From an optimization exercise on the open Yosys and OpenROAD flow, aimed at small area and a short achievable clock period; shortcuts taken in it are not production practice.
Not every run is shown, and edits may drop behaviour that the tests do not exercise.
No run shown here included a check of the RTL's function; only the layout flow was run.

## flow/run.sh

```bash
#!/bin/bash
# synth_recipe.tcl (not shown) runs the flow's synth.tcl, then flattens the netlist and writes it again
# the make line also repeats each setting of config.mk as NAME=value (left out here)
make -C /OpenROAD-flow-scripts/flow DESIGN_CONFIG=/design/flow/config.mk WORK_HOME=/design/flow/orfs CLKGATE_MAP_FILE= SYNTH_SCRIPT=/design/flow/synth_recipe.tcl finish
```

## flow/config.mk

```make
export PLATFORM = sky130hd
export DESIGN_NAME = dipole
export DESIGN_NICKNAME = dipole
export VERILOG_FILES = /design/flow/design.v
export SDC_FILE = /design/flow/constraint.sdc
export NUM_CORES = 4
export LEC_CHECK = 0
export CAP_MARGIN = 20
export CORE_MARGIN = 2
export CORE_UTILIZATION = 40
export SLEW_MARGIN = 20
```

## flow/constraint.sdc

```tcl
create_clock -name core_clock -period 400.0 [get_ports {clk_in}]
set_input_delay 80.0000 -clock core_clock [delete_from_list [all_inputs] [get_ports {clk_in}]]
set_output_delay 80.0000 -clock core_clock [all_outputs]
set_load 0.01 [all_outputs]
```

## flow/design.v

```verilog
`timescale 1ns / 1ps
module dipole(clk_in, reset, clk_out, r_vga, g_vga, b_vga, h_sync, v_sync, h_c, v_c, cw, ccw, start, stop, led, led2);
	input clk_in;
	input reset;
	output reg clk_out;
	input cw;
	input ccw;
	input start;
	input stop;
	output reg [7:0] r_vga;
	output reg [7:0] g_vga;
	output reg [7:0] b_vga;
	output reg h_sync;
	output reg v_sync;
	output [9:0] h_c;
	output [9:0] v_c;
	output reg led;
	output reg led2;
	reg clk_op;
	parameter h_end = 800;
	parameter h_on = 640;
	parameter h_fp = 16;
	parameter h_bp = 48;
	parameter h_sp = 96;
	parameter h_p = 0;
	parameter v_end = 525;
	parameter v_on = 480;
	parameter v_fp = 10;
	parameter v_bp = 33;
	parameter v_sp = 2;
	parameter v_p = 0;
	parameter tick_div = 4;
	parameter second_div = 9;
	reg [9:0] h_count;
	reg [9:0] v_count;
	assign h_c = h_count;
	assign v_c = v_count;
	reg vga_out;
	reg circle;
	reg block1;
	reg block2;
	reg block3;
	reg block4;
	reg redball;
	reg blueball;
	always @ (posedge clk_in)
		begin
			if (reset)
				begin
					clk_out <= 1'b0;
					clk_op <= 1'b0;
				end
			else
				begin
					clk_out <= ~clk_out;
					clk_op <= ~clk_op;
				end
		end
	always @ (posedge clk_in)
		begin
			if (reset)
				begin
					h_count <= 0;
					v_count <= 0;
				end
			else if (!clk_op)
				begin
					if (h_count == (h_end - 1))
						begin
							h_count <= 0;
							if (v_count == (v_end - 1))
								v_count <= 0;
							else
								v_count <= v_count + 1;
						end
					else
						h_count <= h_count + 1;
				end
		end
	always @*
		begin
			if (h_count>=0 && h_count<h_on && v_count>=0 && v_count<v_on)
				vga_out = 1;
			else
				vga_out = 0;
			if (h_count >= (h_on + h_fp) && h_count < (h_on + h_fp + h_sp))
				h_sync = h_p;
			else
				h_sync = ~h_p;
			if (v_count >= (v_on + v_fp) && v_count < (v_on + v_fp + v_sp))
				v_sync = v_p;
			else
				v_sync = ~v_p;
		end
	reg a1,b1,c1,d1,e1,f1,g1;
	reg a1_rgb,b1_rgb,c1_rgb,d1_rgb,e1_rgb,f1_rgb,g1_rgb;
	reg a2,b2,c2,d2,e2,f2,g2;
	reg a2_rgb,b2_rgb,c2_rgb,d2_rgb,e2_rgb,f2_rgb,g2_rgb;
	reg a3,b3,c3,d3,e3,f3,g3;
	reg a3_rgb,b3_rgb,c3_rgb,d3_rgb,e3_rgb,f3_rgb,g3_rgb;
	reg a4,b4,c4,d4,e4,f4,g4;
	reg a4_rgb,b4_rgb,c4_rgb,d4_rgb,e4_rgb,f4_rgb,g4_rgb;
	reg T_rgb_T,T_rgb_I,S_rgb_b,S_rgb_l,S_rgb_m,S_rgb_r,S_rgb_t;
	always @ (posedge clk_in)
		begin
			if (reset)
				begin
					r_vga <= 8'b00000000;
					g_vga <= 8'b00000000;
					b_vga <= 8'b00000000;
				end
			else if (vga_out)
				begin
					if (block1 || block2 || block3 || block4)
						begin
							r_vga <= 8'b00000000;
							g_vga <= 8'b11111111;
							b_vga <= 8'b00000000;
						end
					else if (redball)
						begin
							r_vga <= 8'b11111111;
							g_vga <= 8'b00000000;
							b_vga <= 8'b00000000;
						end
					else if (blueball)
						begin
							r_vga <= 8'b00000000;
							g_vga <= 8'b00000000;
							b_vga <= 8'b11111111;
						end
					else if (circle || a1_rgb || b1_rgb || c1_rgb || d1_rgb || e1_rgb || f1_rgb || g1_rgb || a2_rgb || b2_rgb || c2_rgb || d2_rgb || e2_rgb || f2_rgb || g2_rgb ||
					a3_rgb || b3_rgb || c3_rgb || d3_rgb || e3_rgb || f3_rgb || g3_rgb ||a4_rgb || b4_rgb || c4_rgb || d4_rgb || e4_rgb || f4_rgb || g4_rgb || T_rgb_I || T_rgb_T ||
					S_rgb_b || S_rgb_l || S_rgb_m || S_rgb_r || S_rgb_t)
						begin
							r_vga <= 8'b11111111;
							g_vga <= 8'b11111111;
							b_vga <= 8'b11111111;
						end
					else
						begin
							r_vga <= 8'b00000000;
							g_vga <= 8'b00000000;
							b_vga <= 8'b00000000;
						end
				end
			else
				begin
					r_vga <= 8'b00000000;
					g_vga <= 8'b00000000;
					b_vga <= 8'b00000000;
				end
		end
	always @ (posedge clk_in)
		begin
			if (reset)
				begin
					{a1_rgb,b1_rgb,c1_rgb,d1_rgb,e1_rgb,f1_rgb,g1_rgb} <= 7'b0;
					{a2_rgb,b2_rgb,c2_rgb,d2_rgb,e2_rgb,f2_rgb,g2_rgb} <= 7'b0;
					{a3_rgb,b3_rgb,c3_rgb,d3_rgb,e3_rgb,f3_rgb,g3_rgb} <= 7'b0;
					{a4_rgb,b4_rgb,c4_rgb,d4_rgb,e4_rgb,f4_rgb,g4_rgb} <= 7'b0;
				end
			else
				begin
					if (a1==1) a1_rgb <= (h_count<=49 && h_count>=42 && v_count>=20 && v_count<=21);
					if (b1==1) b1_rgb <= (h_count<=51 && h_count>=50 && v_count>=22 && v_count<=29);
					if (c1==1) c1_rgb <= (h_count<=51 && h_count>=50 && v_count>=32 && v_count<=39);
					if (d1==1) d1_rgb <= (h_count<=49 && h_count>=42 && v_count>=40 && v_count<=41);
					if (e1==1) e1_rgb <= (h_count<=41 && h_count>=40 && v_count>=32 && v_count<=39);
					if (f1==1) f1_rgb <= (h_count<=41 && h_count>=40 && v_count>=22 && v_count<=29);
					if (g1==1) g1_rgb <= (h_count<=49 && h_count>=42 && v_count>=30 && v_count<=31);
					if (a2==1) a2_rgb <= (h_count<=69 && h_count>=62 && v_count>=20 && v_count<=21);
					if (b2==1) b2_rgb <= (h_count<=71 && h_count>=70 && v_count>=22 && v_count<=29);
					if (c2==1) c2_rgb <= (h_count<=71 && h_count>=70 && v_count>=32 && v_count<=39);
					if (d2==1) d2_rgb <= (h_count<=69 && h_count>=62 && v_count>=40 && v_count<=41);
					if (e2==1) e2_rgb <= (h_count<=61 && h_count>=60 && v_count>=32 && v_count<=39);
					if (f2==1) f2_rgb <= (h_count<=61 && h_count>=60 && v_count>=22 && v_count<=29);
					if (g2==1) g2_rgb <= (h_count<=69 && h_count>=62 && v_count>=30 && v_count<=31);
					if (a3==1) a3_rgb <= (h_count<=49 && h_count>=42 && v_count>=60 && v_count<=61);
					if (b3==1) b3_rgb <= (h_count<=51 && h_count>=50 && v_count>=62 && v_count<=69);
					if (c3==1) c3_rgb <= (h_count<=51 && h_count>=50 && v_count>=72 && v_count<=79);
					if (d3==1) d3_rgb <= (h_count<=49 && h_count>=42 && v_count>=80 && v_count<=81);
					if (e3==1) e3_rgb <= (h_count<=41 && h_count>=40 && v_count>=72 && v_count<=79);
					if (f3==1) f3_rgb <= (h_count<=41 && h_count>=40 && v_count>=62 && v_count<=69);
					if (g3==1) g3_rgb <= (h_count<=49 && h_count>=42 && v_count>=70 && v_count<=71);
					if (a4==1) a4_rgb <= (h_count<=69 && h_count>=62 && v_count>=60 && v_count<=61);
					if (b4==1) b4_rgb <= (h_count<=71 && h_count>=70 && v_count>=62 && v_count<=69);
					if (c4==1) c4_rgb <= (h_count<=71 && h_count>=70 && v_count>=72 && v_count<=79);
					if (d4==1) d4_rgb <= (h_count<=69 && h_count>=62 && v_count>=80 && v_count<=81);
					if (e4==1) e4_rgb <= (h_count<=61 && h_count>=60 && v_count>=72 && v_count<=79);
					if (f4==1) f4_rgb <= (h_count<=61 && h_count>=60 && v_count>=62 && v_count<=69);
					if (g4==1) g4_rgb <= (h_count<=69 && h_count>=62 && v_count>=70 && v_count<=71);
				end
		end
	always @ (posedge clk_in)
		begin
			if (reset)
				{T_rgb_T,T_rgb_I,S_rgb_b,S_rgb_l,S_rgb_m,S_rgb_r,S_rgb_t} <= 7'b0;
			else
				begin
					T_rgb_T <= (h_count<=32 && h_count>=20 && v_count>=20 && v_count<=22);
					T_rgb_I <= (h_count<=27 && h_count>=25 && v_count>=22 && v_count<=42);
					S_rgb_t <= (h_count<=32 && h_count>=20 && v_count>=60 && v_count<=62);
					S_rgb_l <= (h_count<=22 && h_count>=20 && v_count>=62 && v_count<=70);
					S_rgb_m <= (h_count<=32 && h_count>=20 && v_count>=70 && v_count<=72);
					S_rgb_r <= (h_count<=32 && h_count>=30 && v_count>=72 && v_count<=80);
					S_rgb_b <= (h_count<=32 && h_count>=20 && v_count>=80 && v_count<=82);
				end
		end
	reg zeroT,oneT,twoT,threeT,fourT,fiveT,sixT,sevenT,eightT,nineT,tenT,elevenT,twentyT,thirdteenT;
	always @ (posedge clk_in)
		begin
			if (reset)
				begin
					{a1,b1,c1,d1,e1,f1,g1} <= 7'b1111110;
					{a2,b2,c2,d2,e2,f2,g2} <= 7'b1111110;
					{a3,b3,c3,d3,e3,f3,g3} <= 7'b1111110;
					{a4,b4,c4,d4,e4,f4,g4} <= 7'b1111110;
				end
			else if	(zeroT)
				begin
				a1 <= 1; b1 <= 1; c1 <= 1; d1 <= 1; e1 <= 1; f1 <= 1; g1 <= 0;
				a2 <= 1; b2 <= 1; c2 <= 1; d2 <= 1; e2 <= 1; f2 <= 1; g2 <= 0;
				end
			else if (oneT)
				begin
				a1 <= 1; b1 <= 1; c1 <= 1;
				a2 <= 0; b2 <= 1; c2 <= 1;
				d1 <= 0; e1 <= 0; f1 <= 0; g1 <= 0;
				end
			else if (twoT)
				begin
				a1 <= 1; b1 <= 1; c1 <= 1; d1 <= 1; e1 <= 1; f1 <= 1; g1 <= 0;
				a2 <= 1; b2 <= 1; c2 <= 0; d2 <= 1; e2 <= 1; f2 <= 0; g2 <= 1;
				end
			else if (threeT)
				begin
				a1 <= 1; b1 <= 1; c1 <= 1; d1 <= 1; e1 <= 1; f1 <= 1; g1 <= 0;
				a2 <= 1; b2 <= 1; c2 <= 1; d2 <= 1; e2 <= 0; f2 <= 0; g2 <= 1;
				end
			else if (fourT)
				begin
				a1 <= 1; b1 <= 1; c1 <= 1; d1 <= 1; e1 <= 1; f1 <= 1; g1 <= 0;
				a2 <= 0; b2 <= 1; c2 <= 1; d2 <= 0; e2 <= 0; f2 <= 1; g2 <= 1;
				end
			else if (fiveT)
				begin
				a1 <= 1; b1 <= 1; c1 <= 1; d1 <= 1; e1 <= 1; f1 <= 1; g1 <= 0;
				a2 <= 1; b2 <= 0; c2 <= 1; d2 <= 1; e2 <= 0; f2 <= 1; g2 <= 1;
				end
			else if (sixT)
				begin
				a1 <= 1; b1 <= 1; c1 <= 1; d1 <= 1; e1 <= 1; f1 <= 1; g1 <= 0;
				a2 <= 1; b2 <= 0; c2 <= 1; d2 <= 1; e2 <= 1; f2 <= 1; g2 <= 1;
				end
			else if (sevenT)
				begin
				a1 <= 1; b1 <= 1; c1 <= 1; d1 <= 1; e1 <= 1; f1 <= 1; g1 <= 0;
				a2 <= 1; b2 <= 1; c2 <= 1; d2 <= 0; e2 <= 0; f2 <= 0; g2 <= 0;
				end
			else if (eightT)
				begin
				a1 <= 1; b1 <= 1; c1 <= 1; d1 <= 1; e1 <= 1; f1 <= 1; g1 <= 0;
				a2 <= 1; b2 <= 1; c2 <= 1; d2 <= 1; e2 <= 1; f2 <= 1; g2 <= 1;
				end
			else if (nineT)
				begin
				a1 <= 1; b1 <= 1; c1 <= 1; d1 <= 1; e1 <= 1; f1 <= 1; g1 <= 0;
				a2 <= 1; b2 <= 1; c2 <= 1; d2 <= 1; e2 <= 0; f2 <= 1; g2 <= 1;
				end
			else if (tenT)
				begin
				a1 <= 0; b1 <= 1; c1 <= 1; d1 <= 0; e1 <= 0; f1 <= 0;
				a2 <= 1; b2 <= 1; c2 <= 1; d2 <= 1; e2 <= 1; f2 <= 1; g2 <= 0;
				end
			else if (elevenT)
				begin
				a1 <= 0; b1 <= 1; c1 <= 1; d1 <= 0; e1 <= 0; f1 <= 0; g1 <= 0;
				a2 <= 0; b2 <= 1; c2 <= 1; d2 <= 0; e2 <= 0; f2 <= 0; g2 <= 0;
				end
			else if (twentyT)
				begin
				a1 <= 0; b1 <= 1; c1 <= 1; d1 <= 0; e1 <= 0; f1 <= 0; g1 <= 0;
				a2 <= 1; b2 <= 1; c2 <= 0; d2 <= 1; e2 <= 1; f2 <= 0; g2 <= 1;
				end
			else if (thirdteenT)
				begin
				a1 <= 0; b1 <= 1; c1 <= 1; d1 <= 0; e1 <= 0; f1 <= 0; g1 <= 0;
				a2 <= 1; b2 <= 1; c2 <= 1; d2 <= 1; e2 <= 0; f2 <= 0; g2 <= 1;
				end
			else
				begin
				a1 <= 1; a2 <= 1; a3 <= 1; a4 <= 1;
				b1 <= 1; b2 <= 1; b3 <= 1; b4 <= 1;
				c1 <= 1; c2 <= 1; c3 <= 1; c4 <= 1;
				d1 <= 1; d2 <= 1; d3 <= 1; d4 <= 1;
				e1 <= 1; e2 <= 1; e3 <= 1; e4 <= 1;
				f1 <= 1; f2 <= 1; f3 <= 1; f4 <= 1;
				g1 <= 0; g2 <= 0; g3 <= 0; g4 <= 0;
				end
		end
	reg [8:0] block1_x;
	reg [8:0] block2_x;
	reg [8:0] block3_x;
	reg [8:0] block4_x;
	wire [8:0] block_at_right = 390;
	wire [8:0] block_at_left = 250;
	wire [8:0] block_at_center = 320;
	reg [9:0] top_screen;
	wire [9:0] block1_y = top_screen[9:0] - 100;
	wire [9:0] block2_y = top_screen[9:0] - 250;
	wire [9:0] block3_y = top_screen[9:0] - 400;
	wire [9:0] block4_y = top_screen[9:0] - 500;
	wire [8:0] circle_mx = 320;
	wire [8:0] circle_my = 400;
	reg [9:0] redball_mx;
	reg [9:0] blueball_mx;
	reg [9:0] blueball_my;
	reg [9:0] redball_my;
	reg b_speed;
	reg circle_speed;
	reg clk_10000hz;
	reg mixed;
	reg [11:0] count1;
	reg [9:0] count2;
	reg [9:0] count3;
	wire tick_10000hz = (count1 >= tick_div) && !clk_10000hz;
	wire tick_b_speed = tick_10000hz && (count2 >= 99) && !b_speed;
	wire tick_mixed = tick_b_speed && (count3 >= second_div) && !mixed;
	wire tick_circle = tick_b_speed && !circle_speed;
	always @ (posedge clk_in)
		begin
			if (reset)
				begin
					count1 <= 0;
					clk_10000hz <= 0;
				end
			else if (count1 < tick_div)
				count1 <= count1 + 1;
			else
				begin
					count1 <= 0;
					clk_10000hz <= ~clk_10000hz;
				end
		end
	always @ (posedge clk_in)
		begin
			if (reset)
				begin
					count2 <= 0;
					b_speed <= 0;
				end
			else if (tick_10000hz)
				begin
					if (count2 < 99)
						count2 <= count2 + 1;
					else
						begin
							count2 <= 0;
							b_speed <= ~b_speed;
						end
				end
		end
	always @ (posedge clk_in)
		begin
			if (reset)
				begin
					count3 <= 0;
					mixed <= 0;
				end
			else if (tick_b_speed)
				begin
					if (count3 < second_div)
						count3 <= count3 + 1;
					else
						begin
							count3 <= 0;
							mixed <= ~mixed;
						end
				end
		end
	reg [3:0] block_rand;
	reg [4:0] second;
	reg on;
	reg rst;
	always @ (posedge clk_in)
		begin
			if (reset)
				begin
					block_rand <= 0;
					second <= 0;
				end
			else if (tick_mixed)
				begin
					block_rand <= (block_rand + 3) % 8;
					if (on == 1 && rst == 0)
						second <= second + 1;
					else if (on == 0 && rst == 1)
						second <= 0;
				end
		end
	always @ (posedge clk_in)
		begin
			if (reset)
				{zeroT,oneT,twoT,threeT,fourT,fiveT,sixT,sevenT,eightT,nineT,tenT,elevenT,twentyT,thirdteenT} <= 14'b0;
			else
				begin
					zeroT <= (second == 0);
					oneT <= (second == 1);
					twoT <= (second == 2);
					threeT <= (second == 3);
					fourT <= (second == 4);
					fiveT <= (second == 5);
					sixT <= (second == 6);
					sevenT <= (second == 7);
					eightT <= (second == 8);
					nineT <= (second == 9);
				end
		end
	always @ (posedge clk_in)
		begin
			if (reset)
				begin
					block1_x <= 0;
					block2_x <= 0;
					block3_x <= 0;
					block4_x <= 0;
				end
			else if (top_screen <20)
				begin
					case (block_rand)
						0:begin
							block1_x <= block_at_right;
							block2_x <= block_at_left;
							block3_x <= block_at_center;
							block4_x <= block_at_center;
						end
						1:begin
							block1_x <= block_at_left;
							block2_x <= block_at_right;
							block3_x <= block_at_right;
							block4_x <= block_at_left;
						end
						2:begin
							block1_x <= block_at_right;
							block2_x <= block_at_left;
							block3_x <= block_at_right;
							block4_x <= block_at_left;
						end
						3:begin
							block1_x <= block_at_left;
							block2_x <= block_at_right;
							block3_x <= block_at_left;
							block4_x <= block_at_right;
						end
						4:begin
							block1_x <= block_at_right;
							block2_x <= block_at_left;
							block3_x <= block_at_left;
							block4_x <= block_at_right;
						end
						5:begin
							block1_x <= block_at_left;
							block2_x <= block_at_right;
							block3_x <= block_at_center;
							block4_x <= block_at_center;
						end
						6:begin
							block1_x <= block_at_left;
							block2_x <= block_at_right;
							block3_x <= block_at_center;
							block4_x <= block_at_right;
						end
						7:begin
							block1_x <= block_at_right;
							block2_x <= block_at_left;
							block3_x <= block_at_left;
							block4_x <= block_at_center;
						end
						default:begin
						end
					endcase
				end
		end
	always @ (posedge clk_in)
		begin
			if (reset)
				begin
					block1 <= 0;
					block2 <= 0;
					block3 <= 0;
					block4 <= 0;
					circle <= 0;
					redball <= 0;
					blueball <= 0;
				end
			else
				begin
					block2 <= (h_count<=block2_x+70 && h_count>=block2_x-70 && v_count>=block2_y-20 && v_count<=block2_y+20);
					block1 <= (h_count<=block1_x+70 && h_count>=block1_x-70 && v_count>=block1_y-20 && v_count<=block1_y+20);
					block3 <= (h_count<=block3_x+20 && h_count>=block3_x-20 && v_count>=block3_y-20 && v_count<=block3_y+20);
					block4 <= (h_count<=block4_x+20 && h_count>=block4_x-20 && v_count>=block4_y-20 && v_count<=block4_y+20);
					circle <= (5041 >= ((((h_count-circle_mx)*(h_count-circle_mx)) + ((v_count-circle_my)*(v_count-circle_my)))) && (4761 <= ((h_count-circle_mx)*(h_count-circle_mx)) + ((v_count-circle_my)*(v_count-circle_my))));
					redball <= (225 >= ((h_count-redball_mx)*(h_count-redball_mx)) + ((v_count-redball_my)*(v_count-redball_my)));
					blueball <= (225 >= ((h_count - blueball_mx)*(h_count - blueball_mx) + (v_count - blueball_my)*(v_count - blueball_my)));
				end
		end
	reg [1:0] state;
	always @ (posedge clk_in)
		begin
			if (reset)
				begin
					top_screen <= 0;
					circle_speed <= 0;
				end
			else if (tick_b_speed)
				begin
					case (state)
						0: top_screen <= 0;
						1: top_screen <= top_screen + 3;
						2: top_screen <= top_screen + 6;
						3: top_screen <= top_screen + 9;
					endcase
					circle_speed <= ~circle_speed;
				end
		end
	always @ (posedge clk_in)
		begin
			if (reset)
				begin
					on <= 0;
					rst <= 0;
					led <= 0;
					led2 <= 0;
				end
			else if (!start)
				begin
					on <= 1;
					rst <= 0;
					led <= 1;
					led2 <= 0;
				end
			else if (!stop)
				begin
					rst <= 1;
					on <= 0;
					led2 <= 1;
					led <= 0;
				end
		end
	always @ (posedge clk_in)
		begin
			if (reset)
				state <= 0;
			else if (on == 1 && rst == 0)
				begin
					if (((redball_mx - 10 >= block1_x - 70) && (redball_mx - 10 <= block1_x + 70) && (redball_my - 10 <= block1_y + 20) && (redball_my + 10 >= block1_y - 20)) ||
					((blueball_mx - 10 >= block1_x - 70) && (blueball_mx - 10 <= block1_x + 70) && (blueball_my - 10 <= block1_y + 20) && (blueball_my + 10 >= block1_y - 20)) ||
					((redball_mx - 10 >= block3_x - 20) && (redball_mx - 10 <= block3_x + 20) && (redball_my - 10 <= block3_y + 20) && (redball_my + 10 >= block3_y - 20)) ||
					((blueball_mx - 10 >= block3_x - 20) && (blueball_mx - 10 <= block3_x + 20) && (blueball_my - 10 <= block3_y + 20) && (blueball_my + 10 >= block3_y - 20)) ||
					((redball_mx - 10 >= block2_x - 70) && (redball_mx - 10 <= block2_x + 70) && (redball_my - 10 <= block2_y + 20) && (redball_my + 10 >= block2_y - 20)) ||
					((blueball_mx - 10 >= block2_x - 70) && (blueball_mx - 10 <= block2_x + 70) && (blueball_my - 10 <= block2_y + 20) && (blueball_my + 10 >= block2_y - 20)) ||
					((redball_mx - 10 >= block4_x - 20) && (redball_mx - 10 <= block4_x + 20) && (redball_my - 10 <= block4_y + 20) && (redball_my + 10 >= block4_y - 20)) ||
					((blueball_mx - 10 >= block4_x - 20) && (blueball_mx - 10 <= block4_x + 20) && (blueball_my - 10 <= block4_y + 20) && (blueball_my + 10 >= block4_y - 20)))
						state <= 0;
					else if (second<=5)
						state <= 1;
					else if (second >= 6 && second <= 15)
						state <= 2;
					else if (second >= 16)
						state <= 3;
				end
			else if (on == 0 && rst == 1)
				state <= 0;
		end
	reg [12:0] y;
	reg [7:0] my;
	reg [7:0] my1;
	reg [7:0] my2;
	reg [7:0] my3;
	reg [7:0] my4;
	reg [7:0] my5;
	reg [7:0] my6;
	reg [8:0] mx;
	reg [9:0] n_redball_mx;
	reg [9:0] n_redball_my;
	reg [9:0] n_blueball_mx;
	reg [9:0] n_blueball_my;
	always @*
		begin
			n_redball_mx = redball_mx;
			n_redball_my = redball_my;
			n_blueball_mx = blueball_mx;
			n_blueball_my = blueball_my;
			mx = 0;
			y = 0;
			my6 = 0;
			my5 = 0;
			my4 = 0;
			my3 = 0;
			my2 = 0;
			my1 = 0;
			my = 0;
			if (!cw)
				begin
					if (redball_mx>=250 && redball_mx<=390)
						begin
							if (redball_mx == 250)
								begin
									n_redball_my = 375;
									n_redball_mx = 260;
									n_blueball_my = 425;
									n_blueball_mx = 380;
								end
							else if (redball_mx == 390)
								begin
									n_redball_my = 425;
									n_redball_mx = 380;
									n_blueball_my = 375;
									n_blueball_mx = 260;
								end
							else
								begin
									if (redball_my < 400 && redball_mx > 389)
										begin
											n_redball_my = 400;
											n_redball_mx = 390;
											n_blueball_my = 400;
											n_blueball_mx = 250;
										end
									else if (redball_my < 400 && redball_mx <= 389)
										begin
											mx = redball_mx + 10;
											y = 4900 - (320 - mx)*(320 - mx);
											my6 = 70 - (4900-y)/140;
											my5 = my6 - (my6*my6 - y)/(my6+my6);
											my4 = my5 - (my5*my5 - y)/(my5+my5);
											my3 = my4 - (my4*my4 - y)/(my4+my4);
											my2 = my3 - (my3*my3 - y)/(my3+my3);
											my1 = my2 - (my2*my2 - y)/(my2+my2);
											my = my1 - (my1*my1 - y)/(my1+my1);
											n_redball_my = 400 - my - (my*my-y)/(2*my);
											n_redball_mx = redball_mx + 10;
											n_blueball_mx = 640 - n_redball_mx;
											n_blueball_my = 800 - n_redball_my;
										end
									else if (redball_my > 400 && redball_mx < 251)
										begin
											n_redball_my = 400;
											n_redball_mx = 250;
											n_blueball_mx = 390;
											n_blueball_my = 400;
										end
									else if (redball_my > 400 && redball_mx >= 251)
										begin
											mx = redball_mx - 10;
											y = 4900 - (320 - mx)*(320 - mx);
											my6 = 70 - (4900-y)/140;
											my5 = my6 - (my6*my6 - y)/(my6+my6);
											my4 = my5 - (my5*my5 - y)/(my5+my5);
											my3 = my4 - (my4*my4 - y)/(my4+my4);
											my2 = my3 - (my3*my3 - y)/(my3+my3);
											my1 = my2 - (my2*my2 - y)/(my2+my2);
											my = my1 - (my1*my1 - y)/(my1+my1);
											n_redball_my = 400 + my - (my*my-y)/(2*my);
											n_redball_mx = redball_mx - 10;
											n_blueball_mx = 640 - n_redball_mx;
											n_blueball_my = 800 - n_redball_my;
										end
								end
						end
				end
			else if (!ccw)
				begin
					if (redball_mx>=250 && redball_mx<=390)
						begin
							if (redball_mx == 250)
								begin
									n_redball_my = 425;
									n_redball_mx = 260;
									n_blueball_my = 375;
									n_blueball_mx = 380;
								end
							else if (redball_mx == 390)
								begin
									n_redball_my = 375;
									n_redball_mx = 380;
									n_blueball_my = 425;
									n_blueball_mx = 260;
								end
							else
								begin
									if (redball_my < 400 && redball_mx < 251)
										begin
											n_redball_my = 400;
											n_redball_mx = 390;
											n_blueball_my = 400;
											n_blueball_mx = 250;
										end
									else if (redball_my < 400 && redball_mx >= 251)
										begin
											mx = redball_mx - 10;
											y = 4900 - (320 - mx)*(320 - mx);
											my6 = 70 - (4900-y)/140;
											my5 = my6 - (my6*my6 - y)/(my6+my6);
											my4 = my5 - (my5*my5 - y)/(my5+my5);
											my3 = my4 - (my4*my4 - y)/(my4+my4);
											my2 = my3 - (my3*my3 - y)/(my3+my3);
											my1 = my2 - (my2*my2 - y)/(my2+my2);
											my = my1 - (my1*my1 - y)/(my1+my1);
											n_redball_my = 400 - my - (my*my-y)/(2*my);
											n_redball_mx = redball_mx - 10;
											n_blueball_mx = 640 - n_redball_mx;
											n_blueball_my = 800 - n_redball_my;
										end
									else if (redball_my > 400 && redball_mx > 389)
										begin
											n_redball_my = 400;
											n_redball_mx = 250;
											n_blueball_mx = 390;
											n_blueball_my = 400;
										end
									else if (redball_my > 400 && redball_mx <= 389)
										begin
											mx = redball_mx + 10;
											y = 4900 - (320 - mx)*(320 - mx);
											my6 = 70 - (4900-y)/140;
											my5 = my6 - (my6*my6 - y)/(my6+my6);
											my4 = my5 - (my5*my5 - y)/(my5+my5);
											my3 = my4 - (my4*my4 - y)/(my4+my4);
											my2 = my3 - (my3*my3 - y)/(my3+my3);
											my1 = my2 - (my2*my2 - y)/(my2+my2);
											my = my1 - (my1*my1 - y)/(my1+my1);
											n_redball_my = 400 + my - (my*my-y)/(2*my);
											n_redball_mx = redball_mx + 10;
											n_blueball_mx = 640 - n_redball_mx;
											n_blueball_my = 800 - n_redball_my;
										end
								end
						end
				end
		end
	always @ (posedge clk_in)
		begin
			if (reset)
				begin
					redball_mx <= 250;
					redball_my <= 400;
					blueball_mx <= 390;
					blueball_my <= 400;
				end
			else if (tick_circle)
				begin
					redball_mx <= n_redball_mx;
					redball_my <= n_redball_my;
					blueball_mx <= n_blueball_mx;
					blueball_my <= n_blueball_my;
				end
		end
endmodule
```

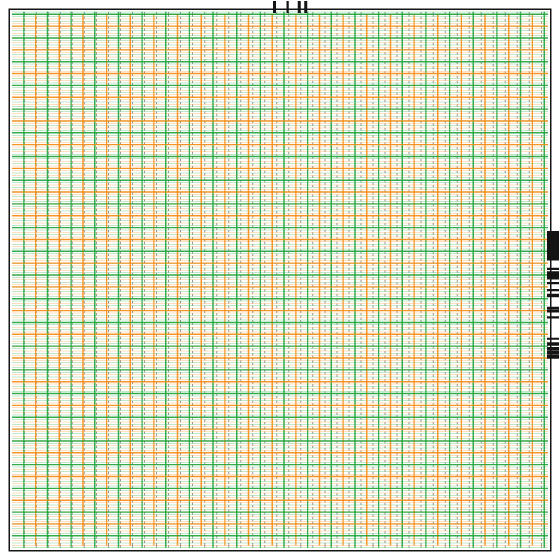
**Above:** run 1 (PDN straps and rails).
Pins as bars on the die edge. Tap cells in grey.
legend:
  green:
    net: VSS
  orange:
    net: VDD
tap cells: 5016
met5 straps: 45
signal pins: 55

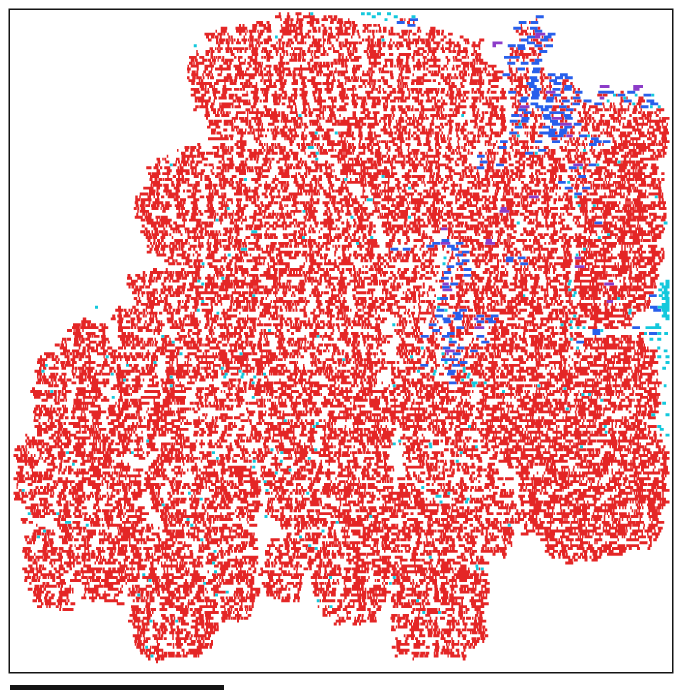
**Above:** run 1 (placed cells, one colour a class).
Bar = 200 um.
legend:
  purple:
    class: clock drivers and dummy loads
    cells: 32
    share_of_their_area: 0.42%
  red:
    class: all other logic
    cells: 19018
    share_of_their_area: 96%
  cyan:
    class: other buffers and delay cells
    cells: 287
    share_of_their_area: 1.5%
  blue:
    class: flip-flops
    cells: 190
    share_of_their_area: 2.5%

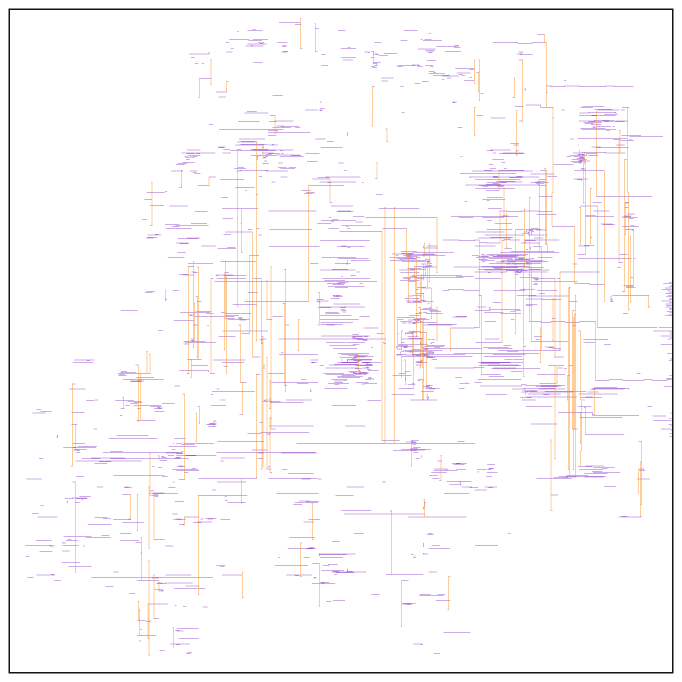
**Above:** run 1 (signal wires by layer).
Only two layers are drawn.
legend:
  orange:
    layer: met4
    wire_length: 10100 um
  purple:
    layer: met3
    wire_length: 18600 um

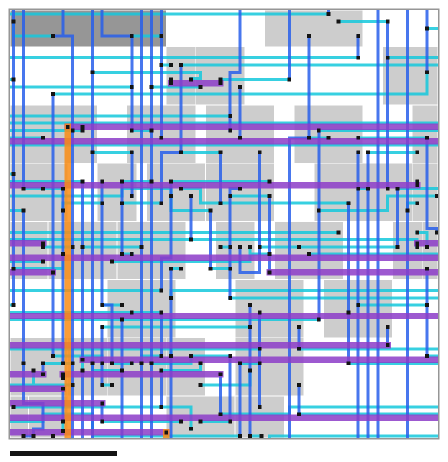
**Above:** run 1 (layout detail).
Bar = 5 um. Window x 455 to 475, y 455 to 475 um. Cells in grey, sequential cells in the stronger grey; small squares are vias.
legend:
  cyan:
    layer: met1
  orange:
    layer: met4
  purple:
    layer: met3
  blue:
    layer: met2
cells with their middle in the window: 33
sequential cells in the window: 1
netlist names of flops here include: top_screen (1)
most frequent: xnor2_1 (10), ha_1 (5), xor2_1 (4)

==> key figures, run 1 <==
Clock tree
  • Clock net sink count: 190
  • Skew-Pair Late Insertion Delay: 0.53 ns
  • CTS hold repair buffers: 0
  • Post-CTS Resized: 0
  • Root Driver: clkbuf_16
  • Worst-case clock buffer depth: 2
  • CTS tree: yes

Synthesis
  • Syn Area/Cell: 7.74 um2
  • Sequential cell area fraction in the yosys report: 0.0251
  • Async SR Flop Fraction: 0
  • Netlist cell types: 168
  • Synth Instances: 19600
  • Post-synth EDFFs: 0
  • Synth Flop Type: dfxtp_1
  • Syn Std Cell Area: 0.152 mm2

STA
  • F_max: 0.00347 GHz
  • Final period utilization: 0.721
  • Max_slew headroom: 0.227
  • Worst-margin pin slew: 1.15 ns
  • Final setup vio count: 0
  • Skew final: 0.0232 ns
  • Slew Limit Fails: 0

Worst setup path
  • Cell mode on critical path: o21a_1
  • CP Capture Point: blueball_my[9]$_SDFFE_PP0P_
  • WP depth: 810
  • Slowest CP cell: nor3_1
  • Worst Setup Start Kind: flip-flop
  • CP max stage delay: 0.92 ns
  • Setup crit end kind: flip-flop
  • R2R depth: 1285
  • Critical path launch point: blueball_mx[1]$_SDFFE_PP1P_
  • CP Data Arrival Time: 288.71 ns
  • Worst Path Max Fanout: 42
  • WP buf/inv: 50
  • Setup CP Type: flip-flop to flip-flop
  • Reg2reg end: blueball_my[9]$_SDFFE_PP0P_
  • Critical R2R Launch: blueball_mx[1]$_SDFFE_PP1P_

Placed design
  • Placed Cells: 24500
  • Port-buffer cells: 54
  • Hpwl dp: 366 mm
  • Gpl congestion: 0.940

Cells and area
  • Synth-to-layout area growth: 5.16%
  • ANT cells: 0
  • Share of cells above drive strength 1: 0.0475
  • Nets@finish: 23400

Global routing
  • Top Usage Layer GRT: met2
  • Largest net degree at the start of global routing: 62
  • Congestion Overflow GR: 0
  • Initial antenna violation count: 4
  • Vias in the first global route: 133000
  • Global-route usage over all layers: 0.227
  • M1 GR Usage: 0.309
  • First-pass GRT wire length: 717 mm
  • GR Util met3: 0.0138

Min path
  • Hold Path Depth: 1
  • Hold Crit Class: flip-flop to flip-flop
  • Hold Crit Start: twoT$_SDFF_PP0_
  • Worst Hold Path EP: c2$_SDFF_PP1_

Floorplan
  • Die ar.: 0.384 mm2
  • Die width: 620 um
  • Core ar.: 0.378 mm2
  • Starting Density: 0.401
  • Die Y: 620 um

Routing
  • Vias per std cell: 5.64
  • Residual DRC count: 0
  • Via count: 138000
  • Routed wire length: 443 mm
  • Wire per inst: 18.1 um
  • Pre-antenna DRT Iters: 7
  • Drt initial violations: 9404
  • Antenna-violating nets left: 0

Job
  • Max Cap Viol: 0

Run status
  • Status: no timing/DRC/antenna violations
## run 1: flip-flops by register name, indices dropped and copies added (netlist names), 8 cells and up
name and flops:
blueball_mx 10, blueball_my 9, count1 12, count2 10
count3 10, h_count 10, redball_mx 8, redball_my 10
top_screen 10, v_count 10
## run 1: kinds of logic after synthesis
| family | Yosys count | share of synthesized area |
|---|---|---|
| DFF | 190 | 0.0251 |
| muxes | 340 | 0.0242 |
| and+or+nand+nor | 6154 | 0.198 |
| buffers and inverters | 2855 | 0.0723 |
| AOI/OAI and AO/OA | 4999 | 0.225 |
| xor gates and xnor gates | 1122 | 0.0655 |
| adders and majority gates | 3922 | 0.390 |
| other | 2 | 0.0000495 |
## run 1: cell usage after synthesis (66+ instances only)
cell type  count  share of area
a211oi_1     100         0.0050
a21o_1       314          0.016
a21oi_1     1173          0.039
a31oi_1      108         0.0045
and2_1       188         0.0078
and3_1       102         0.0042
clkbuf_1     311         0.0077
dfxtp_1      190          0.025
fa_1        1348           0.18
ha_1        2565           0.21
inv_1       2337          0.058
mux2_2       184          0.014
mux2i_1      145         0.0096
nand2_1     1539          0.038
nand2b_1     296          0.012
nand3_1      278         0.0092
nand4_1      214         0.0088
nor2_1      1618          0.040
nor2b_1      242          0.010
nor3_1       981          0.032
nor4_1       115         0.0047
o211ai_1      74         0.0037
o21a_1       880          0.044
o21ai_0      788          0.026
o21bai_1     164         0.0081
o22ai_1       66         0.0027
o31ai_1      493          0.024
or2_2        102         0.0042
or3_1        152         0.0063
xnor2_1      775          0.045
xor2_1       337          0.019
## run 1: per-stage QoR
step	cell area (um2)	util	worst slack, ns
after CTS	159000	0.422	112.01
final	159000	0.422	111.73
after floorplan	152000	-	145.94
after global placement	159000	0.420	114.94
after global routing	159000	0.422	85.77
after detailed placement	159000	0.420	113.07
## run 1: final cells by class
class / instances / area (um2)
Clock buffer: 18 / 439
Multi-Input combinational cell: 16600 / 137000
Clock inverter: 14 / 206
Timing Repair Buffer: 287 / 2280
Tap cell: 5016 / 6280
Sequential cell: 190 / 3810
Fill cell: 38600 / 219000
Inverter: 2413 / 9070
## run 1: layer usage
| metal | wire length (um) | vias to the layer above |
|---|---|---|
| met5 | 12 | - |
| met4 | 10100 | 2 |
| met3 | 18600 | 425 |
| met2 | 208000 | 3049 |
| met1 | 207000 | 66100 |
| li1 | - | 68900 |
**Run 1: congestion heat map**

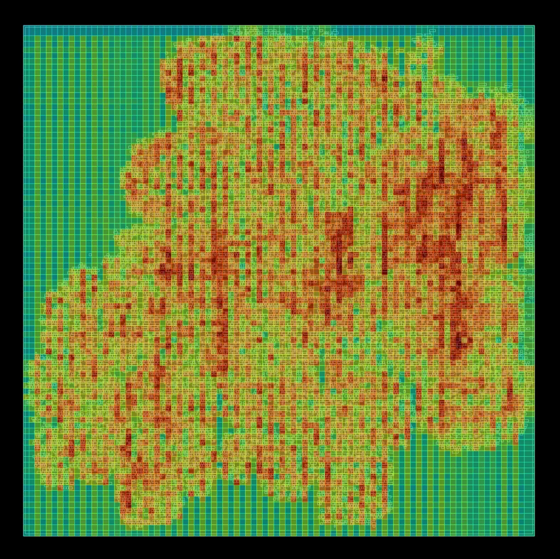

==> run 2: a larger rewrite; changed files in full <==
==> flow/design.v <==
`timescale 1ns / 1ps
module dipole(clk_in, reset, clk_out, r_vga, g_vga, b_vga, h_sync, v_sync, h_c, v_c, cw, ccw, start, stop, led, led2);
	input clk_in;
	input reset;
	output reg clk_out;
	input cw;
	input ccw;
	input start;
	input stop;
	output [7:0] r_vga;
	output [7:0] g_vga;
	output [7:0] b_vga;
	output h_sync;
	output v_sync;
	output [9:0] h_c;
	output [9:0] v_c;
	output led;
	output led2;
	reg [9:0] h_count;
	reg [9:0] v_count;
	reg [2:0] vm5;    
	reg [2:0] vd5;    
	assign h_c = h_count;
	assign v_c = v_count;
	wire h_last = h_count[9] & h_count[8] & (&h_count[4:0]);    
	wire v_last = v_count[9] & v_count[3] & v_count[2];         
	wire vm5_last = vm5[2];
	wire vd5_last = vd5[2];
	always @ (posedge clk_in)
		if (reset)
			clk_out <= 1'b0;
		else
			clk_out <= ~clk_out;
	always @ (posedge clk_in)
		begin
			if (reset)
				begin
					h_count <= 0;
					v_count <= 0;
					vm5 <= 0;
					vd5 <= 0;
				end
			else if (!clk_out)
				begin
					if (h_last)
						begin
							h_count <= 0;
							if (v_last)
								v_count <= 0;
							else
								v_count <= v_count + 1'b1;
							if (vm5_last)
								begin
									vm5 <= 0;
									vd5 <= vd5_last ? 3'd0 : vd5 + 1'b1;
								end
							else
								vm5 <= vm5 + 1'b1;
						end
					else
						h_count <= h_count + 1'b1;
				end
		end
	wire vga_out = (h_count < 640) && (v_count < 480);
	assign h_sync = ~(h_count >= 656 && h_count < 752);
	assign v_sync = ~(v_count >= 490 && v_count < 492);
	wire tick_b = !clk_out && (
		(vm5 == 3'd0 && h_count == 10'd497) ||
		(vm5 == 3'd1 && h_count == 10'd697) ||
		(vm5 == 3'd3 && h_count == 10'd97) ||
		(vm5 == 3'd4 && h_count == 10'd297));
	wire tick_circle = tick_b && (vm5 == 3'd0 || vm5 == 3'd3);
	wire tick_mixed = tick_b && vm5 == 3'd1 && vd5 == 3'd2;
	wire recent_mixed = (h_count == 10'd698) && vm5 == 3'd1 && vd5 == 3'd2;
	reg on;
	reg rst;
	assign led = on;
	assign led2 = rst;
	always @ (posedge clk_in)
		begin
			if (reset)
				begin
					on <= 0;
					rst <= 0;
				end
			else if (!start)
				begin
					on <= 1;
					rst <= 0;
				end
			else if (!stop)
				begin
					on <= 0;
					rst <= 1;
				end
		end
	reg [2:0] block_rand;
	reg [4:0] second;
	reg [4:0] second_prev;
	always @ (posedge clk_in)
		begin
			if (reset)
				begin
					block_rand <= 0;
					second <= 0;
					second_prev <= 0;
				end
			else if (tick_mixed)
				begin
					block_rand <= block_rand + 3'd3;
					second_prev <= second;
					if (on)
						second <= second + 1'b1;
					else if (rst)
						second <= 0;
				end
		end
	reg [9:0] top_screen;
	reg [1:0] state;
	reg [2:0] pat;
	reg pv;
	always @ (posedge clk_in)
		begin
			if (reset)
				top_screen <= 0;
			else if (tick_b)
				case (state)
					2'd0: top_screen <= 0;
					2'd1: top_screen <= top_screen + 10'd3;
					2'd2: top_screen <= top_screen + 10'd6;
					2'd3: top_screen <= top_screen + 10'd9;
				endcase
		end
	always @ (posedge clk_in)
		begin
			if (reset)
				begin
					pat <= 0;
					pv <= 0;
				end
			else if (top_screen < 20)
				begin
					pat <= block_rand;
					pv <= 1;
				end
		end
	wire b1r = (pat == 0) || (pat == 2) || (pat == 4) || (pat == 7);
	reg [1:0] b3x, b4x;
	always @*
		begin
			case (pat)
				3'd0: begin b3x = 2'd1; b4x = 2'd1; end
				3'd1: begin b3x = 2'd2; b4x = 2'd0; end
				3'd2: begin b3x = 2'd2; b4x = 2'd0; end
				3'd3: begin b3x = 2'd0; b4x = 2'd2; end
				3'd4: begin b3x = 2'd0; b4x = 2'd2; end
				3'd5: begin b3x = 2'd1; b4x = 2'd1; end
				3'd6: begin b3x = 2'd1; b4x = 2'd2; end
				default: begin b3x = 2'd0; b4x = 2'd1; end
			endcase
		end
	reg bs;
	reg [3:0] bi;
	reg be;
	reg [6:0] ball_y;    
	always @*
		case (bi)
			4'd0, 4'd14: ball_y = be ? 7'd0 : 7'd1;
			4'd1, 4'd13: ball_y = be ? 7'd25 : 7'd37;
			4'd2, 4'd12: ball_y = 7'd49;
			4'd3, 4'd11: ball_y = 7'd58;
			4'd4, 4'd10: ball_y = 7'd64;
			4'd5, 4'd9:  ball_y = 7'd68;
			default:     ball_y = 7'd70;
		endcase
	reg n_bs;
	reg [3:0] n_bi;
	reg n_be;
	wire up = (!cw && !bs) || (cw && !ccw && bs);    
	always @*
		begin
			n_bs = bs;
			n_bi = bi;
			n_be = be;
			if (!cw || !ccw)
				begin
					if (bi == 0)
						begin
							n_bi = 1;
							n_bs = cw;
							n_be = 1;
						end
					else if (bi == 14)
						begin
							n_bi = 13;
							n_bs = !cw;
							n_be = 1;
						end
					else
						begin
							n_bi = up ? bi + 1'b1 : bi - 1'b1;
							n_be = 0;
						end
				end
		end
	always @ (posedge clk_in)
		begin
			if (reset)
				begin
					bs <= 0;
					bi <= 0;
					be <= 1;
				end
			else if (tick_circle)
				begin
					bs <= n_bs;
					bi <= n_bi;
					be <= n_be;
				end
		end
	wire [9:0] red_mx = 10'd250 + bi * 10'd10;
	wire [9:0] blue_mx = 10'd390 - bi * 10'd10;
	wire [9:0] red_my = bs ? 10'd400 + ball_y : 10'd400 - ball_y;
	wire [9:0] blue_my = bs ? 10'd400 - ball_y : 10'd400 + ball_y;
	function xhit;
		input [9:0] mx;
		input wide;
		input [1:0] bx;
		begin
			if (wide)
				xhit = (bx == 0) ? (mx <= 330) : (mx >= 330);
			else
				case (bx)
					2'd0: xhit = (mx <= 280);
					2'd1: xhit = (mx >= 310 && mx <= 350);
					default: xhit = (mx >= 380);
				endcase
		end
	endfunction
	function [3:0] ywin;
		input [9:0] t;
		begin
			ywin[0] = (t >= 70 && t <= 130);
			ywin[1] = (t >= 220 && t <= 280);
			ywin[2] = (t >= 370 && t <= 430);
			ywin[3] = (t >= 470 && t <= 530);
		end
	endfunction
	wire [9:0] red_t = top_screen - red_my;
	wire [9:0] blue_t = top_screen - blue_my;
	wire [3:0] red_yw = ywin(red_t);
	wire [3:0] blue_yw = ywin(blue_t);
	wire coll = pv && (
		(xhit(red_mx, 1'b1, b1r ? 2'd2 : 2'd0) && red_yw[0]) ||
		(xhit(blue_mx, 1'b1, b1r ? 2'd2 : 2'd0) && blue_yw[0]) ||
		(xhit(red_mx, 1'b1, b1r ? 2'd0 : 2'd2) && red_yw[1]) ||
		(xhit(blue_mx, 1'b1, b1r ? 2'd0 : 2'd2) && blue_yw[1]) ||
		(xhit(red_mx, 1'b0, b3x) && red_yw[2]) ||
		(xhit(blue_mx, 1'b0, b3x) && blue_yw[2]) ||
		(xhit(red_mx, 1'b0, b4x) && red_yw[3]) ||
		(xhit(blue_mx, 1'b0, b4x) && blue_yw[3]));
	always @ (posedge clk_in)
		begin
			if (reset)
				state <= 0;
			else if (on)
				begin
					if (coll)
						state <= 0;
					else if (second <= 5)
						state <= 1;
					else if (second <= 15)
						state <= 2;
					else
						state <= 3;
				end
			else if (rst)
				state <= 0;
		end
	function hwin;
		input [9:0] h;
		input wide;
		input [1:0] bx;
		begin
			if (wide)
				hwin = (bx == 0) ? (h >= 180 && h <= 320) : (h >= 320 && h <= 460);
			else
				case (bx)
					2'd0: hwin = (h >= 230 && h <= 270);
					2'd1: hwin = (h >= 300 && h <= 340);
					default: hwin = (h >= 370 && h <= 410);
				endcase
		end
	endfunction
	wire [9:0] vz = v_count - top_screen;
	wire vw1 = (vz >= 904 && vz <= 944) && (top_screen >= 120 && top_screen <= 644);
	wire vw2 = (vz >= 754 && vz <= 794) && (top_screen >= 270 && top_screen <= 794);
	wire vw3 = (vz >= 604 && vz <= 644) && (top_screen >= 420 && top_screen <= 944);
	wire vw4 = (vz >= 504 && vz <= 544) && (top_screen >= 520 || top_screen <= 20);
	wire blocks = pv && (
		(hwin(h_count, 1'b1, b1r ? 2'd2 : 2'd0) && vw1) ||
		(hwin(h_count, 1'b1, b1r ? 2'd0 : 2'd2) && vw2) ||
		(hwin(h_count, 1'b0, b3x) && vw3) ||
		(hwin(h_count, 1'b0, b4x) && vw4));
	function ball_in;
		input [10:0] dx;
		input [10:0] dy;
		reg [3:0] ax, ay, lim;
		begin
			ax = dx[10] ? -dx[3:0] : dx[3:0];
			ay = dy[10] ? -dy[3:0] : dy[3:0];
			case (ay)
				4'd0: lim = 15;
				4'd1, 4'd2, 4'd3, 4'd4, 4'd5: lim = 14;
				4'd6, 4'd7: lim = 13;
				4'd8, 4'd9: lim = 12;
				4'd10: lim = 11;
				4'd11: lim = 10;
				4'd12: lim = 9;
				4'd13: lim = 7;
				4'd14: lim = 5;
				default: lim = 0;
			endcase
			ball_in = ((dx[10:4] == 7'h00) || (dx[10:4] == 7'h7f && dx[3:0] != 0)) &&
				((dy[10:4] == 7'h00) || (dy[10:4] == 7'h7f && dy[3:0] != 0)) &&
				(ax <= lim);
		end
	endfunction
	wire redball = ball_in({1'b0, h_count} - {1'b0, red_mx}, {1'b0, v_count} - {1'b0, red_my});
	wire blueball = ball_in({1'b0, h_count} - {1'b0, blue_mx}, {1'b0, v_count} - {1'b0, blue_my});
	wire [10:0] cdx = {1'b0, h_count} - 11'd320;
	wire [10:0] cdy = {1'b0, v_count} - 11'd400;
	wire [10:0] cax = cdx[10] ? -cdx : cdx;
	wire [10:0] cay = cdy[10] ? -cdy : cdy;
	wire [13:0] csum = cax[6:0] * cax[6:0] + cay[6:0] * cay[6:0];
	wire circle = (cax <= 71) && (cay <= 71) && (csum >= 4761) && (csum <= 5041);
	wire white = circle ||
		(h_count<=49 && h_count>=42 && v_count>=20 && v_count<=21) ||
		(h_count<=51 && h_count>=50 && v_count>=22 && v_count<=29) ||
		(h_count<=51 && h_count>=50 && v_count>=32 && v_count<=39) ||
		(h_count<=49 && h_count>=42 && v_count>=60 && v_count<=61) ||
		(h_count<=51 && h_count>=50 && v_count>=62 && v_count<=69) ||
		(h_count<=51 && h_count>=50 && v_count>=72 && v_count<=79) ||
		(h_count<=49 && h_count>=42 && v_count>=80 && v_count<=81) ||
		(h_count<=41 && h_count>=40 && v_count>=72 && v_count<=79) ||
		(h_count<=41 && h_count>=40 && v_count>=62 && v_count<=69) ||
		(h_count<=69 && h_count>=62 && v_count>=60 && v_count<=61) ||
		(h_count<=71 && h_count>=70 && v_count>=62 && v_count<=69) ||
		(h_count<=71 && h_count>=70 && v_count>=72 && v_count<=79) ||
		(h_count<=69 && h_count>=62 && v_count>=80 && v_count<=81) ||
		(h_count<=61 && h_count>=60 && v_count>=72 && v_count<=79) ||
		(h_count<=61 && h_count>=60 && v_count>=62 && v_count<=69) ||
		(h_count<=32 && h_count>=20 && v_count>=20 && v_count<=22) ||
		(h_count<=27 && h_count>=25 && v_count>=22 && v_count<=42) ||
		(h_count<=32 && h_count>=20 && v_count>=60 && v_count<=62) ||
		(h_count<=22 && h_count>=20 && v_count>=62 && v_count<=70) ||
		(h_count<=32 && h_count>=20 && v_count>=70 && v_count<=72) ||
		(h_count<=32 && h_count>=30 && v_count>=72 && v_count<=80) ||
		(h_count<=32 && h_count>=20 && v_count>=80 && v_count<=82);
	wire [4:0] shown = recent_mixed ? second_prev : second;
	wire seg_def1 = (shown != 1);
	wire seg_a2 = !(shown == 1 || shown == 4);
	wire seg_b2 = !(shown == 5 || shown == 6);
	wire seg_c2 = !(shown == 2);
	wire seg_d2 = !(shown == 4 || shown == 7);
	wire seg_e2 = !(shown == 3 || shown == 4 || shown == 5 || shown == 7 || shown == 9);
	wire seg_f2 = !(shown == 2 || shown == 3 || shown == 7);
	wire seg_g2 = (shown >= 2 && shown <= 6) || shown == 8 || shown == 9;
	reg def1_rgb, a2_rgb, b2_rgb, c2_rgb, d2_rgb, e2_rgb, f2_rgb, g2_rgb;
	reg blocks_q, red_q, blue_q, white_q;
	always @ (posedge clk_in)
		begin
			if (reset)
				begin
					{def1_rgb, a2_rgb, b2_rgb, c2_rgb, d2_rgb, e2_rgb, f2_rgb, g2_rgb} <= 8'b0;
					{blocks_q, red_q, blue_q, white_q} <= 4'b0;
				end
			else
				begin
					if (seg_def1) def1_rgb <= (h_count<=49 && h_count>=42 && v_count>=40 && v_count<=41) ||
						(h_count<=41 && h_count>=40 && v_count>=32 && v_count<=39) ||
						(h_count<=41 && h_count>=40 && v_count>=22 && v_count<=29);
					if (seg_a2) a2_rgb <= (h_count<=69 && h_count>=62 && v_count>=20 && v_count<=21);
					if (seg_b2) b2_rgb <= (h_count<=71 && h_count>=70 && v_count>=22 && v_count<=29);
					if (seg_c2) c2_rgb <= (h_count<=71 && h_count>=70 && v_count>=32 && v_count<=39);
					if (seg_d2) d2_rgb <= (h_count<=69 && h_count>=62 && v_count>=40 && v_count<=41);
					if (seg_e2) e2_rgb <= (h_count<=61 && h_count>=60 && v_count>=32 && v_count<=39);
					if (seg_f2) f2_rgb <= (h_count<=61 && h_count>=60 && v_count>=22 && v_count<=29);
					if (seg_g2) g2_rgb <= (h_count<=69 && h_count>=62 && v_count>=30 && v_count<=31);
					blocks_q <= blocks;
					red_q <= redball;
					blue_q <= blueball;
					white_q <= white;
				end
		end
	wire white_any = white_q || def1_rgb || a2_rgb || b2_rgb || c2_rgb || d2_rgb || e2_rgb || f2_rgb || g2_rgb;
	reg r_q, g_q, b_q;
	always @ (posedge clk_in)
		begin
			if (reset)
				{r_q, g_q, b_q} <= 3'b0;
			else if (vga_out)
				begin
					r_q <= !blocks_q && (red_q || (!blue_q && white_any));
					g_q <= blocks_q || (!red_q && !blue_q && white_any);
					b_q <= !blocks_q && !red_q && (blue_q || white_any);
				end
			else
				{r_q, g_q, b_q} <= 3'b0;
		end
	assign r_vga = {8{r_q}};
	assign g_vga = {8{g_q}};
	assign b_vga = {8{b_q}};
endmodule
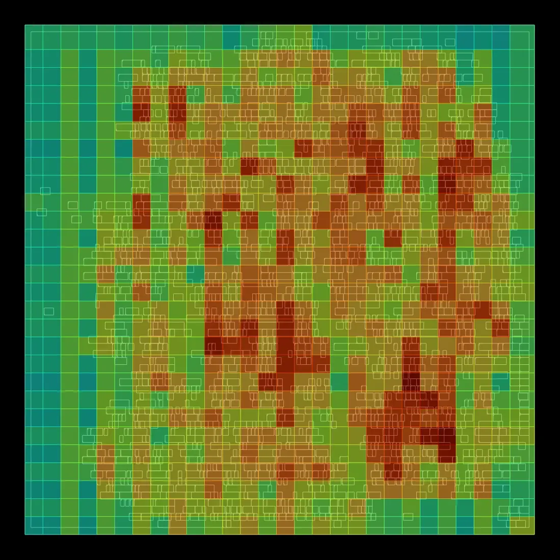
**Above:** run 2 (congestion heat map).
global-route usage over all layers: 0.238
M2 GR Usage: 0.382
GR Util met3: 0.0299

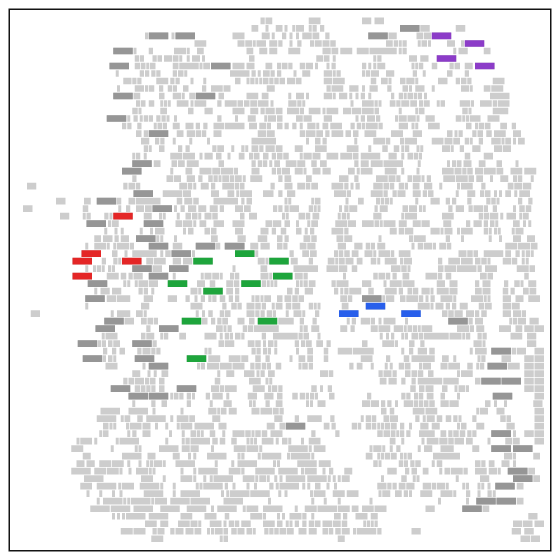
**Above:** run 2 (sequential cells coloured by netlist name).
Other sequential cells in the stronger grey, the rest of the logic in the fainter grey.
legend:
  green:
    signal: v_count
    sequential_cells: 10
    where: centre
  purple:
    signal: bi
    sequential_cells: 4
    where: north-east
  blue:
    signal: vm5
    sequential_cells: 3
  red:
    signal: second
    sequential_cells: 5
    where: west
not coloured: 57
Final Core Density: 0.431
Seq/total area: 0.101
Reg area: 0.00158 mm2

==> key figures, run 2 <==
Worst setup path
  • CP Capture Point: h_sync
  • Reg2Reg Setup Slack: 391.13 ns
  • Setup CP Type: flip-flop to output port
  • CP max stage delay: 0.70 ns
  • WP depth: 5
  • Critical path launch point: h_count[6]$_SDFFE_PP0N_
  • Setup crit end kind: output port
  • WP buf/inv: 2
  • WP data required: 320.00 ns
  • R2R depth: 27
  • Reg2reg end: white_q$_SDFF_PP0_
  • Worst Path Max Fanout: 15
  • Worst Setup Start Kind: flip-flop
  • Critical R2R Launch: h_count[7]$_SDFFE_PP0N_
  • CP Data Arrival Time: 2.68 ns
  • Slowest CP cell: dfxtp_1

Floorplan
  • Die ar.: 0.0383 mm2
  • Core ar.: 0.0364 mm2
  • Die width: 196 um
  • Starting Density: 0.404
  • Die Y: 196 um
  • Row count: 70
  • I/O pin cnt: 55

Cells and area
  • ANT cells: 0
  • Synth-to-layout area growth: 6.80%
  • Biggest regs: h_count: 10 flops, top_screen: 10 flops, v_count: 10 flops
  • Share of cells above drive strength 1: 0.0403
  • Finished Cell Area: 0.0157 mm2
  • Nets@finish: 2220
  • # fillers: 3743
  • Most common cell after layout, fill and taps aside: nor2_1

Synthesis
  • Synth Area in Compound Gates: 0.237
  • Sequential cell area fraction in the yosys report: 0.108
  • Largest family of logic cells by synthesized area: simple AND/OR/NAND/NOR gates
  • Async SR Flop Fraction: 0
  • Top post-synthesis cells by area: ha_1 15%, dfxtp_1 11%, fa_1 7.8%
  • Synth Instances: 2015
  • Most frequent cell after synthesis: nor2_1
  • Synth Register Bits: 79
  • Synth Flop Type: dfxtp_1
  • Synth area leader: ha_1
  • Netlist cell types: 94
  • Syn Area/Cell: 7.30 um2
  • Mux contribution to synthesized area: 0.0231
  • Post-synth EDFFs: 0
  • Simple-Gate Fraction of Synth Area: 0.248
  • Post-Synth Adder-Cell Area: 0.229
  • Top cells by count, synth: 214 x nor2_1, 176 x ha_1, 156 x inv_1
  • Synth Area in XOR/XNOR: 0.0762
  • Post-synth top area share: 0.150
  • Syn Std Cell Area: 0.0147 mm2

Routing
  • Vias per std cell: 5.98
  • Antenna-violating nets left: 0
  • Via count: 14700
  • Pre-antenna DRT Iters: 6
  • Drt initial violations: 1401
  • Residual DRC count: 0
  • Routed wire length: 46.0 mm
  • Wire per inst: 18.8 um

Placed design
  • Gpl congestion: 0.912
  • Port-buffer cells: 54
  • Hpwl dp: 35.9 mm
  • Pre-CTS setup slack: 317.71 ns
  • Placed Cells: 2438
  • Area after DPL: 0.0154 mm2

STA
  • Final period utilization: 0.207
  • Final worst setup slack: 317.32 ns
  • F_max: 0.0121 GHz
  • Slew Limit Fails: 0
  • Worst-margin pin slew: 1.03 ns
  • Skew final: 0.0192 ns
  • RSZ-0062 raised after global routing: no
  • Max_slew headroom: 0.307
  • Final setup vio count: 0
  • Tmin final: 82.68 ns

Global routing
  • First-pass GRT wire length: 73.3 mm
  • Initial antenna violation count: 0
  • Vias in the first global route: 13600
  • Top Usage Layer GRT: met2
  • M1 GR Usage: 0.337
  • Largest net degree at the start of global routing: 68
  • Congestion Overflow GR: 0

Clock tree
  • Root Driver: clkbuf_16
  • Skew-Pair Late Insertion Delay: 0.37 ns
  • Worst-case clock buffer depth: 2
  • CTS hold repair buffers: 0
  • Post-CTS Resized: 0
  • CTS tree: yes
  • # Post-CTS Setup Buffers: 0
  • CTS Buf Count: 9
  • Clock net sink count: 79

Run status
  • Status: no timing/DRC/antenna violations

Min path
  • Hold Crit Class: flip-flop to flip-flop

Job
  • Max Cap Viol: 0
## run 2: cell types whose count changed after synthesis, moves of 268 or more
cell      delta
a21o_1     -290
ha_1      -2389
nor3_1     -911
fa_1      -1291
nor2_1    -1404
a21oi_1   -1021
nand2b_1   -268
xnor2_1    -688
inv_1     -2181
nand2_1   -1394
o21ai_0    -672
o21a_1     -860
xor2_1     -303
o31ai_1    -478
## run 2: per-stage QoR
step	utilization	hold slack (ns)
after CTS	0.431	0.461
after global placement	0.423	0.443
after detailed placement	0.423	0.451
after global routing	0.431	0.481
after floorplan	-	0.422
final	0.431	0.457
## run 2: worst min-delay path by stage
| stage | to | slack, ns | from | cells after the start |
|---|---|---|---|---|
| after CTS | a2_rgb$_SDFFE_PP0N_ | 0.46 | a2_rgb$_SDFFE_PP0N_ | 2 |
| after floorplan | b_q$_SDFF_PP0_ | 0.42 | red_q$_SDFF_PP0_ | 1 |
| after detailed placement | a2_rgb$_SDFFE_PP0N_ | 0.45 | a2_rgb$_SDFFE_PP0N_ | 2 |
| final | a2_rgb$_SDFFE_PP0N_ | 0.46 | a2_rgb$_SDFFE_PP0N_ | 2 |
| after global routing | a2_rgb$_SDFFE_PP0N_ | 0.48 | a2_rgb$_SDFFE_PP0N_ | 2 |
| after global placement | g2_rgb$_SDFFE_PP0P_ | 0.44 | g2_rgb$_SDFFE_PP0P_ | 2 |
## run 2: tightest hold or removal path, cell delays in order (launching register included)
cell	delay [ns]
dfxtp_1	0.32
nand2_1	0.05
a21oi_1	0.05
## run 2: layout make-up
class	count	area, um2	share of cell area
multi-input cells	1657	11900	0.761
clock inverters	7	76.3	0.00486
repair buffers	75	693	0.0441
flip-flops and latches	79	1580	0.101
clock buffers	9	225	0.0143
inverters	159	597	0.0380
well taps	468	586	0.0373
## run 2: layer usage
metal	vias up	wire (um)
met5	-	0
met4	0	1030
met3	77	3070
met2	509	20500
met1	6980	21400
li1	7107	-
**Run 2: layout detail**

Bar = 5 um. Window x 137 to 157, y 137 to 157 um. Cells in grey, sequential cells in the stronger grey; small squares are vias.
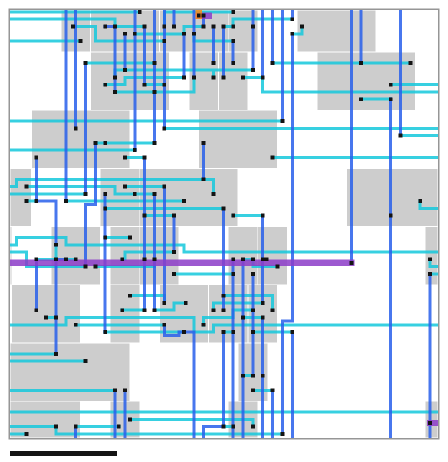

--- run 3 (changed files replaced; the others as in run 2) ---
==> flow/design.v <==
`timescale 1ns / 1ps
module dipole(clk_in, reset, clk_out, r_vga, g_vga, b_vga, h_sync, v_sync, h_c, v_c, cw, ccw, start, stop, led, led2);
	input clk_in;
	input reset;
	output reg clk_out;
	input cw;
	input ccw;
	input start;
	input stop;
	output [7:0] r_vga;
	output [7:0] g_vga;
	output [7:0] b_vga;
	output reg h_sync;
	output reg v_sync;
	output [9:0] h_c;
	output [9:0] v_c;
	output led;
	output led2;
	reg [9:0] h_count;
	reg [9:0] v_count;
	reg [2:0] vm5;    
	reg [2:0] vd5;    
	assign h_c = h_count;
	assign v_c = v_count;
	wire h_last = h_count[9] & h_count[8] & (&h_count[4:0]);    
	wire v_last = v_count[9] & v_count[3] & v_count[2];         
	wire h_step = !clk_out;
	wire v_step = h_step && h_last;
	always @ (posedge clk_in)
		if (reset)
			clk_out <= 1'b0;
		else
			clk_out <= ~clk_out;
	always @ (posedge clk_in)
		begin
			if (reset)
				begin
					h_count <= 0;
					v_count <= 0;
					vm5 <= 0;
					vd5 <= 0;
				end
			else if (h_step)
				begin
					if (h_last)
						begin
							h_count <= 0;
							if (v_last)
								v_count <= 0;
							else
								v_count <= v_count + 1'b1;
							if (vm5[2])
								begin
									vm5 <= 0;
									vd5 <= vd5[2] ? 3'd0 : vd5 + 1'b1;
								end
							else
								vm5 <= vm5 + 1'b1;
						end
					else
						h_count <= h_count + 1'b1;
				end
		end
	always @ (posedge clk_in)
		begin
			if (reset)
				begin
					h_sync <= 1'b1;
					v_sync <= 1'b1;
				end
			else
				begin
					if (h_step)
						h_sync <= ~(h_count >= 655 && h_count < 751);
					else
						h_sync <= ~(h_count >= 656 && h_count < 752);
					if (v_step)
						v_sync <= ~(v_count >= 489 && v_count < 491);
					else
						v_sync <= ~(v_count >= 490 && v_count < 492);
				end
		end
	wire vga_out = (h_count < 640) && (v_count < 480);
	wire tick_b = h_step && (
		(vm5 == 3'd0 && h_count == 10'd497) ||
		(vm5 == 3'd1 && h_count == 10'd697) ||
		(vm5 == 3'd3 && h_count == 10'd97) ||
		(vm5 == 3'd4 && h_count == 10'd297));
	wire tick_circle = tick_b && (vm5 == 3'd0 || vm5 == 3'd3);
	wire tick_mixed = tick_b && vm5 == 3'd1 && vd5 == 3'd2;
	reg on;
	reg rst;
	assign led = on;
	assign led2 = rst;
	always @ (posedge clk_in)
		begin
			if (reset)
				begin
					on <= 0;
					rst <= 0;
				end
			else if (!start)
				begin
					on <= 1;
					rst <= 0;
				end
			else if (!stop)
				begin
					on <= 0;
					rst <= 1;
				end
		end
	reg [2:0] block_rand;
	reg [4:0] second;
	always @ (posedge clk_in)
		begin
			if (reset)
				begin
					block_rand <= 0;
					second <= 0;
				end
			else if (tick_mixed)
				begin
					block_rand <= block_rand + 3'd3;
					if (on)
						second <= second + 1'b1;
					else if (rst)
						second <= 0;
				end
		end
	reg [9:0] top_screen;
	reg [1:0] state;
	reg [2:0] pat;
	reg pv;
	always @ (posedge clk_in)
		begin
			if (reset)
				top_screen <= 0;
			else if (tick_b)
				case (state)
					2'd0: top_screen <= 0;
					2'd1: top_screen <= top_screen + 10'd3;
					2'd2: top_screen <= top_screen + 10'd6;
					2'd3: top_screen <= top_screen + 10'd9;
				endcase
		end
	always @ (posedge clk_in)
		begin
			if (reset)
				begin
					pat <= 0;
					pv <= 0;
				end
			else if (top_screen < 20)
				begin
					pat <= block_rand;
					pv <= 1;
				end
		end
	wire b1r = (pat == 0) || (pat == 2) || (pat == 4) || (pat == 7);
	reg [1:0] b3x, b4x;
	always @*
		begin
			case (pat)
				3'd0: begin b3x = 2'd1; b4x = 2'd1; end
				3'd1: begin b3x = 2'd2; b4x = 2'd0; end
				3'd2: begin b3x = 2'd2; b4x = 2'd0; end
				3'd3: begin b3x = 2'd0; b4x = 2'd2; end
				3'd4: begin b3x = 2'd0; b4x = 2'd2; end
				3'd5: begin b3x = 2'd1; b4x = 2'd1; end
				3'd6: begin b3x = 2'd1; b4x = 2'd2; end
				default: begin b3x = 2'd0; b4x = 2'd1; end
			endcase
		end
	reg bs;
	reg [3:0] bi;
	reg be;
	reg [6:0] ball_y;
	always @*
		case (bi)
			4'd0, 4'd14: ball_y = be ? 7'd0 : 7'd1;
			4'd1, 4'd13: ball_y = be ? 7'd25 : 7'd37;
			4'd2, 4'd12: ball_y = 7'd49;
			4'd3, 4'd11: ball_y = 7'd58;
			4'd4, 4'd10: ball_y = 7'd64;
			4'd5, 4'd9:  ball_y = 7'd68;
			default:     ball_y = 7'd70;
		endcase
	reg [6:0] ball_x;
	always @*
		case (bi)
			4'd0, 4'd14: ball_x = 7'd70;
			4'd1, 4'd13: ball_x = 7'd60;
			4'd2, 4'd12: ball_x = 7'd50;
			4'd3, 4'd11: ball_x = 7'd40;
			4'd4, 4'd10: ball_x = 7'd30;
			4'd5, 4'd9:  ball_x = 7'd20;
			4'd6, 4'd8:  ball_x = 7'd10;
			default:     ball_x = 7'd0;
		endcase
	reg n_bs;
	reg [3:0] n_bi;
	reg n_be;
	wire right = bs ? (cw && !ccw) : !cw;
	always @*
		begin
			n_bs = bs;
			n_bi = bi;
			n_be = be;
			if (!cw || !ccw)
				begin
					if (bi == 0)
						begin
							n_bi = 1;
							n_bs = cw;
							n_be = 1;
						end
					else if (bi == 14)
						begin
							n_bi = 13;
							n_bs = !cw;
							n_be = 1;
						end
					else
						begin
							n_bi = right ? bi + 1'b1 : bi - 1'b1;
							n_be = 0;
						end
				end
		end
	always @ (posedge clk_in)
		begin
			if (reset)
				begin
					bs <= 0;
					bi <= 0;
					be <= 1;
				end
			else if (tick_circle)
				begin
					bs <= n_bs;
					bi <= n_bi;
					be <= n_be;
				end
		end
	wire [2:0] cp = h_count[2:0];
	wire cball = cp[0];
	wire [1:0] cblk = cp[2:1];
	wire [3:0] cix = cball ? 4'd14 - bi : bi;    
	wire cup = bs ^ cball;                        
	reg [1:0] cbx;
	always @*
		case (cblk)
			2'd0: cbx = b1r ? 2'd2 : 2'd0;
			2'd1: cbx = b1r ? 2'd0 : 2'd2;
			2'd2: cbx = b3x;
			default: cbx = b4x;
		endcase
	reg cxhit;
	always @*
		if (!cblk[1])
			cxhit = (cbx == 2'd0) ? (cix <= 8) : (cix >= 8);
		else
			case (cbx)
				2'd0: cxhit = (cix <= 3);
				2'd1: cxhit = (cix >= 6 && cix <= 10);
				default: cxhit = (cix >= 13);
			endcase
	wire [9:0] cu = cup ? top_screen - ball_y : top_screen + ball_y;
	reg cyhit;
	always @*
		case (cblk)
			2'd0: cyhit = (cu >= 470 && cu <= 530);
			2'd1: cyhit = (cu >= 620 && cu <= 680);
			2'd2: cyhit = (cu >= 770 && cu <= 830);
			default: cyhit = (cu >= 870 && cu <= 930);
		endcase
	wire chit = pv && cxhit && cyhit;
	reg cacc, coll;
	always @ (posedge clk_in)
		begin
			if (reset)
				begin
					cacc <= 0;
					coll <= 0;
				end
			else if (cp == 3'd7 && !clk_out)
				begin
					coll <= cacc || chit;
					cacc <= 0;
				end
			else
				cacc <= cacc || chit;
		end
	always @ (posedge clk_in)
		begin
			if (reset)
				state <= 0;
			else if (on)
				begin
					if (coll)
						state <= 0;
					else if (second <= 5)
						state <= 1;
					else if (second <= 15)
						state <= 2;
					else
						state <= 3;
				end
			else if (rst)
				state <= 0;
		end
	function hwin;
		input [9:0] h;
		input wide;
		input [1:0] bx;
		begin
			if (wide)
				hwin = (bx == 0) ? (h >= 180 && h <= 320) : (h >= 320 && h <= 460);
			else
				case (bx)
					2'd0: hwin = (h >= 230 && h <= 270);
					2'd1: hwin = (h >= 300 && h <= 340);
					default: hwin = (h >= 370 && h <= 410);
				endcase
		end
	endfunction
	wire [9:0] vz = v_count - top_screen;
	wire vw1 = (vz >= 904 && vz <= 944) && (top_screen >= 120 && top_screen <= 644);
	wire vw2 = (vz >= 754 && vz <= 794) && (top_screen >= 270 && top_screen <= 794);
	wire vw3 = (vz >= 604 && vz <= 644) && (top_screen >= 420 && top_screen <= 944);
	wire vw4 = (vz >= 504 && vz <= 544) && (top_screen >= 520 || top_screen <= 20);
	wire blocks = pv && (
		(hwin(h_count, 1'b1, b1r ? 2'd2 : 2'd0) && vw1) ||
		(hwin(h_count, 1'b1, b1r ? 2'd0 : 2'd2) && vw2) ||
		(hwin(h_count, 1'b0, b3x) && vw3) ||
		(hwin(h_count, 1'b0, b4x) && vw4));
	wire xneg = (h_count < 320);
	wire [6:0] dx7 = {~h_count[6], h_count[5:0]};           
	wire [6:0] cax = xneg ? -dx7 : dx7;                      
	wire xnear = (h_count >= 235 && h_count <= 405);
	wire yneg = (v_count < 400);
	wire [6:0] dy7 = v_count[6:0] - 7'd16;                   
	wire [6:0] cay = yneg ? -dy7 : dy7;                      
	wire ynear = (v_count >= 315 && v_count <= 485);
	reg [6:0] ring_lo, ring_hi;
	always @*
		case (cay)
			7'd0: begin ring_lo = 7'd69; ring_hi = 7'd71; end
			7'd1: begin ring_lo = 7'd69; ring_hi = 7'd70; end
			7'd2: begin ring_lo = 7'd69; ring_hi = 7'd70; end
			7'd3: begin ring_lo = 7'd69; ring_hi = 7'd70; end
			7'd4: begin ring_lo = 7'd69; ring_hi = 7'd70; end
			7'd5: begin ring_lo = 7'd69; ring_hi = 7'd70; end
			7'd6: begin ring_lo = 7'd69; ring_hi = 7'd70; end
			7'd7: begin ring_lo = 7'd69; ring_hi = 7'd70; end
			7'd8: begin ring_lo = 7'd69; ring_hi = 7'd70; end
			7'd9: begin ring_lo = 7'd69; ring_hi = 7'd70; end
			7'd10: begin ring_lo = 7'd69; ring_hi = 7'd70; end
			7'd11: begin ring_lo = 7'd69; ring_hi = 7'd70; end
			7'd12: begin ring_lo = 7'd68; ring_hi = 7'd69; end
			7'd13: begin ring_lo = 7'd68; ring_hi = 7'd69; end
			7'd14: begin ring_lo = 7'd68; ring_hi = 7'd69; end
			7'd15: begin ring_lo = 7'd68; ring_hi = 7'd69; end
			7'd16: begin ring_lo = 7'd68; ring_hi = 7'd69; end
			7'd17: begin ring_lo = 7'd67; ring_hi = 7'd68; end
			7'd18: begin ring_lo = 7'd67; ring_hi = 7'd68; end
			7'd19: begin ring_lo = 7'd67; ring_hi = 7'd68; end
			7'd20: begin ring_lo = 7'd67; ring_hi = 7'd68; end
			7'd21: begin ring_lo = 7'd66; ring_hi = 7'd67; end
			7'd22: begin ring_lo = 7'd66; ring_hi = 7'd67; end
			7'd23: begin ring_lo = 7'd66; ring_hi = 7'd67; end
			7'd24: begin ring_lo = 7'd65; ring_hi = 7'd66; end
			7'd25: begin ring_lo = 7'd65; ring_hi = 7'd66; end
			7'd26: begin ring_lo = 7'd64; ring_hi = 7'd66; end
			7'd27: begin ring_lo = 7'd64; ring_hi = 7'd65; end
			7'd28: begin ring_lo = 7'd64; ring_hi = 7'd65; end
			7'd29: begin ring_lo = 7'd63; ring_hi = 7'd64; end
			7'd30: begin ring_lo = 7'd63; ring_hi = 7'd64; end
			7'd31: begin ring_lo = 7'd62; ring_hi = 7'd63; end
			7'd32: begin ring_lo = 7'd62; ring_hi = 7'd63; end
			7'd33: begin ring_lo = 7'd61; ring_hi = 7'd62; end
			7'd34: begin ring_lo = 7'd61; ring_hi = 7'd62; end
			7'd35: begin ring_lo = 7'd60; ring_hi = 7'd61; end
			7'd36: begin ring_lo = 7'd59; ring_hi = 7'd61; end
			7'd37: begin ring_lo = 7'd59; ring_hi = 7'd60; end
			7'd38: begin ring_lo = 7'd58; ring_hi = 7'd59; end
			7'd39: begin ring_lo = 7'd57; ring_hi = 7'd59; end
			7'd40: begin ring_lo = 7'd57; ring_hi = 7'd58; end
			7'd41: begin ring_lo = 7'd56; ring_hi = 7'd57; end
			7'd42: begin ring_lo = 7'd55; ring_hi = 7'd57; end
			7'd43: begin ring_lo = 7'd54; ring_hi = 7'd56; end
			7'd44: begin ring_lo = 7'd54; ring_hi = 7'd55; end
			7'd45: begin ring_lo = 7'd53; ring_hi = 7'd54; end
			7'd46: begin ring_lo = 7'd52; ring_hi = 7'd54; end
			7'd47: begin ring_lo = 7'd51; ring_hi = 7'd53; end
			7'd48: begin ring_lo = 7'd50; ring_hi = 7'd52; end
			7'd49: begin ring_lo = 7'd49; ring_hi = 7'd51; end
			7'd50: begin ring_lo = 7'd48; ring_hi = 7'd50; end
			7'd51: begin ring_lo = 7'd47; ring_hi = 7'd49; end
			7'd52: begin ring_lo = 7'd46; ring_hi = 7'd48; end
			7'd53: begin ring_lo = 7'd45; ring_hi = 7'd47; end
			7'd54: begin ring_lo = 7'd43; ring_hi = 7'd46; end
			7'd55: begin ring_lo = 7'd42; ring_hi = 7'd44; end
			7'd56: begin ring_lo = 7'd41; ring_hi = 7'd43; end
			7'd57: begin ring_lo = 7'd39; ring_hi = 7'd42; end
			7'd58: begin ring_lo = 7'd38; ring_hi = 7'd40; end
			7'd59: begin ring_lo = 7'd36; ring_hi = 7'd39; end
			7'd60: begin ring_lo = 7'd35; ring_hi = 7'd37; end
			7'd61: begin ring_lo = 7'd33; ring_hi = 7'd36; end
			7'd62: begin ring_lo = 7'd31; ring_hi = 7'd34; end
			7'd63: begin ring_lo = 7'd29; ring_hi = 7'd32; end
			7'd64: begin ring_lo = 7'd26; ring_hi = 7'd30; end
			7'd65: begin ring_lo = 7'd24; ring_hi = 7'd28; end
			7'd66: begin ring_lo = 7'd21; ring_hi = 7'd26; end
			7'd67: begin ring_lo = 7'd17; ring_hi = 7'd23; end
			7'd68: begin ring_lo = 7'd12; ring_hi = 7'd20; end
			7'd69: begin ring_lo = 7'd0; ring_hi = 7'd16; end
			7'd70: begin ring_lo = 7'd0; ring_hi = 7'd11; end
			7'd71: begin ring_lo = 7'd0; ring_hi = 7'd0; end
			default: begin ring_lo = 7'd127; ring_hi = 7'd0; end
		endcase
	wire circle = xnear && ynear && (cax >= ring_lo) && (cax <= ring_hi) && (cax <= 71);
	wire red_sx = (bi >= 7) ? !xneg : xneg;      
	wire red_sy = bs ? !yneg : yneg;             
	wire [7:0] tx = {1'b0, cax} - {1'b0, ball_x};
	wire [7:0] ty = {1'b0, cay} - {1'b0, ball_y};
	wire nx_ok = (tx[7:4] == 4'h0) || (tx[7:4] == 4'hf && tx[3:0] != 0);
	wire ny_ok = (ty[7:4] == 4'h0) || (ty[7:4] == 4'hf && ty[3:0] != 0);
	wire [3:0] nx = tx[7] ? -tx[3:0] : tx[3:0];
	wire [3:0] ny = ty[7] ? -ty[3:0] : ty[3:0];
	wire fx_ok = (ball_x == 0) ? (cax <= 15) : (ball_x == 10) && (cax <= 5);
	wire fy_ok = (ball_y == 0) ? (cay <= 15) : (ball_y == 1) && (cay <= 14);
	wire [3:0] fx = (ball_x == 0) ? cax[3:0] : cax[3:0] + 4'd10;
	wire [3:0] fy = (ball_y == 0) ? cay[3:0] : cay[3:0] + 4'd1;
	function disc;
		input [3:0] ax;
		input [3:0] ay;
		reg [3:0] lim;
		begin
			case (ay)
				4'd0: lim = 15;
				4'd1, 4'd2, 4'd3, 4'd4, 4'd5: lim = 14;
				4'd6, 4'd7: lim = 13;
				4'd8, 4'd9: lim = 12;
				4'd10: lim = 11;
				4'd11: lim = 10;
				4'd12: lim = 9;
				4'd13: lim = 7;
				4'd14: lim = 5;
				default: lim = 0;
			endcase
			disc = (ax <= lim);
		end
	endfunction
	wire redball = xnear && ynear &&
		(red_sx ? nx_ok : fx_ok) && (red_sy ? ny_ok : fy_ok) &&
		disc(red_sx ? nx : fx, red_sy ? ny : fy);
	wire blueball = xnear && ynear &&
		(red_sx ? fx_ok : nx_ok) && (red_sy ? fy_ok : ny_ok) &&
		disc(red_sx ? fx : nx, red_sy ? fy : ny);
	wire fixed_white =
		(h_count<=49 && h_count>=42 && v_count>=20 && v_count<=21) ||
		(h_count<=51 && h_count>=50 && v_count>=22 && v_count<=29) ||
		(h_count<=51 && h_count>=50 && v_count>=32 && v_count<=39) ||
		(h_count<=49 && h_count>=42 && v_count>=60 && v_count<=61) ||
		(h_count<=51 && h_count>=50 && v_count>=62 && v_count<=69) ||
		(h_count<=51 && h_count>=50 && v_count>=72 && v_count<=79) ||
		(h_count<=49 && h_count>=42 && v_count>=80 && v_count<=81) ||
		(h_count<=41 && h_count>=40 && v_count>=72 && v_count<=79) ||
		(h_count<=41 && h_count>=40 && v_count>=62 && v_count<=69) ||
		(h_count<=69 && h_count>=62 && v_count>=60 && v_count<=61) ||
		(h_count<=71 && h_count>=70 && v_count>=62 && v_count<=69) ||
		(h_count<=71 && h_count>=70 && v_count>=72 && v_count<=79) ||
		(h_count<=69 && h_count>=62 && v_count>=80 && v_count<=81) ||
		(h_count<=61 && h_count>=60 && v_count>=72 && v_count<=79) ||
		(h_count<=61 && h_count>=60 && v_count>=62 && v_count<=69) ||
		(h_count<=32 && h_count>=20 && v_count>=20 && v_count<=22) ||
		(h_count<=27 && h_count>=25 && v_count>=22 && v_count<=42) ||
		(h_count<=32 && h_count>=20 && v_count>=60 && v_count<=62) ||
		(h_count<=22 && h_count>=20 && v_count>=62 && v_count<=70) ||
		(h_count<=32 && h_count>=20 && v_count>=70 && v_count<=72) ||
		(h_count<=32 && h_count>=30 && v_count>=72 && v_count<=80) ||
		(h_count<=32 && h_count>=20 && v_count>=80 && v_count<=82);
	wire seg_def1 = (second != 1);
	wire seg_a2 = !(second == 1 || second == 4);
	wire seg_b2 = !(second == 5 || second == 6);
	wire seg_c2 = !(second == 2);
	wire seg_d2 = !(second == 4 || second == 7);
	wire seg_e2 = !(second == 3 || second == 4 || second == 5 || second == 7 || second == 9);
	wire seg_f2 = !(second == 2 || second == 3 || second == 7);
	wire seg_g2 = (second >= 2 && second <= 6) || second == 8 || second == 9;
	wire digits =
		(seg_def1 && ((h_count<=49 && h_count>=42 && v_count>=40 && v_count<=41) ||
			(h_count<=41 && h_count>=40 && v_count>=32 && v_count<=39) ||
			(h_count<=41 && h_count>=40 && v_count>=22 && v_count<=29))) ||
		(seg_a2 && (h_count<=69 && h_count>=62 && v_count>=20 && v_count<=21)) ||
		(seg_b2 && (h_count<=71 && h_count>=70 && v_count>=22 && v_count<=29)) ||
		(seg_c2 && (h_count<=71 && h_count>=70 && v_count>=32 && v_count<=39)) ||
		(seg_d2 && (h_count<=69 && h_count>=62 && v_count>=40 && v_count<=41)) ||
		(seg_e2 && (h_count<=61 && h_count>=60 && v_count>=32 && v_count<=39)) ||
		(seg_f2 && (h_count<=61 && h_count>=60 && v_count>=22 && v_count<=29)) ||
		(seg_g2 && (h_count<=69 && h_count>=62 && v_count>=30 && v_count<=31));
	reg blocks_q, red_q, blue_q, white_q;
	always @ (posedge clk_in)
		begin
			if (reset)
				{blocks_q, red_q, blue_q, white_q} <= 4'b0;
			else
				begin
					blocks_q <= blocks;
					red_q <= redball;
					blue_q <= blueball;
					white_q <= circle || fixed_white || digits;
				end
		end
	reg r_q, g_q, b_q;
	always @ (posedge clk_in)
		begin
			if (reset || !vga_out)
				{r_q, g_q, b_q} <= 3'b0;
			else
				begin
					r_q <= !blocks_q && (red_q || (!blue_q && white_q));
					g_q <= blocks_q || (!red_q && !blue_q && white_q);
					b_q <= !blocks_q && !red_q && (blue_q || white_q);
				end
		end
	assign r_vga = {8{r_q}};
	assign g_vga = {8{g_q}};
	assign b_vga = {8{b_q}};
endmodule
==> flow/config.mk <==
export PLATFORM = sky130hd
export DESIGN_NAME = dipole
export DESIGN_NICKNAME = dipole
export VERILOG_FILES = /design/flow/design.v
export SDC_FILE = /design/flow/constraint.sdc
export NUM_CORES = 4
export LEC_CHECK = 0
export CAP_MARGIN = 20
export CORE_MARGIN = 2
export CORE_UTILIZATION = 65
export PLACE_DENSITY = 0.75
export SLEW_MARGIN = 20
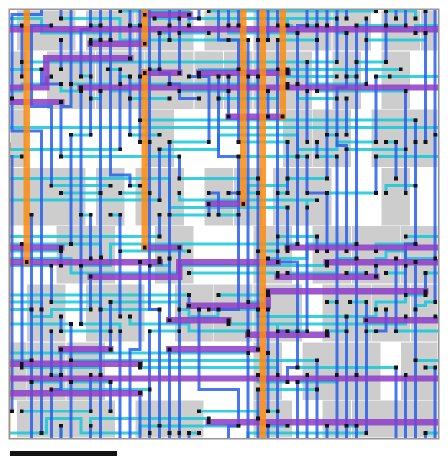
**Above:** run 3 (layout detail).
Bar = 5 um. Window x 88 to 108, y 88 to 108 um. Cells in grey, sequential cells in the stronger grey; small squares are vias.
legend:
  orange:
    layer: met4
  cyan:
    layer: met1
  blue:
    layer: met2
  purple:
    layer: met3
most frequent: o21ai_0 (8), nor2_1 (6), a21oi_1 (6)
cells with their middle in the window: 49
sequential cells in the window: 0

==> key figures, run 3 <==
Run status
  • Status: no timing/DRC/antenna violations

Synthesis
  • Most frequent cell after synthesis: nor2_1
  • Netlist cell types: 89
  • Synth Register Bits: 76
  • Synth Flop Type: dfxtp_1
  • Syn Area/Cell: 7.18 um2
  • Synth Instances: 1456
  • Sequential cell area fraction in the yosys report: 0.145
  • Top cells by count, synth: 161 x nor2_1, 122 x a21oi_1, 111 x ha_1
  • Total number of yosys warnings: 1
  • Post-synth top area share: 0.145
  • Async SR Flop Fraction: 0
  • Top post-synthesis cells by area: dfxtp_1 15%, ha_1 13%, a21oi_1 5.8%
  • Syn Std Cell Area: 0.0105 mm2
  • Post-synth EDFFs: 0
  • Synth area leader: dfxtp_1

Routing
  • Residual DRC count: 0
  • Routed wire length: 30.2 mm
  • Via count: 10900
  • Antenna-violating nets left: 0
  • Pre-antenna DRT Iters: 7
  • Vias per std cell: 6.63
  • Wire per inst: 18.3 um
  • Drt initial violations: 1511

Worst setup path
  • Reg2Reg Setup Slack: 393.70 ns
  • Critical path launch point: cw
  • Worst-path cell chain: clkdlybuf4s50_1 > o21ai_0 > xor2_1 > nor3_1 > a21oi_1 > nor2_1 > inv_1 > ha_1 > nor2b_1 > a211o_1
  • Worst Path Max Fanout: 5
  • R2R depth: 22
  • CP Data Arrival Time: 82.49 ns
  • Setup CP Type: input pin to flip-flop
  • Reg2reg end: red_q$_SDFF_PP0_
  • Slowest CP cell: clkdlybuf4s50_1
  • Worst Setup Start Kind: input pin
  • CP max stage delay: 0.47 ns
  • WP data required: 400.25 ns
  • Setup crit end kind: flip-flop
  • Critical R2R Launch: v_count[0]$_SDFFE_PP0P_

Global routing
  • First-pass GRT wire length: 48.0 mm
  • Congestion Overflow GR: 0
  • Largest net degree at the start of global routing: 58
  • Vias in the first global route: 9627
  • Initial antenna violation count: 0
  • Global-route usage over all layers: 0.351

Floorplan
  • I/O pin cnt: 55
  • Row count: 46
  • Core ar.: 0.0158 mm2
  • Starting Density: 0.661
  • Die ar.: 0.0171 mm2

Cells and area
  • Most common cell after layout, fill and taps aside: nor2_1
  • ANT cells: 0
  • Highest-count cells in the layout ignoring fill and taps: 161 x nor2_1, 122 x a21oi_1, 111 x ha_1, 108 x nand2_1, 91 x o21ai_0
  • Finished Cell Area: 0.0112 mm2
  • Final Core Density: 0.706
  • Synth-to-layout area growth: 6.89%
  • Share of cells above drive strength 1: 0.0516
  • Nets@finish: 1552
  • Layout Cells excl Fill: 1651
  • # fillers: 1356
  • Biggest regs: h_count: 10 flops, top_screen: 10 flops, v_count: 10 flops

Placed design
  • Gpl congestion: 0.987
  • Area after DPL: 0.0109 mm2
  • Port-buffer cells: 54
  • Placed Cells: 1635
  • Hpwl dp: 22.2 mm
  • Pre-CTS setup slack: 317.43 ns

STA
  • F_max: 0.0122 GHz
  • Max_slew headroom: 0.305
  • Setup TNS: 0 ns
  • Tmin final: 82.24 ns
  • Skew final: 0.00789 ns
  • Final period utilization: 0.206
  • Slew Limit Fails: 0
  • Final hold vios: 0
  • Final worst setup slack: 317.76 ns
  • RSZ-0062 raised after global routing: no
  • Worst-margin pin slew: 1.04 ns
  • Final setup vio count: 0

Clock tree
  • Post-CTS Resized: 0
  • H-Tree Depth: 3
  • CTS hold repair buffers: 0
  • Clock net sink count: 76
  • # Post-CTS Setup Buffers: 0
  • Worst-case clock buffer depth: 2
  • CTS clk-pin slew, worst paths: 0.07 ns
  • CTS tree: yes
  • CTS Buf Count: 9
  • Root Driver: clkbuf_16
  • Skew-Pair Late Insertion Delay: 0.36 ns

Min path
  • Hold Path Depth: 1
  • Worst Hold Path EP: b_q$_SDFF_PP0_
  • Hold Crit Class: flip-flop to flip-flop
  • Hold Crit Start: red_q$_SDFF_PP0_

Job
  • Max Cap Viol: 0
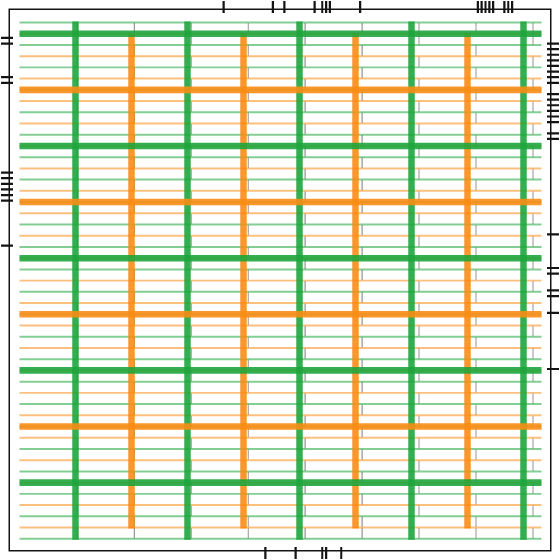
**Above:** run 3 (PDN straps and rails).
Pins as bars on the die edge. Tap cells in grey.
legend:
  orange:
    net: VDD
  green:
    net: VSS
met1 rails: 47
tap cells: 216
met5 straps: 9
die width: 131 um
Die Y: 131 um

[run 3: changes by cell type after synthesis, sizes merged, moves of 37 or more]
cell and change:
inv -82, ha -65, nor2 -54, fa -52, xnor2 -42, nand2 -37
[run 3: worst max path at each step]
stage                                    to  slack [ns]
after floorplan           ball_x[2]$_DFF_P_      318.14
after global placement    ball_x[2]$_DFF_P_      317.51
after detailed placement  ball_x[3]$_DFF_P_      317.43
after CTS                 ball_x[3]$_DFF_P_      317.81
after global routing      ball_x[3]$_DFF_P_      317.57
final                     ball_x[2]$_DFF_P_      317.76
[run 3: area by class of cell]
cell class                      count  area, um2  share of cell area
Sequential cell                    76       1520               0.136
Inverter                           79        297              0.0265
Clock buffer                       11        243              0.0217
Clock inverter                      5       61.3             0.00548
Tap cell                          216        270              0.0242
Timing Repair Buffer               68        641              0.0573
Multi-Input combinational cell   1196       8150               0.729
[run 3: critical path, delay by kind of cell]
family / cells / cell delay [ns]
buffers and inverters: 2 / 0.64
AND/OR/NAND/NOR: 3 / 0.33
AO/OA/AOI/OAI: 3 / 1.05
adder cells (fa/ha/maj): 1 / 0.26
XOR/XNOR: 1 / 0.20
[run 3: metal layers]
metal	global-route usage	wire length, um
met3	0.0497	2110
met1	0.463	13100
met5	0	0
met4	0.156	993
met2	0.574	14000
[run 3: metrics by stage]
step,hold WS [ns]
after CTS,0.472
final,0.472
after detailed placement,0.465
after floorplan,0.422
after global placement,0.451
after global routing,0.488
[run 3: cells by family (layout without fill, tap and decap cells)]
logic type / Yosys count / after routing / share of synthesized area
xor+xnor: 80 / 80 / 0.0698
simple gates: 510 / 510 / 0.242
compound gates: 445 / 445 / 0.279
flops: 76 / 76 / 0.145
buf+inv: 184 / 163 / 0.0763
fa+ha+maj: 116 / 116 / 0.142
mux: 45 / 45 / 0.0451
**Run 3: congestion heat map**

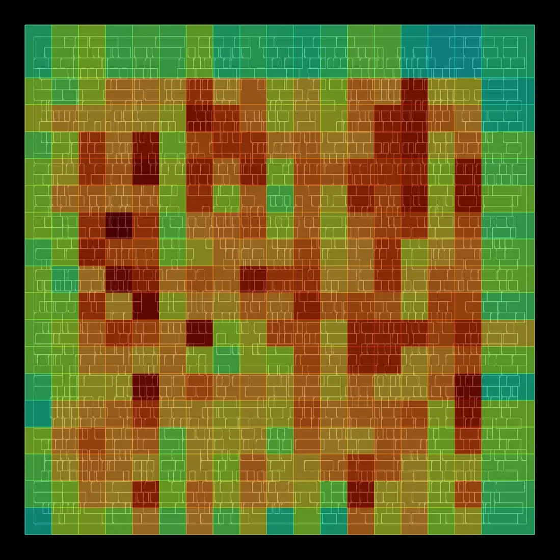

==> run 4, diff against run 3 <==
--- a/flow/config.mk
+++ b/flow/config.mk
@@ -8,5 +8,4 @@
 export CAP_MARGIN = 20
 export CORE_MARGIN = 2
-export CORE_UTILIZATION = 65
-export PLACE_DENSITY = 0.75
+export CORE_UTILIZATION = 40
 export SLEW_MARGIN = 20
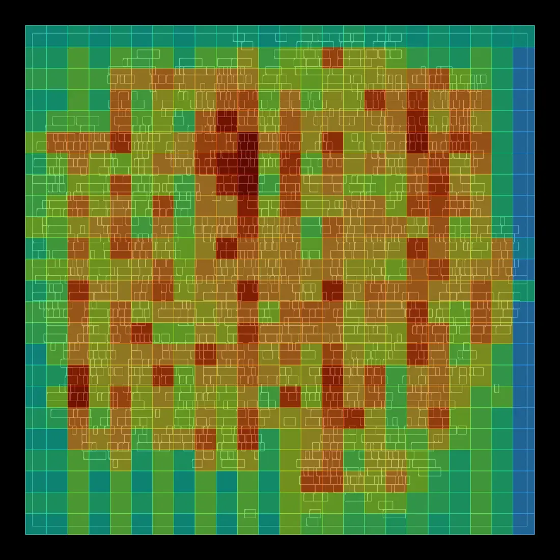
**Above:** run 4 (congestion heat map).
GR Util met3: 0.0327
wire per inst: 17.9 um
Final Core Density: 0.437
Top Usage Layer GRT: met2
M1 GR Usage: 0.316

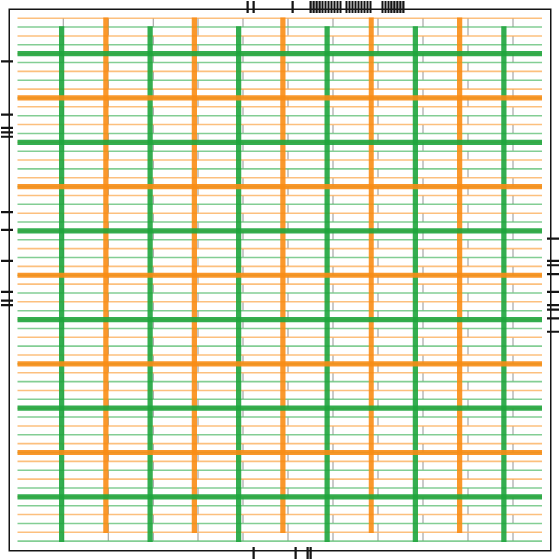
**Above:** run 4 (PDN straps and rails).
Pins as bars on the die edge. Tap cells in grey.
legend:
  orange:
    net: VDD
  green:
    net: VSS
met1 rails: 60
rows: 59
met4 straps: 11
die width: 166 um
Die Y: 166 um
Core ar.: 0.0258 mm2

==> key figures, run 4 <==
Run status
  • Status: no timing/DRC/antenna violations

Cells and area
  • ANT cells: 0
  • Biggest regs: h_count: 10 flops, top_screen: 10 flops, v_count: 10 flops
  • Finished Cell Area: 0.0113 mm2
  • Synth-to-layout area growth: 7.88%

Synthesis
  • Most frequent cell after synthesis: nor2_1
  • Netlist cell types: 89
  • Syn Std Cell Area: 0.0105 mm2
  • Syn Area/Cell: 7.18 um2
  • Synth area leader: dfxtp_1
  • Synth Flop Type: dfxtp_1
  • Top cells by count, synth: 161 x nor2_1, 122 x a21oi_1, 111 x ha_1
  • Total number of yosys warnings: 1
  • Post-synth top area share: 0.145
  • Synth Register Bits: 76

Clock tree
  • H-Tree Depth: 3
  • Root Driver: clkbuf_16
  • Clock net sink count: 76
  • Skew-Pair Late Insertion Delay: 0.36 ns
  • Post-CTS Resized: 0
  • CTS hold repair buffers: 0
  • CTS Buf Count: 9
  • CTS clk-pin slew, worst paths: 0.06 ns

Global routing
  • Vias in the first global route: 9730
  • First-pass GRT wire length: 52.0 mm
  • Largest net degree at the start of global routing: 58
  • Initial antenna violation count: 0

Worst setup path
  • CP max stage delay: 0.47 ns
  • Worst Path Max Fanout: 5
  • Setup crit end kind: flip-flop
  • Worst-path cell chain: clkdlybuf4s50_1 > a211o_1 > or2_1 > nor3_1 > a21oi_1 > nor2_1 > inv_1 > ha_1 > or2_2 > a21oi_1 > a211oi_1
  • Slowest CP cell: clkdlybuf4s50_1

Floorplan
  • Die ar.: 0.0275 mm2
  • Row count: 59
  • I/O pin cnt: 55

Routing
  • Via count: 10500
  • Drt initial violations: 953
  • Routed wire length: 31.7 mm
  • Pre-antenna DRT Iters: 5
  • Antenna-violating nets left: 0

STA
  • Max_slew headroom: 0.287
  • Skew final: 0.0135 ns
  • Setup TNS: 0 ns
  • Slew Limit Fails: 0
  • Final period utilization: 0.206
  • Tmin final: 82.21 ns
  • F_max: 0.0122 GHz
  • Final hold vios: 0

Placed design
  • Gpl congestion: 0.871

Job
  • Max Cap Viol: 0
run 4: worst paths after layout:
check / to / cells after the start / from
max: ball_x[3]$_DFF_P_ / 11 / cw
min: vm5[1]$_SDFFE_PP0P_ / 2 / vm5[1]$_SDFFE_PP0P_
max reg2reg: red_q$_SDFF_PP0_ / 22 / v_count[0]$_SDFFE_PP0P_
min reg2reg: vm5[1]$_SDFFE_PP0P_ / 2 / vm5[1]$_SDFFE_PP0P_
run 4: cell families after synthesis:
family | synth area share
compound gates | 0.279
xor+xnor | 0.0698
fa+ha+maj | 0.142
buf+inv | 0.0763
flops | 0.145
mux | 0.0451
simple gates | 0.242
run 4: critical path, delay by kind of cell:
kind	cells	cell delay (ns)
AO/OA/AOI/OAI	4	0.68
buffers and inverters	2	0.59
adder cells (fa/ha/maj)	1	0.19
AND/OR/NAND/NOR	4	0.94
run 4: final cells by class:
type	instances	area [um2]
clock inverter	3	22.5
clock buffer	11	253
timing repair buffer	64	611
sequential	76	1520
inverter	79	297
multi-input combinational	1196	8160
fill	2653	14600
tap	335	419
run 4: routing by layer:
| layer | vias up | track usage | share of wire |
|---|---|---|---|
| met5 | - | 0 | 0 |
| met4 | 0 | 0.0563 | 0.012 |
| met3 | 30 | 0.0327 | 0.059 |
| met2 | 351 | 0.373 | 0.47 |
| met1 | 4940 | 0.316 | 0.46 |
| li1 | 5226 | - | - |
run 4: through the flow:
stage	hold WS, ns	setup slack, ns	util	cells
floorplan	0.422	318.14	-	1456
global placement	0.460	317.49	0.426	1750
detailed placement	0.469	317.43	0.426	1750
CTS	0.479	317.80	0.437	1764
global route	0.506	317.58	0.437	1764
finish	0.480	317.79	0.437	1764

## Gallery

Placed cells, one colour a class.
Bar = 50 um.
(a)
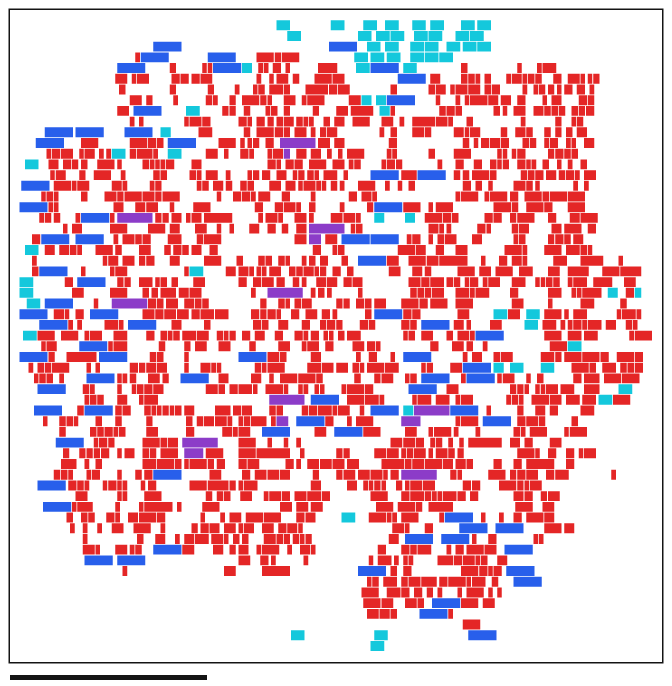
(b)
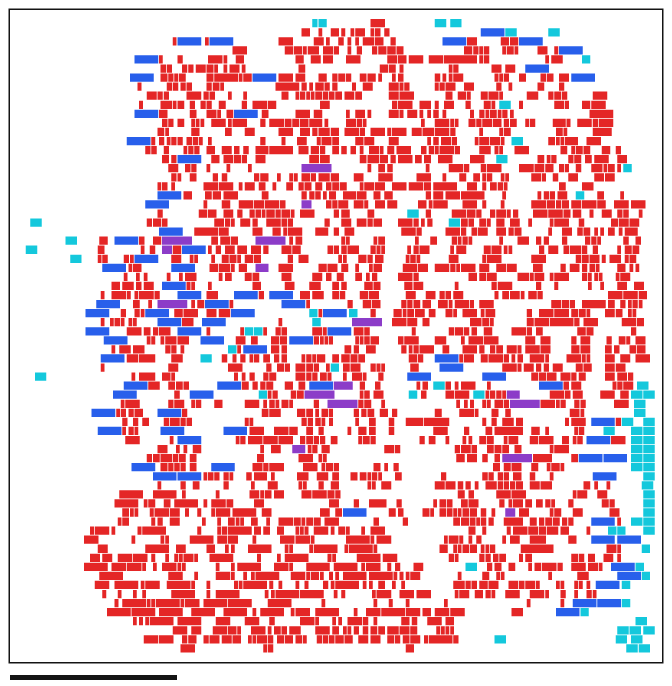
(c)
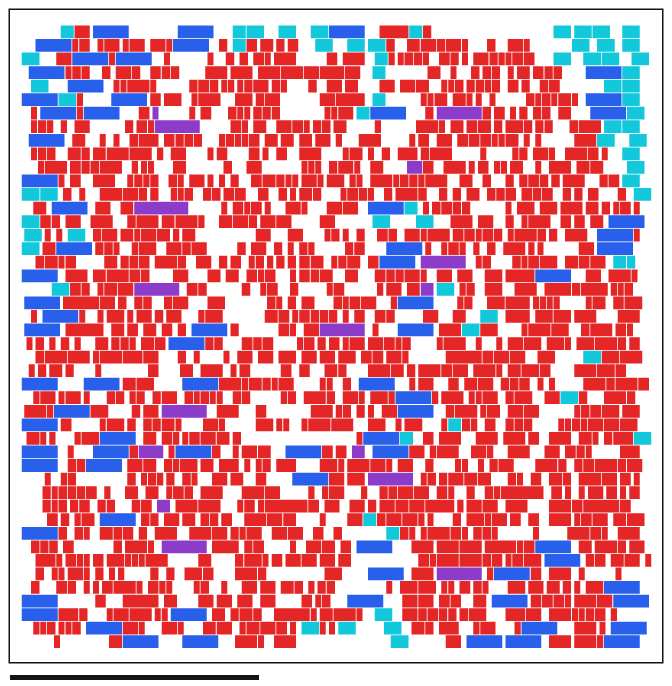
The one with the highest utilization is (c).
(a) comes from run 4.
(b) comes from run 2.
(c) comes from run 3.

==> afterwards: timing with drivers on the ports <==
Ports are ideal in the flow. The routed layouts listed here were re-timed in OpenROAD.
Step 1, drivers: a clkbuf_16 drives clk_in and a buf_2 each remaining input, both assumed.
Step 2 adds t to the input delays and takes it off the output delays; t is the mean of the earliest and latest rising clock arrival at the registers after step 1. Input paths then give back, and output paths get back, about the clock's delay inside the block.
Slacks: ideal / step 1 / step 2; pairs: ideal / step 1.
| run | t (ns) | setup slack, ns | hold slack, ns | worst data-port slew with drivers (ns) | pins driven straight from the clock port |
|---|---|---|---|---|---|
| run 1 | 0.593 | 111.726 / 111.726 / 111.726 | 0.451 / 0.451 / 0.451 | 0.04 | 1 |
| run 2 | 0.413 | 317.316 / 317.265 / 317.678 | 0.457 / 0.457 / 0.457 | 0.03 | 1 |
| run 3 | 0.405 | 317.762 / 317.789 / 317.384 | 0.472 / 0.472 / 0.472 | 0.03 | 1 |
| run 4 | 0.397 | 317.794 / 317.821 / 317.424 | 0.480 / 0.480 / 0.480 | 0.04 | 1 |
After both steps every run listed still meets setup and hold. For run 3, which loses most, drivers alone change the setup slack by +0.027 ns; drivers and shift together by -0.378 ns.
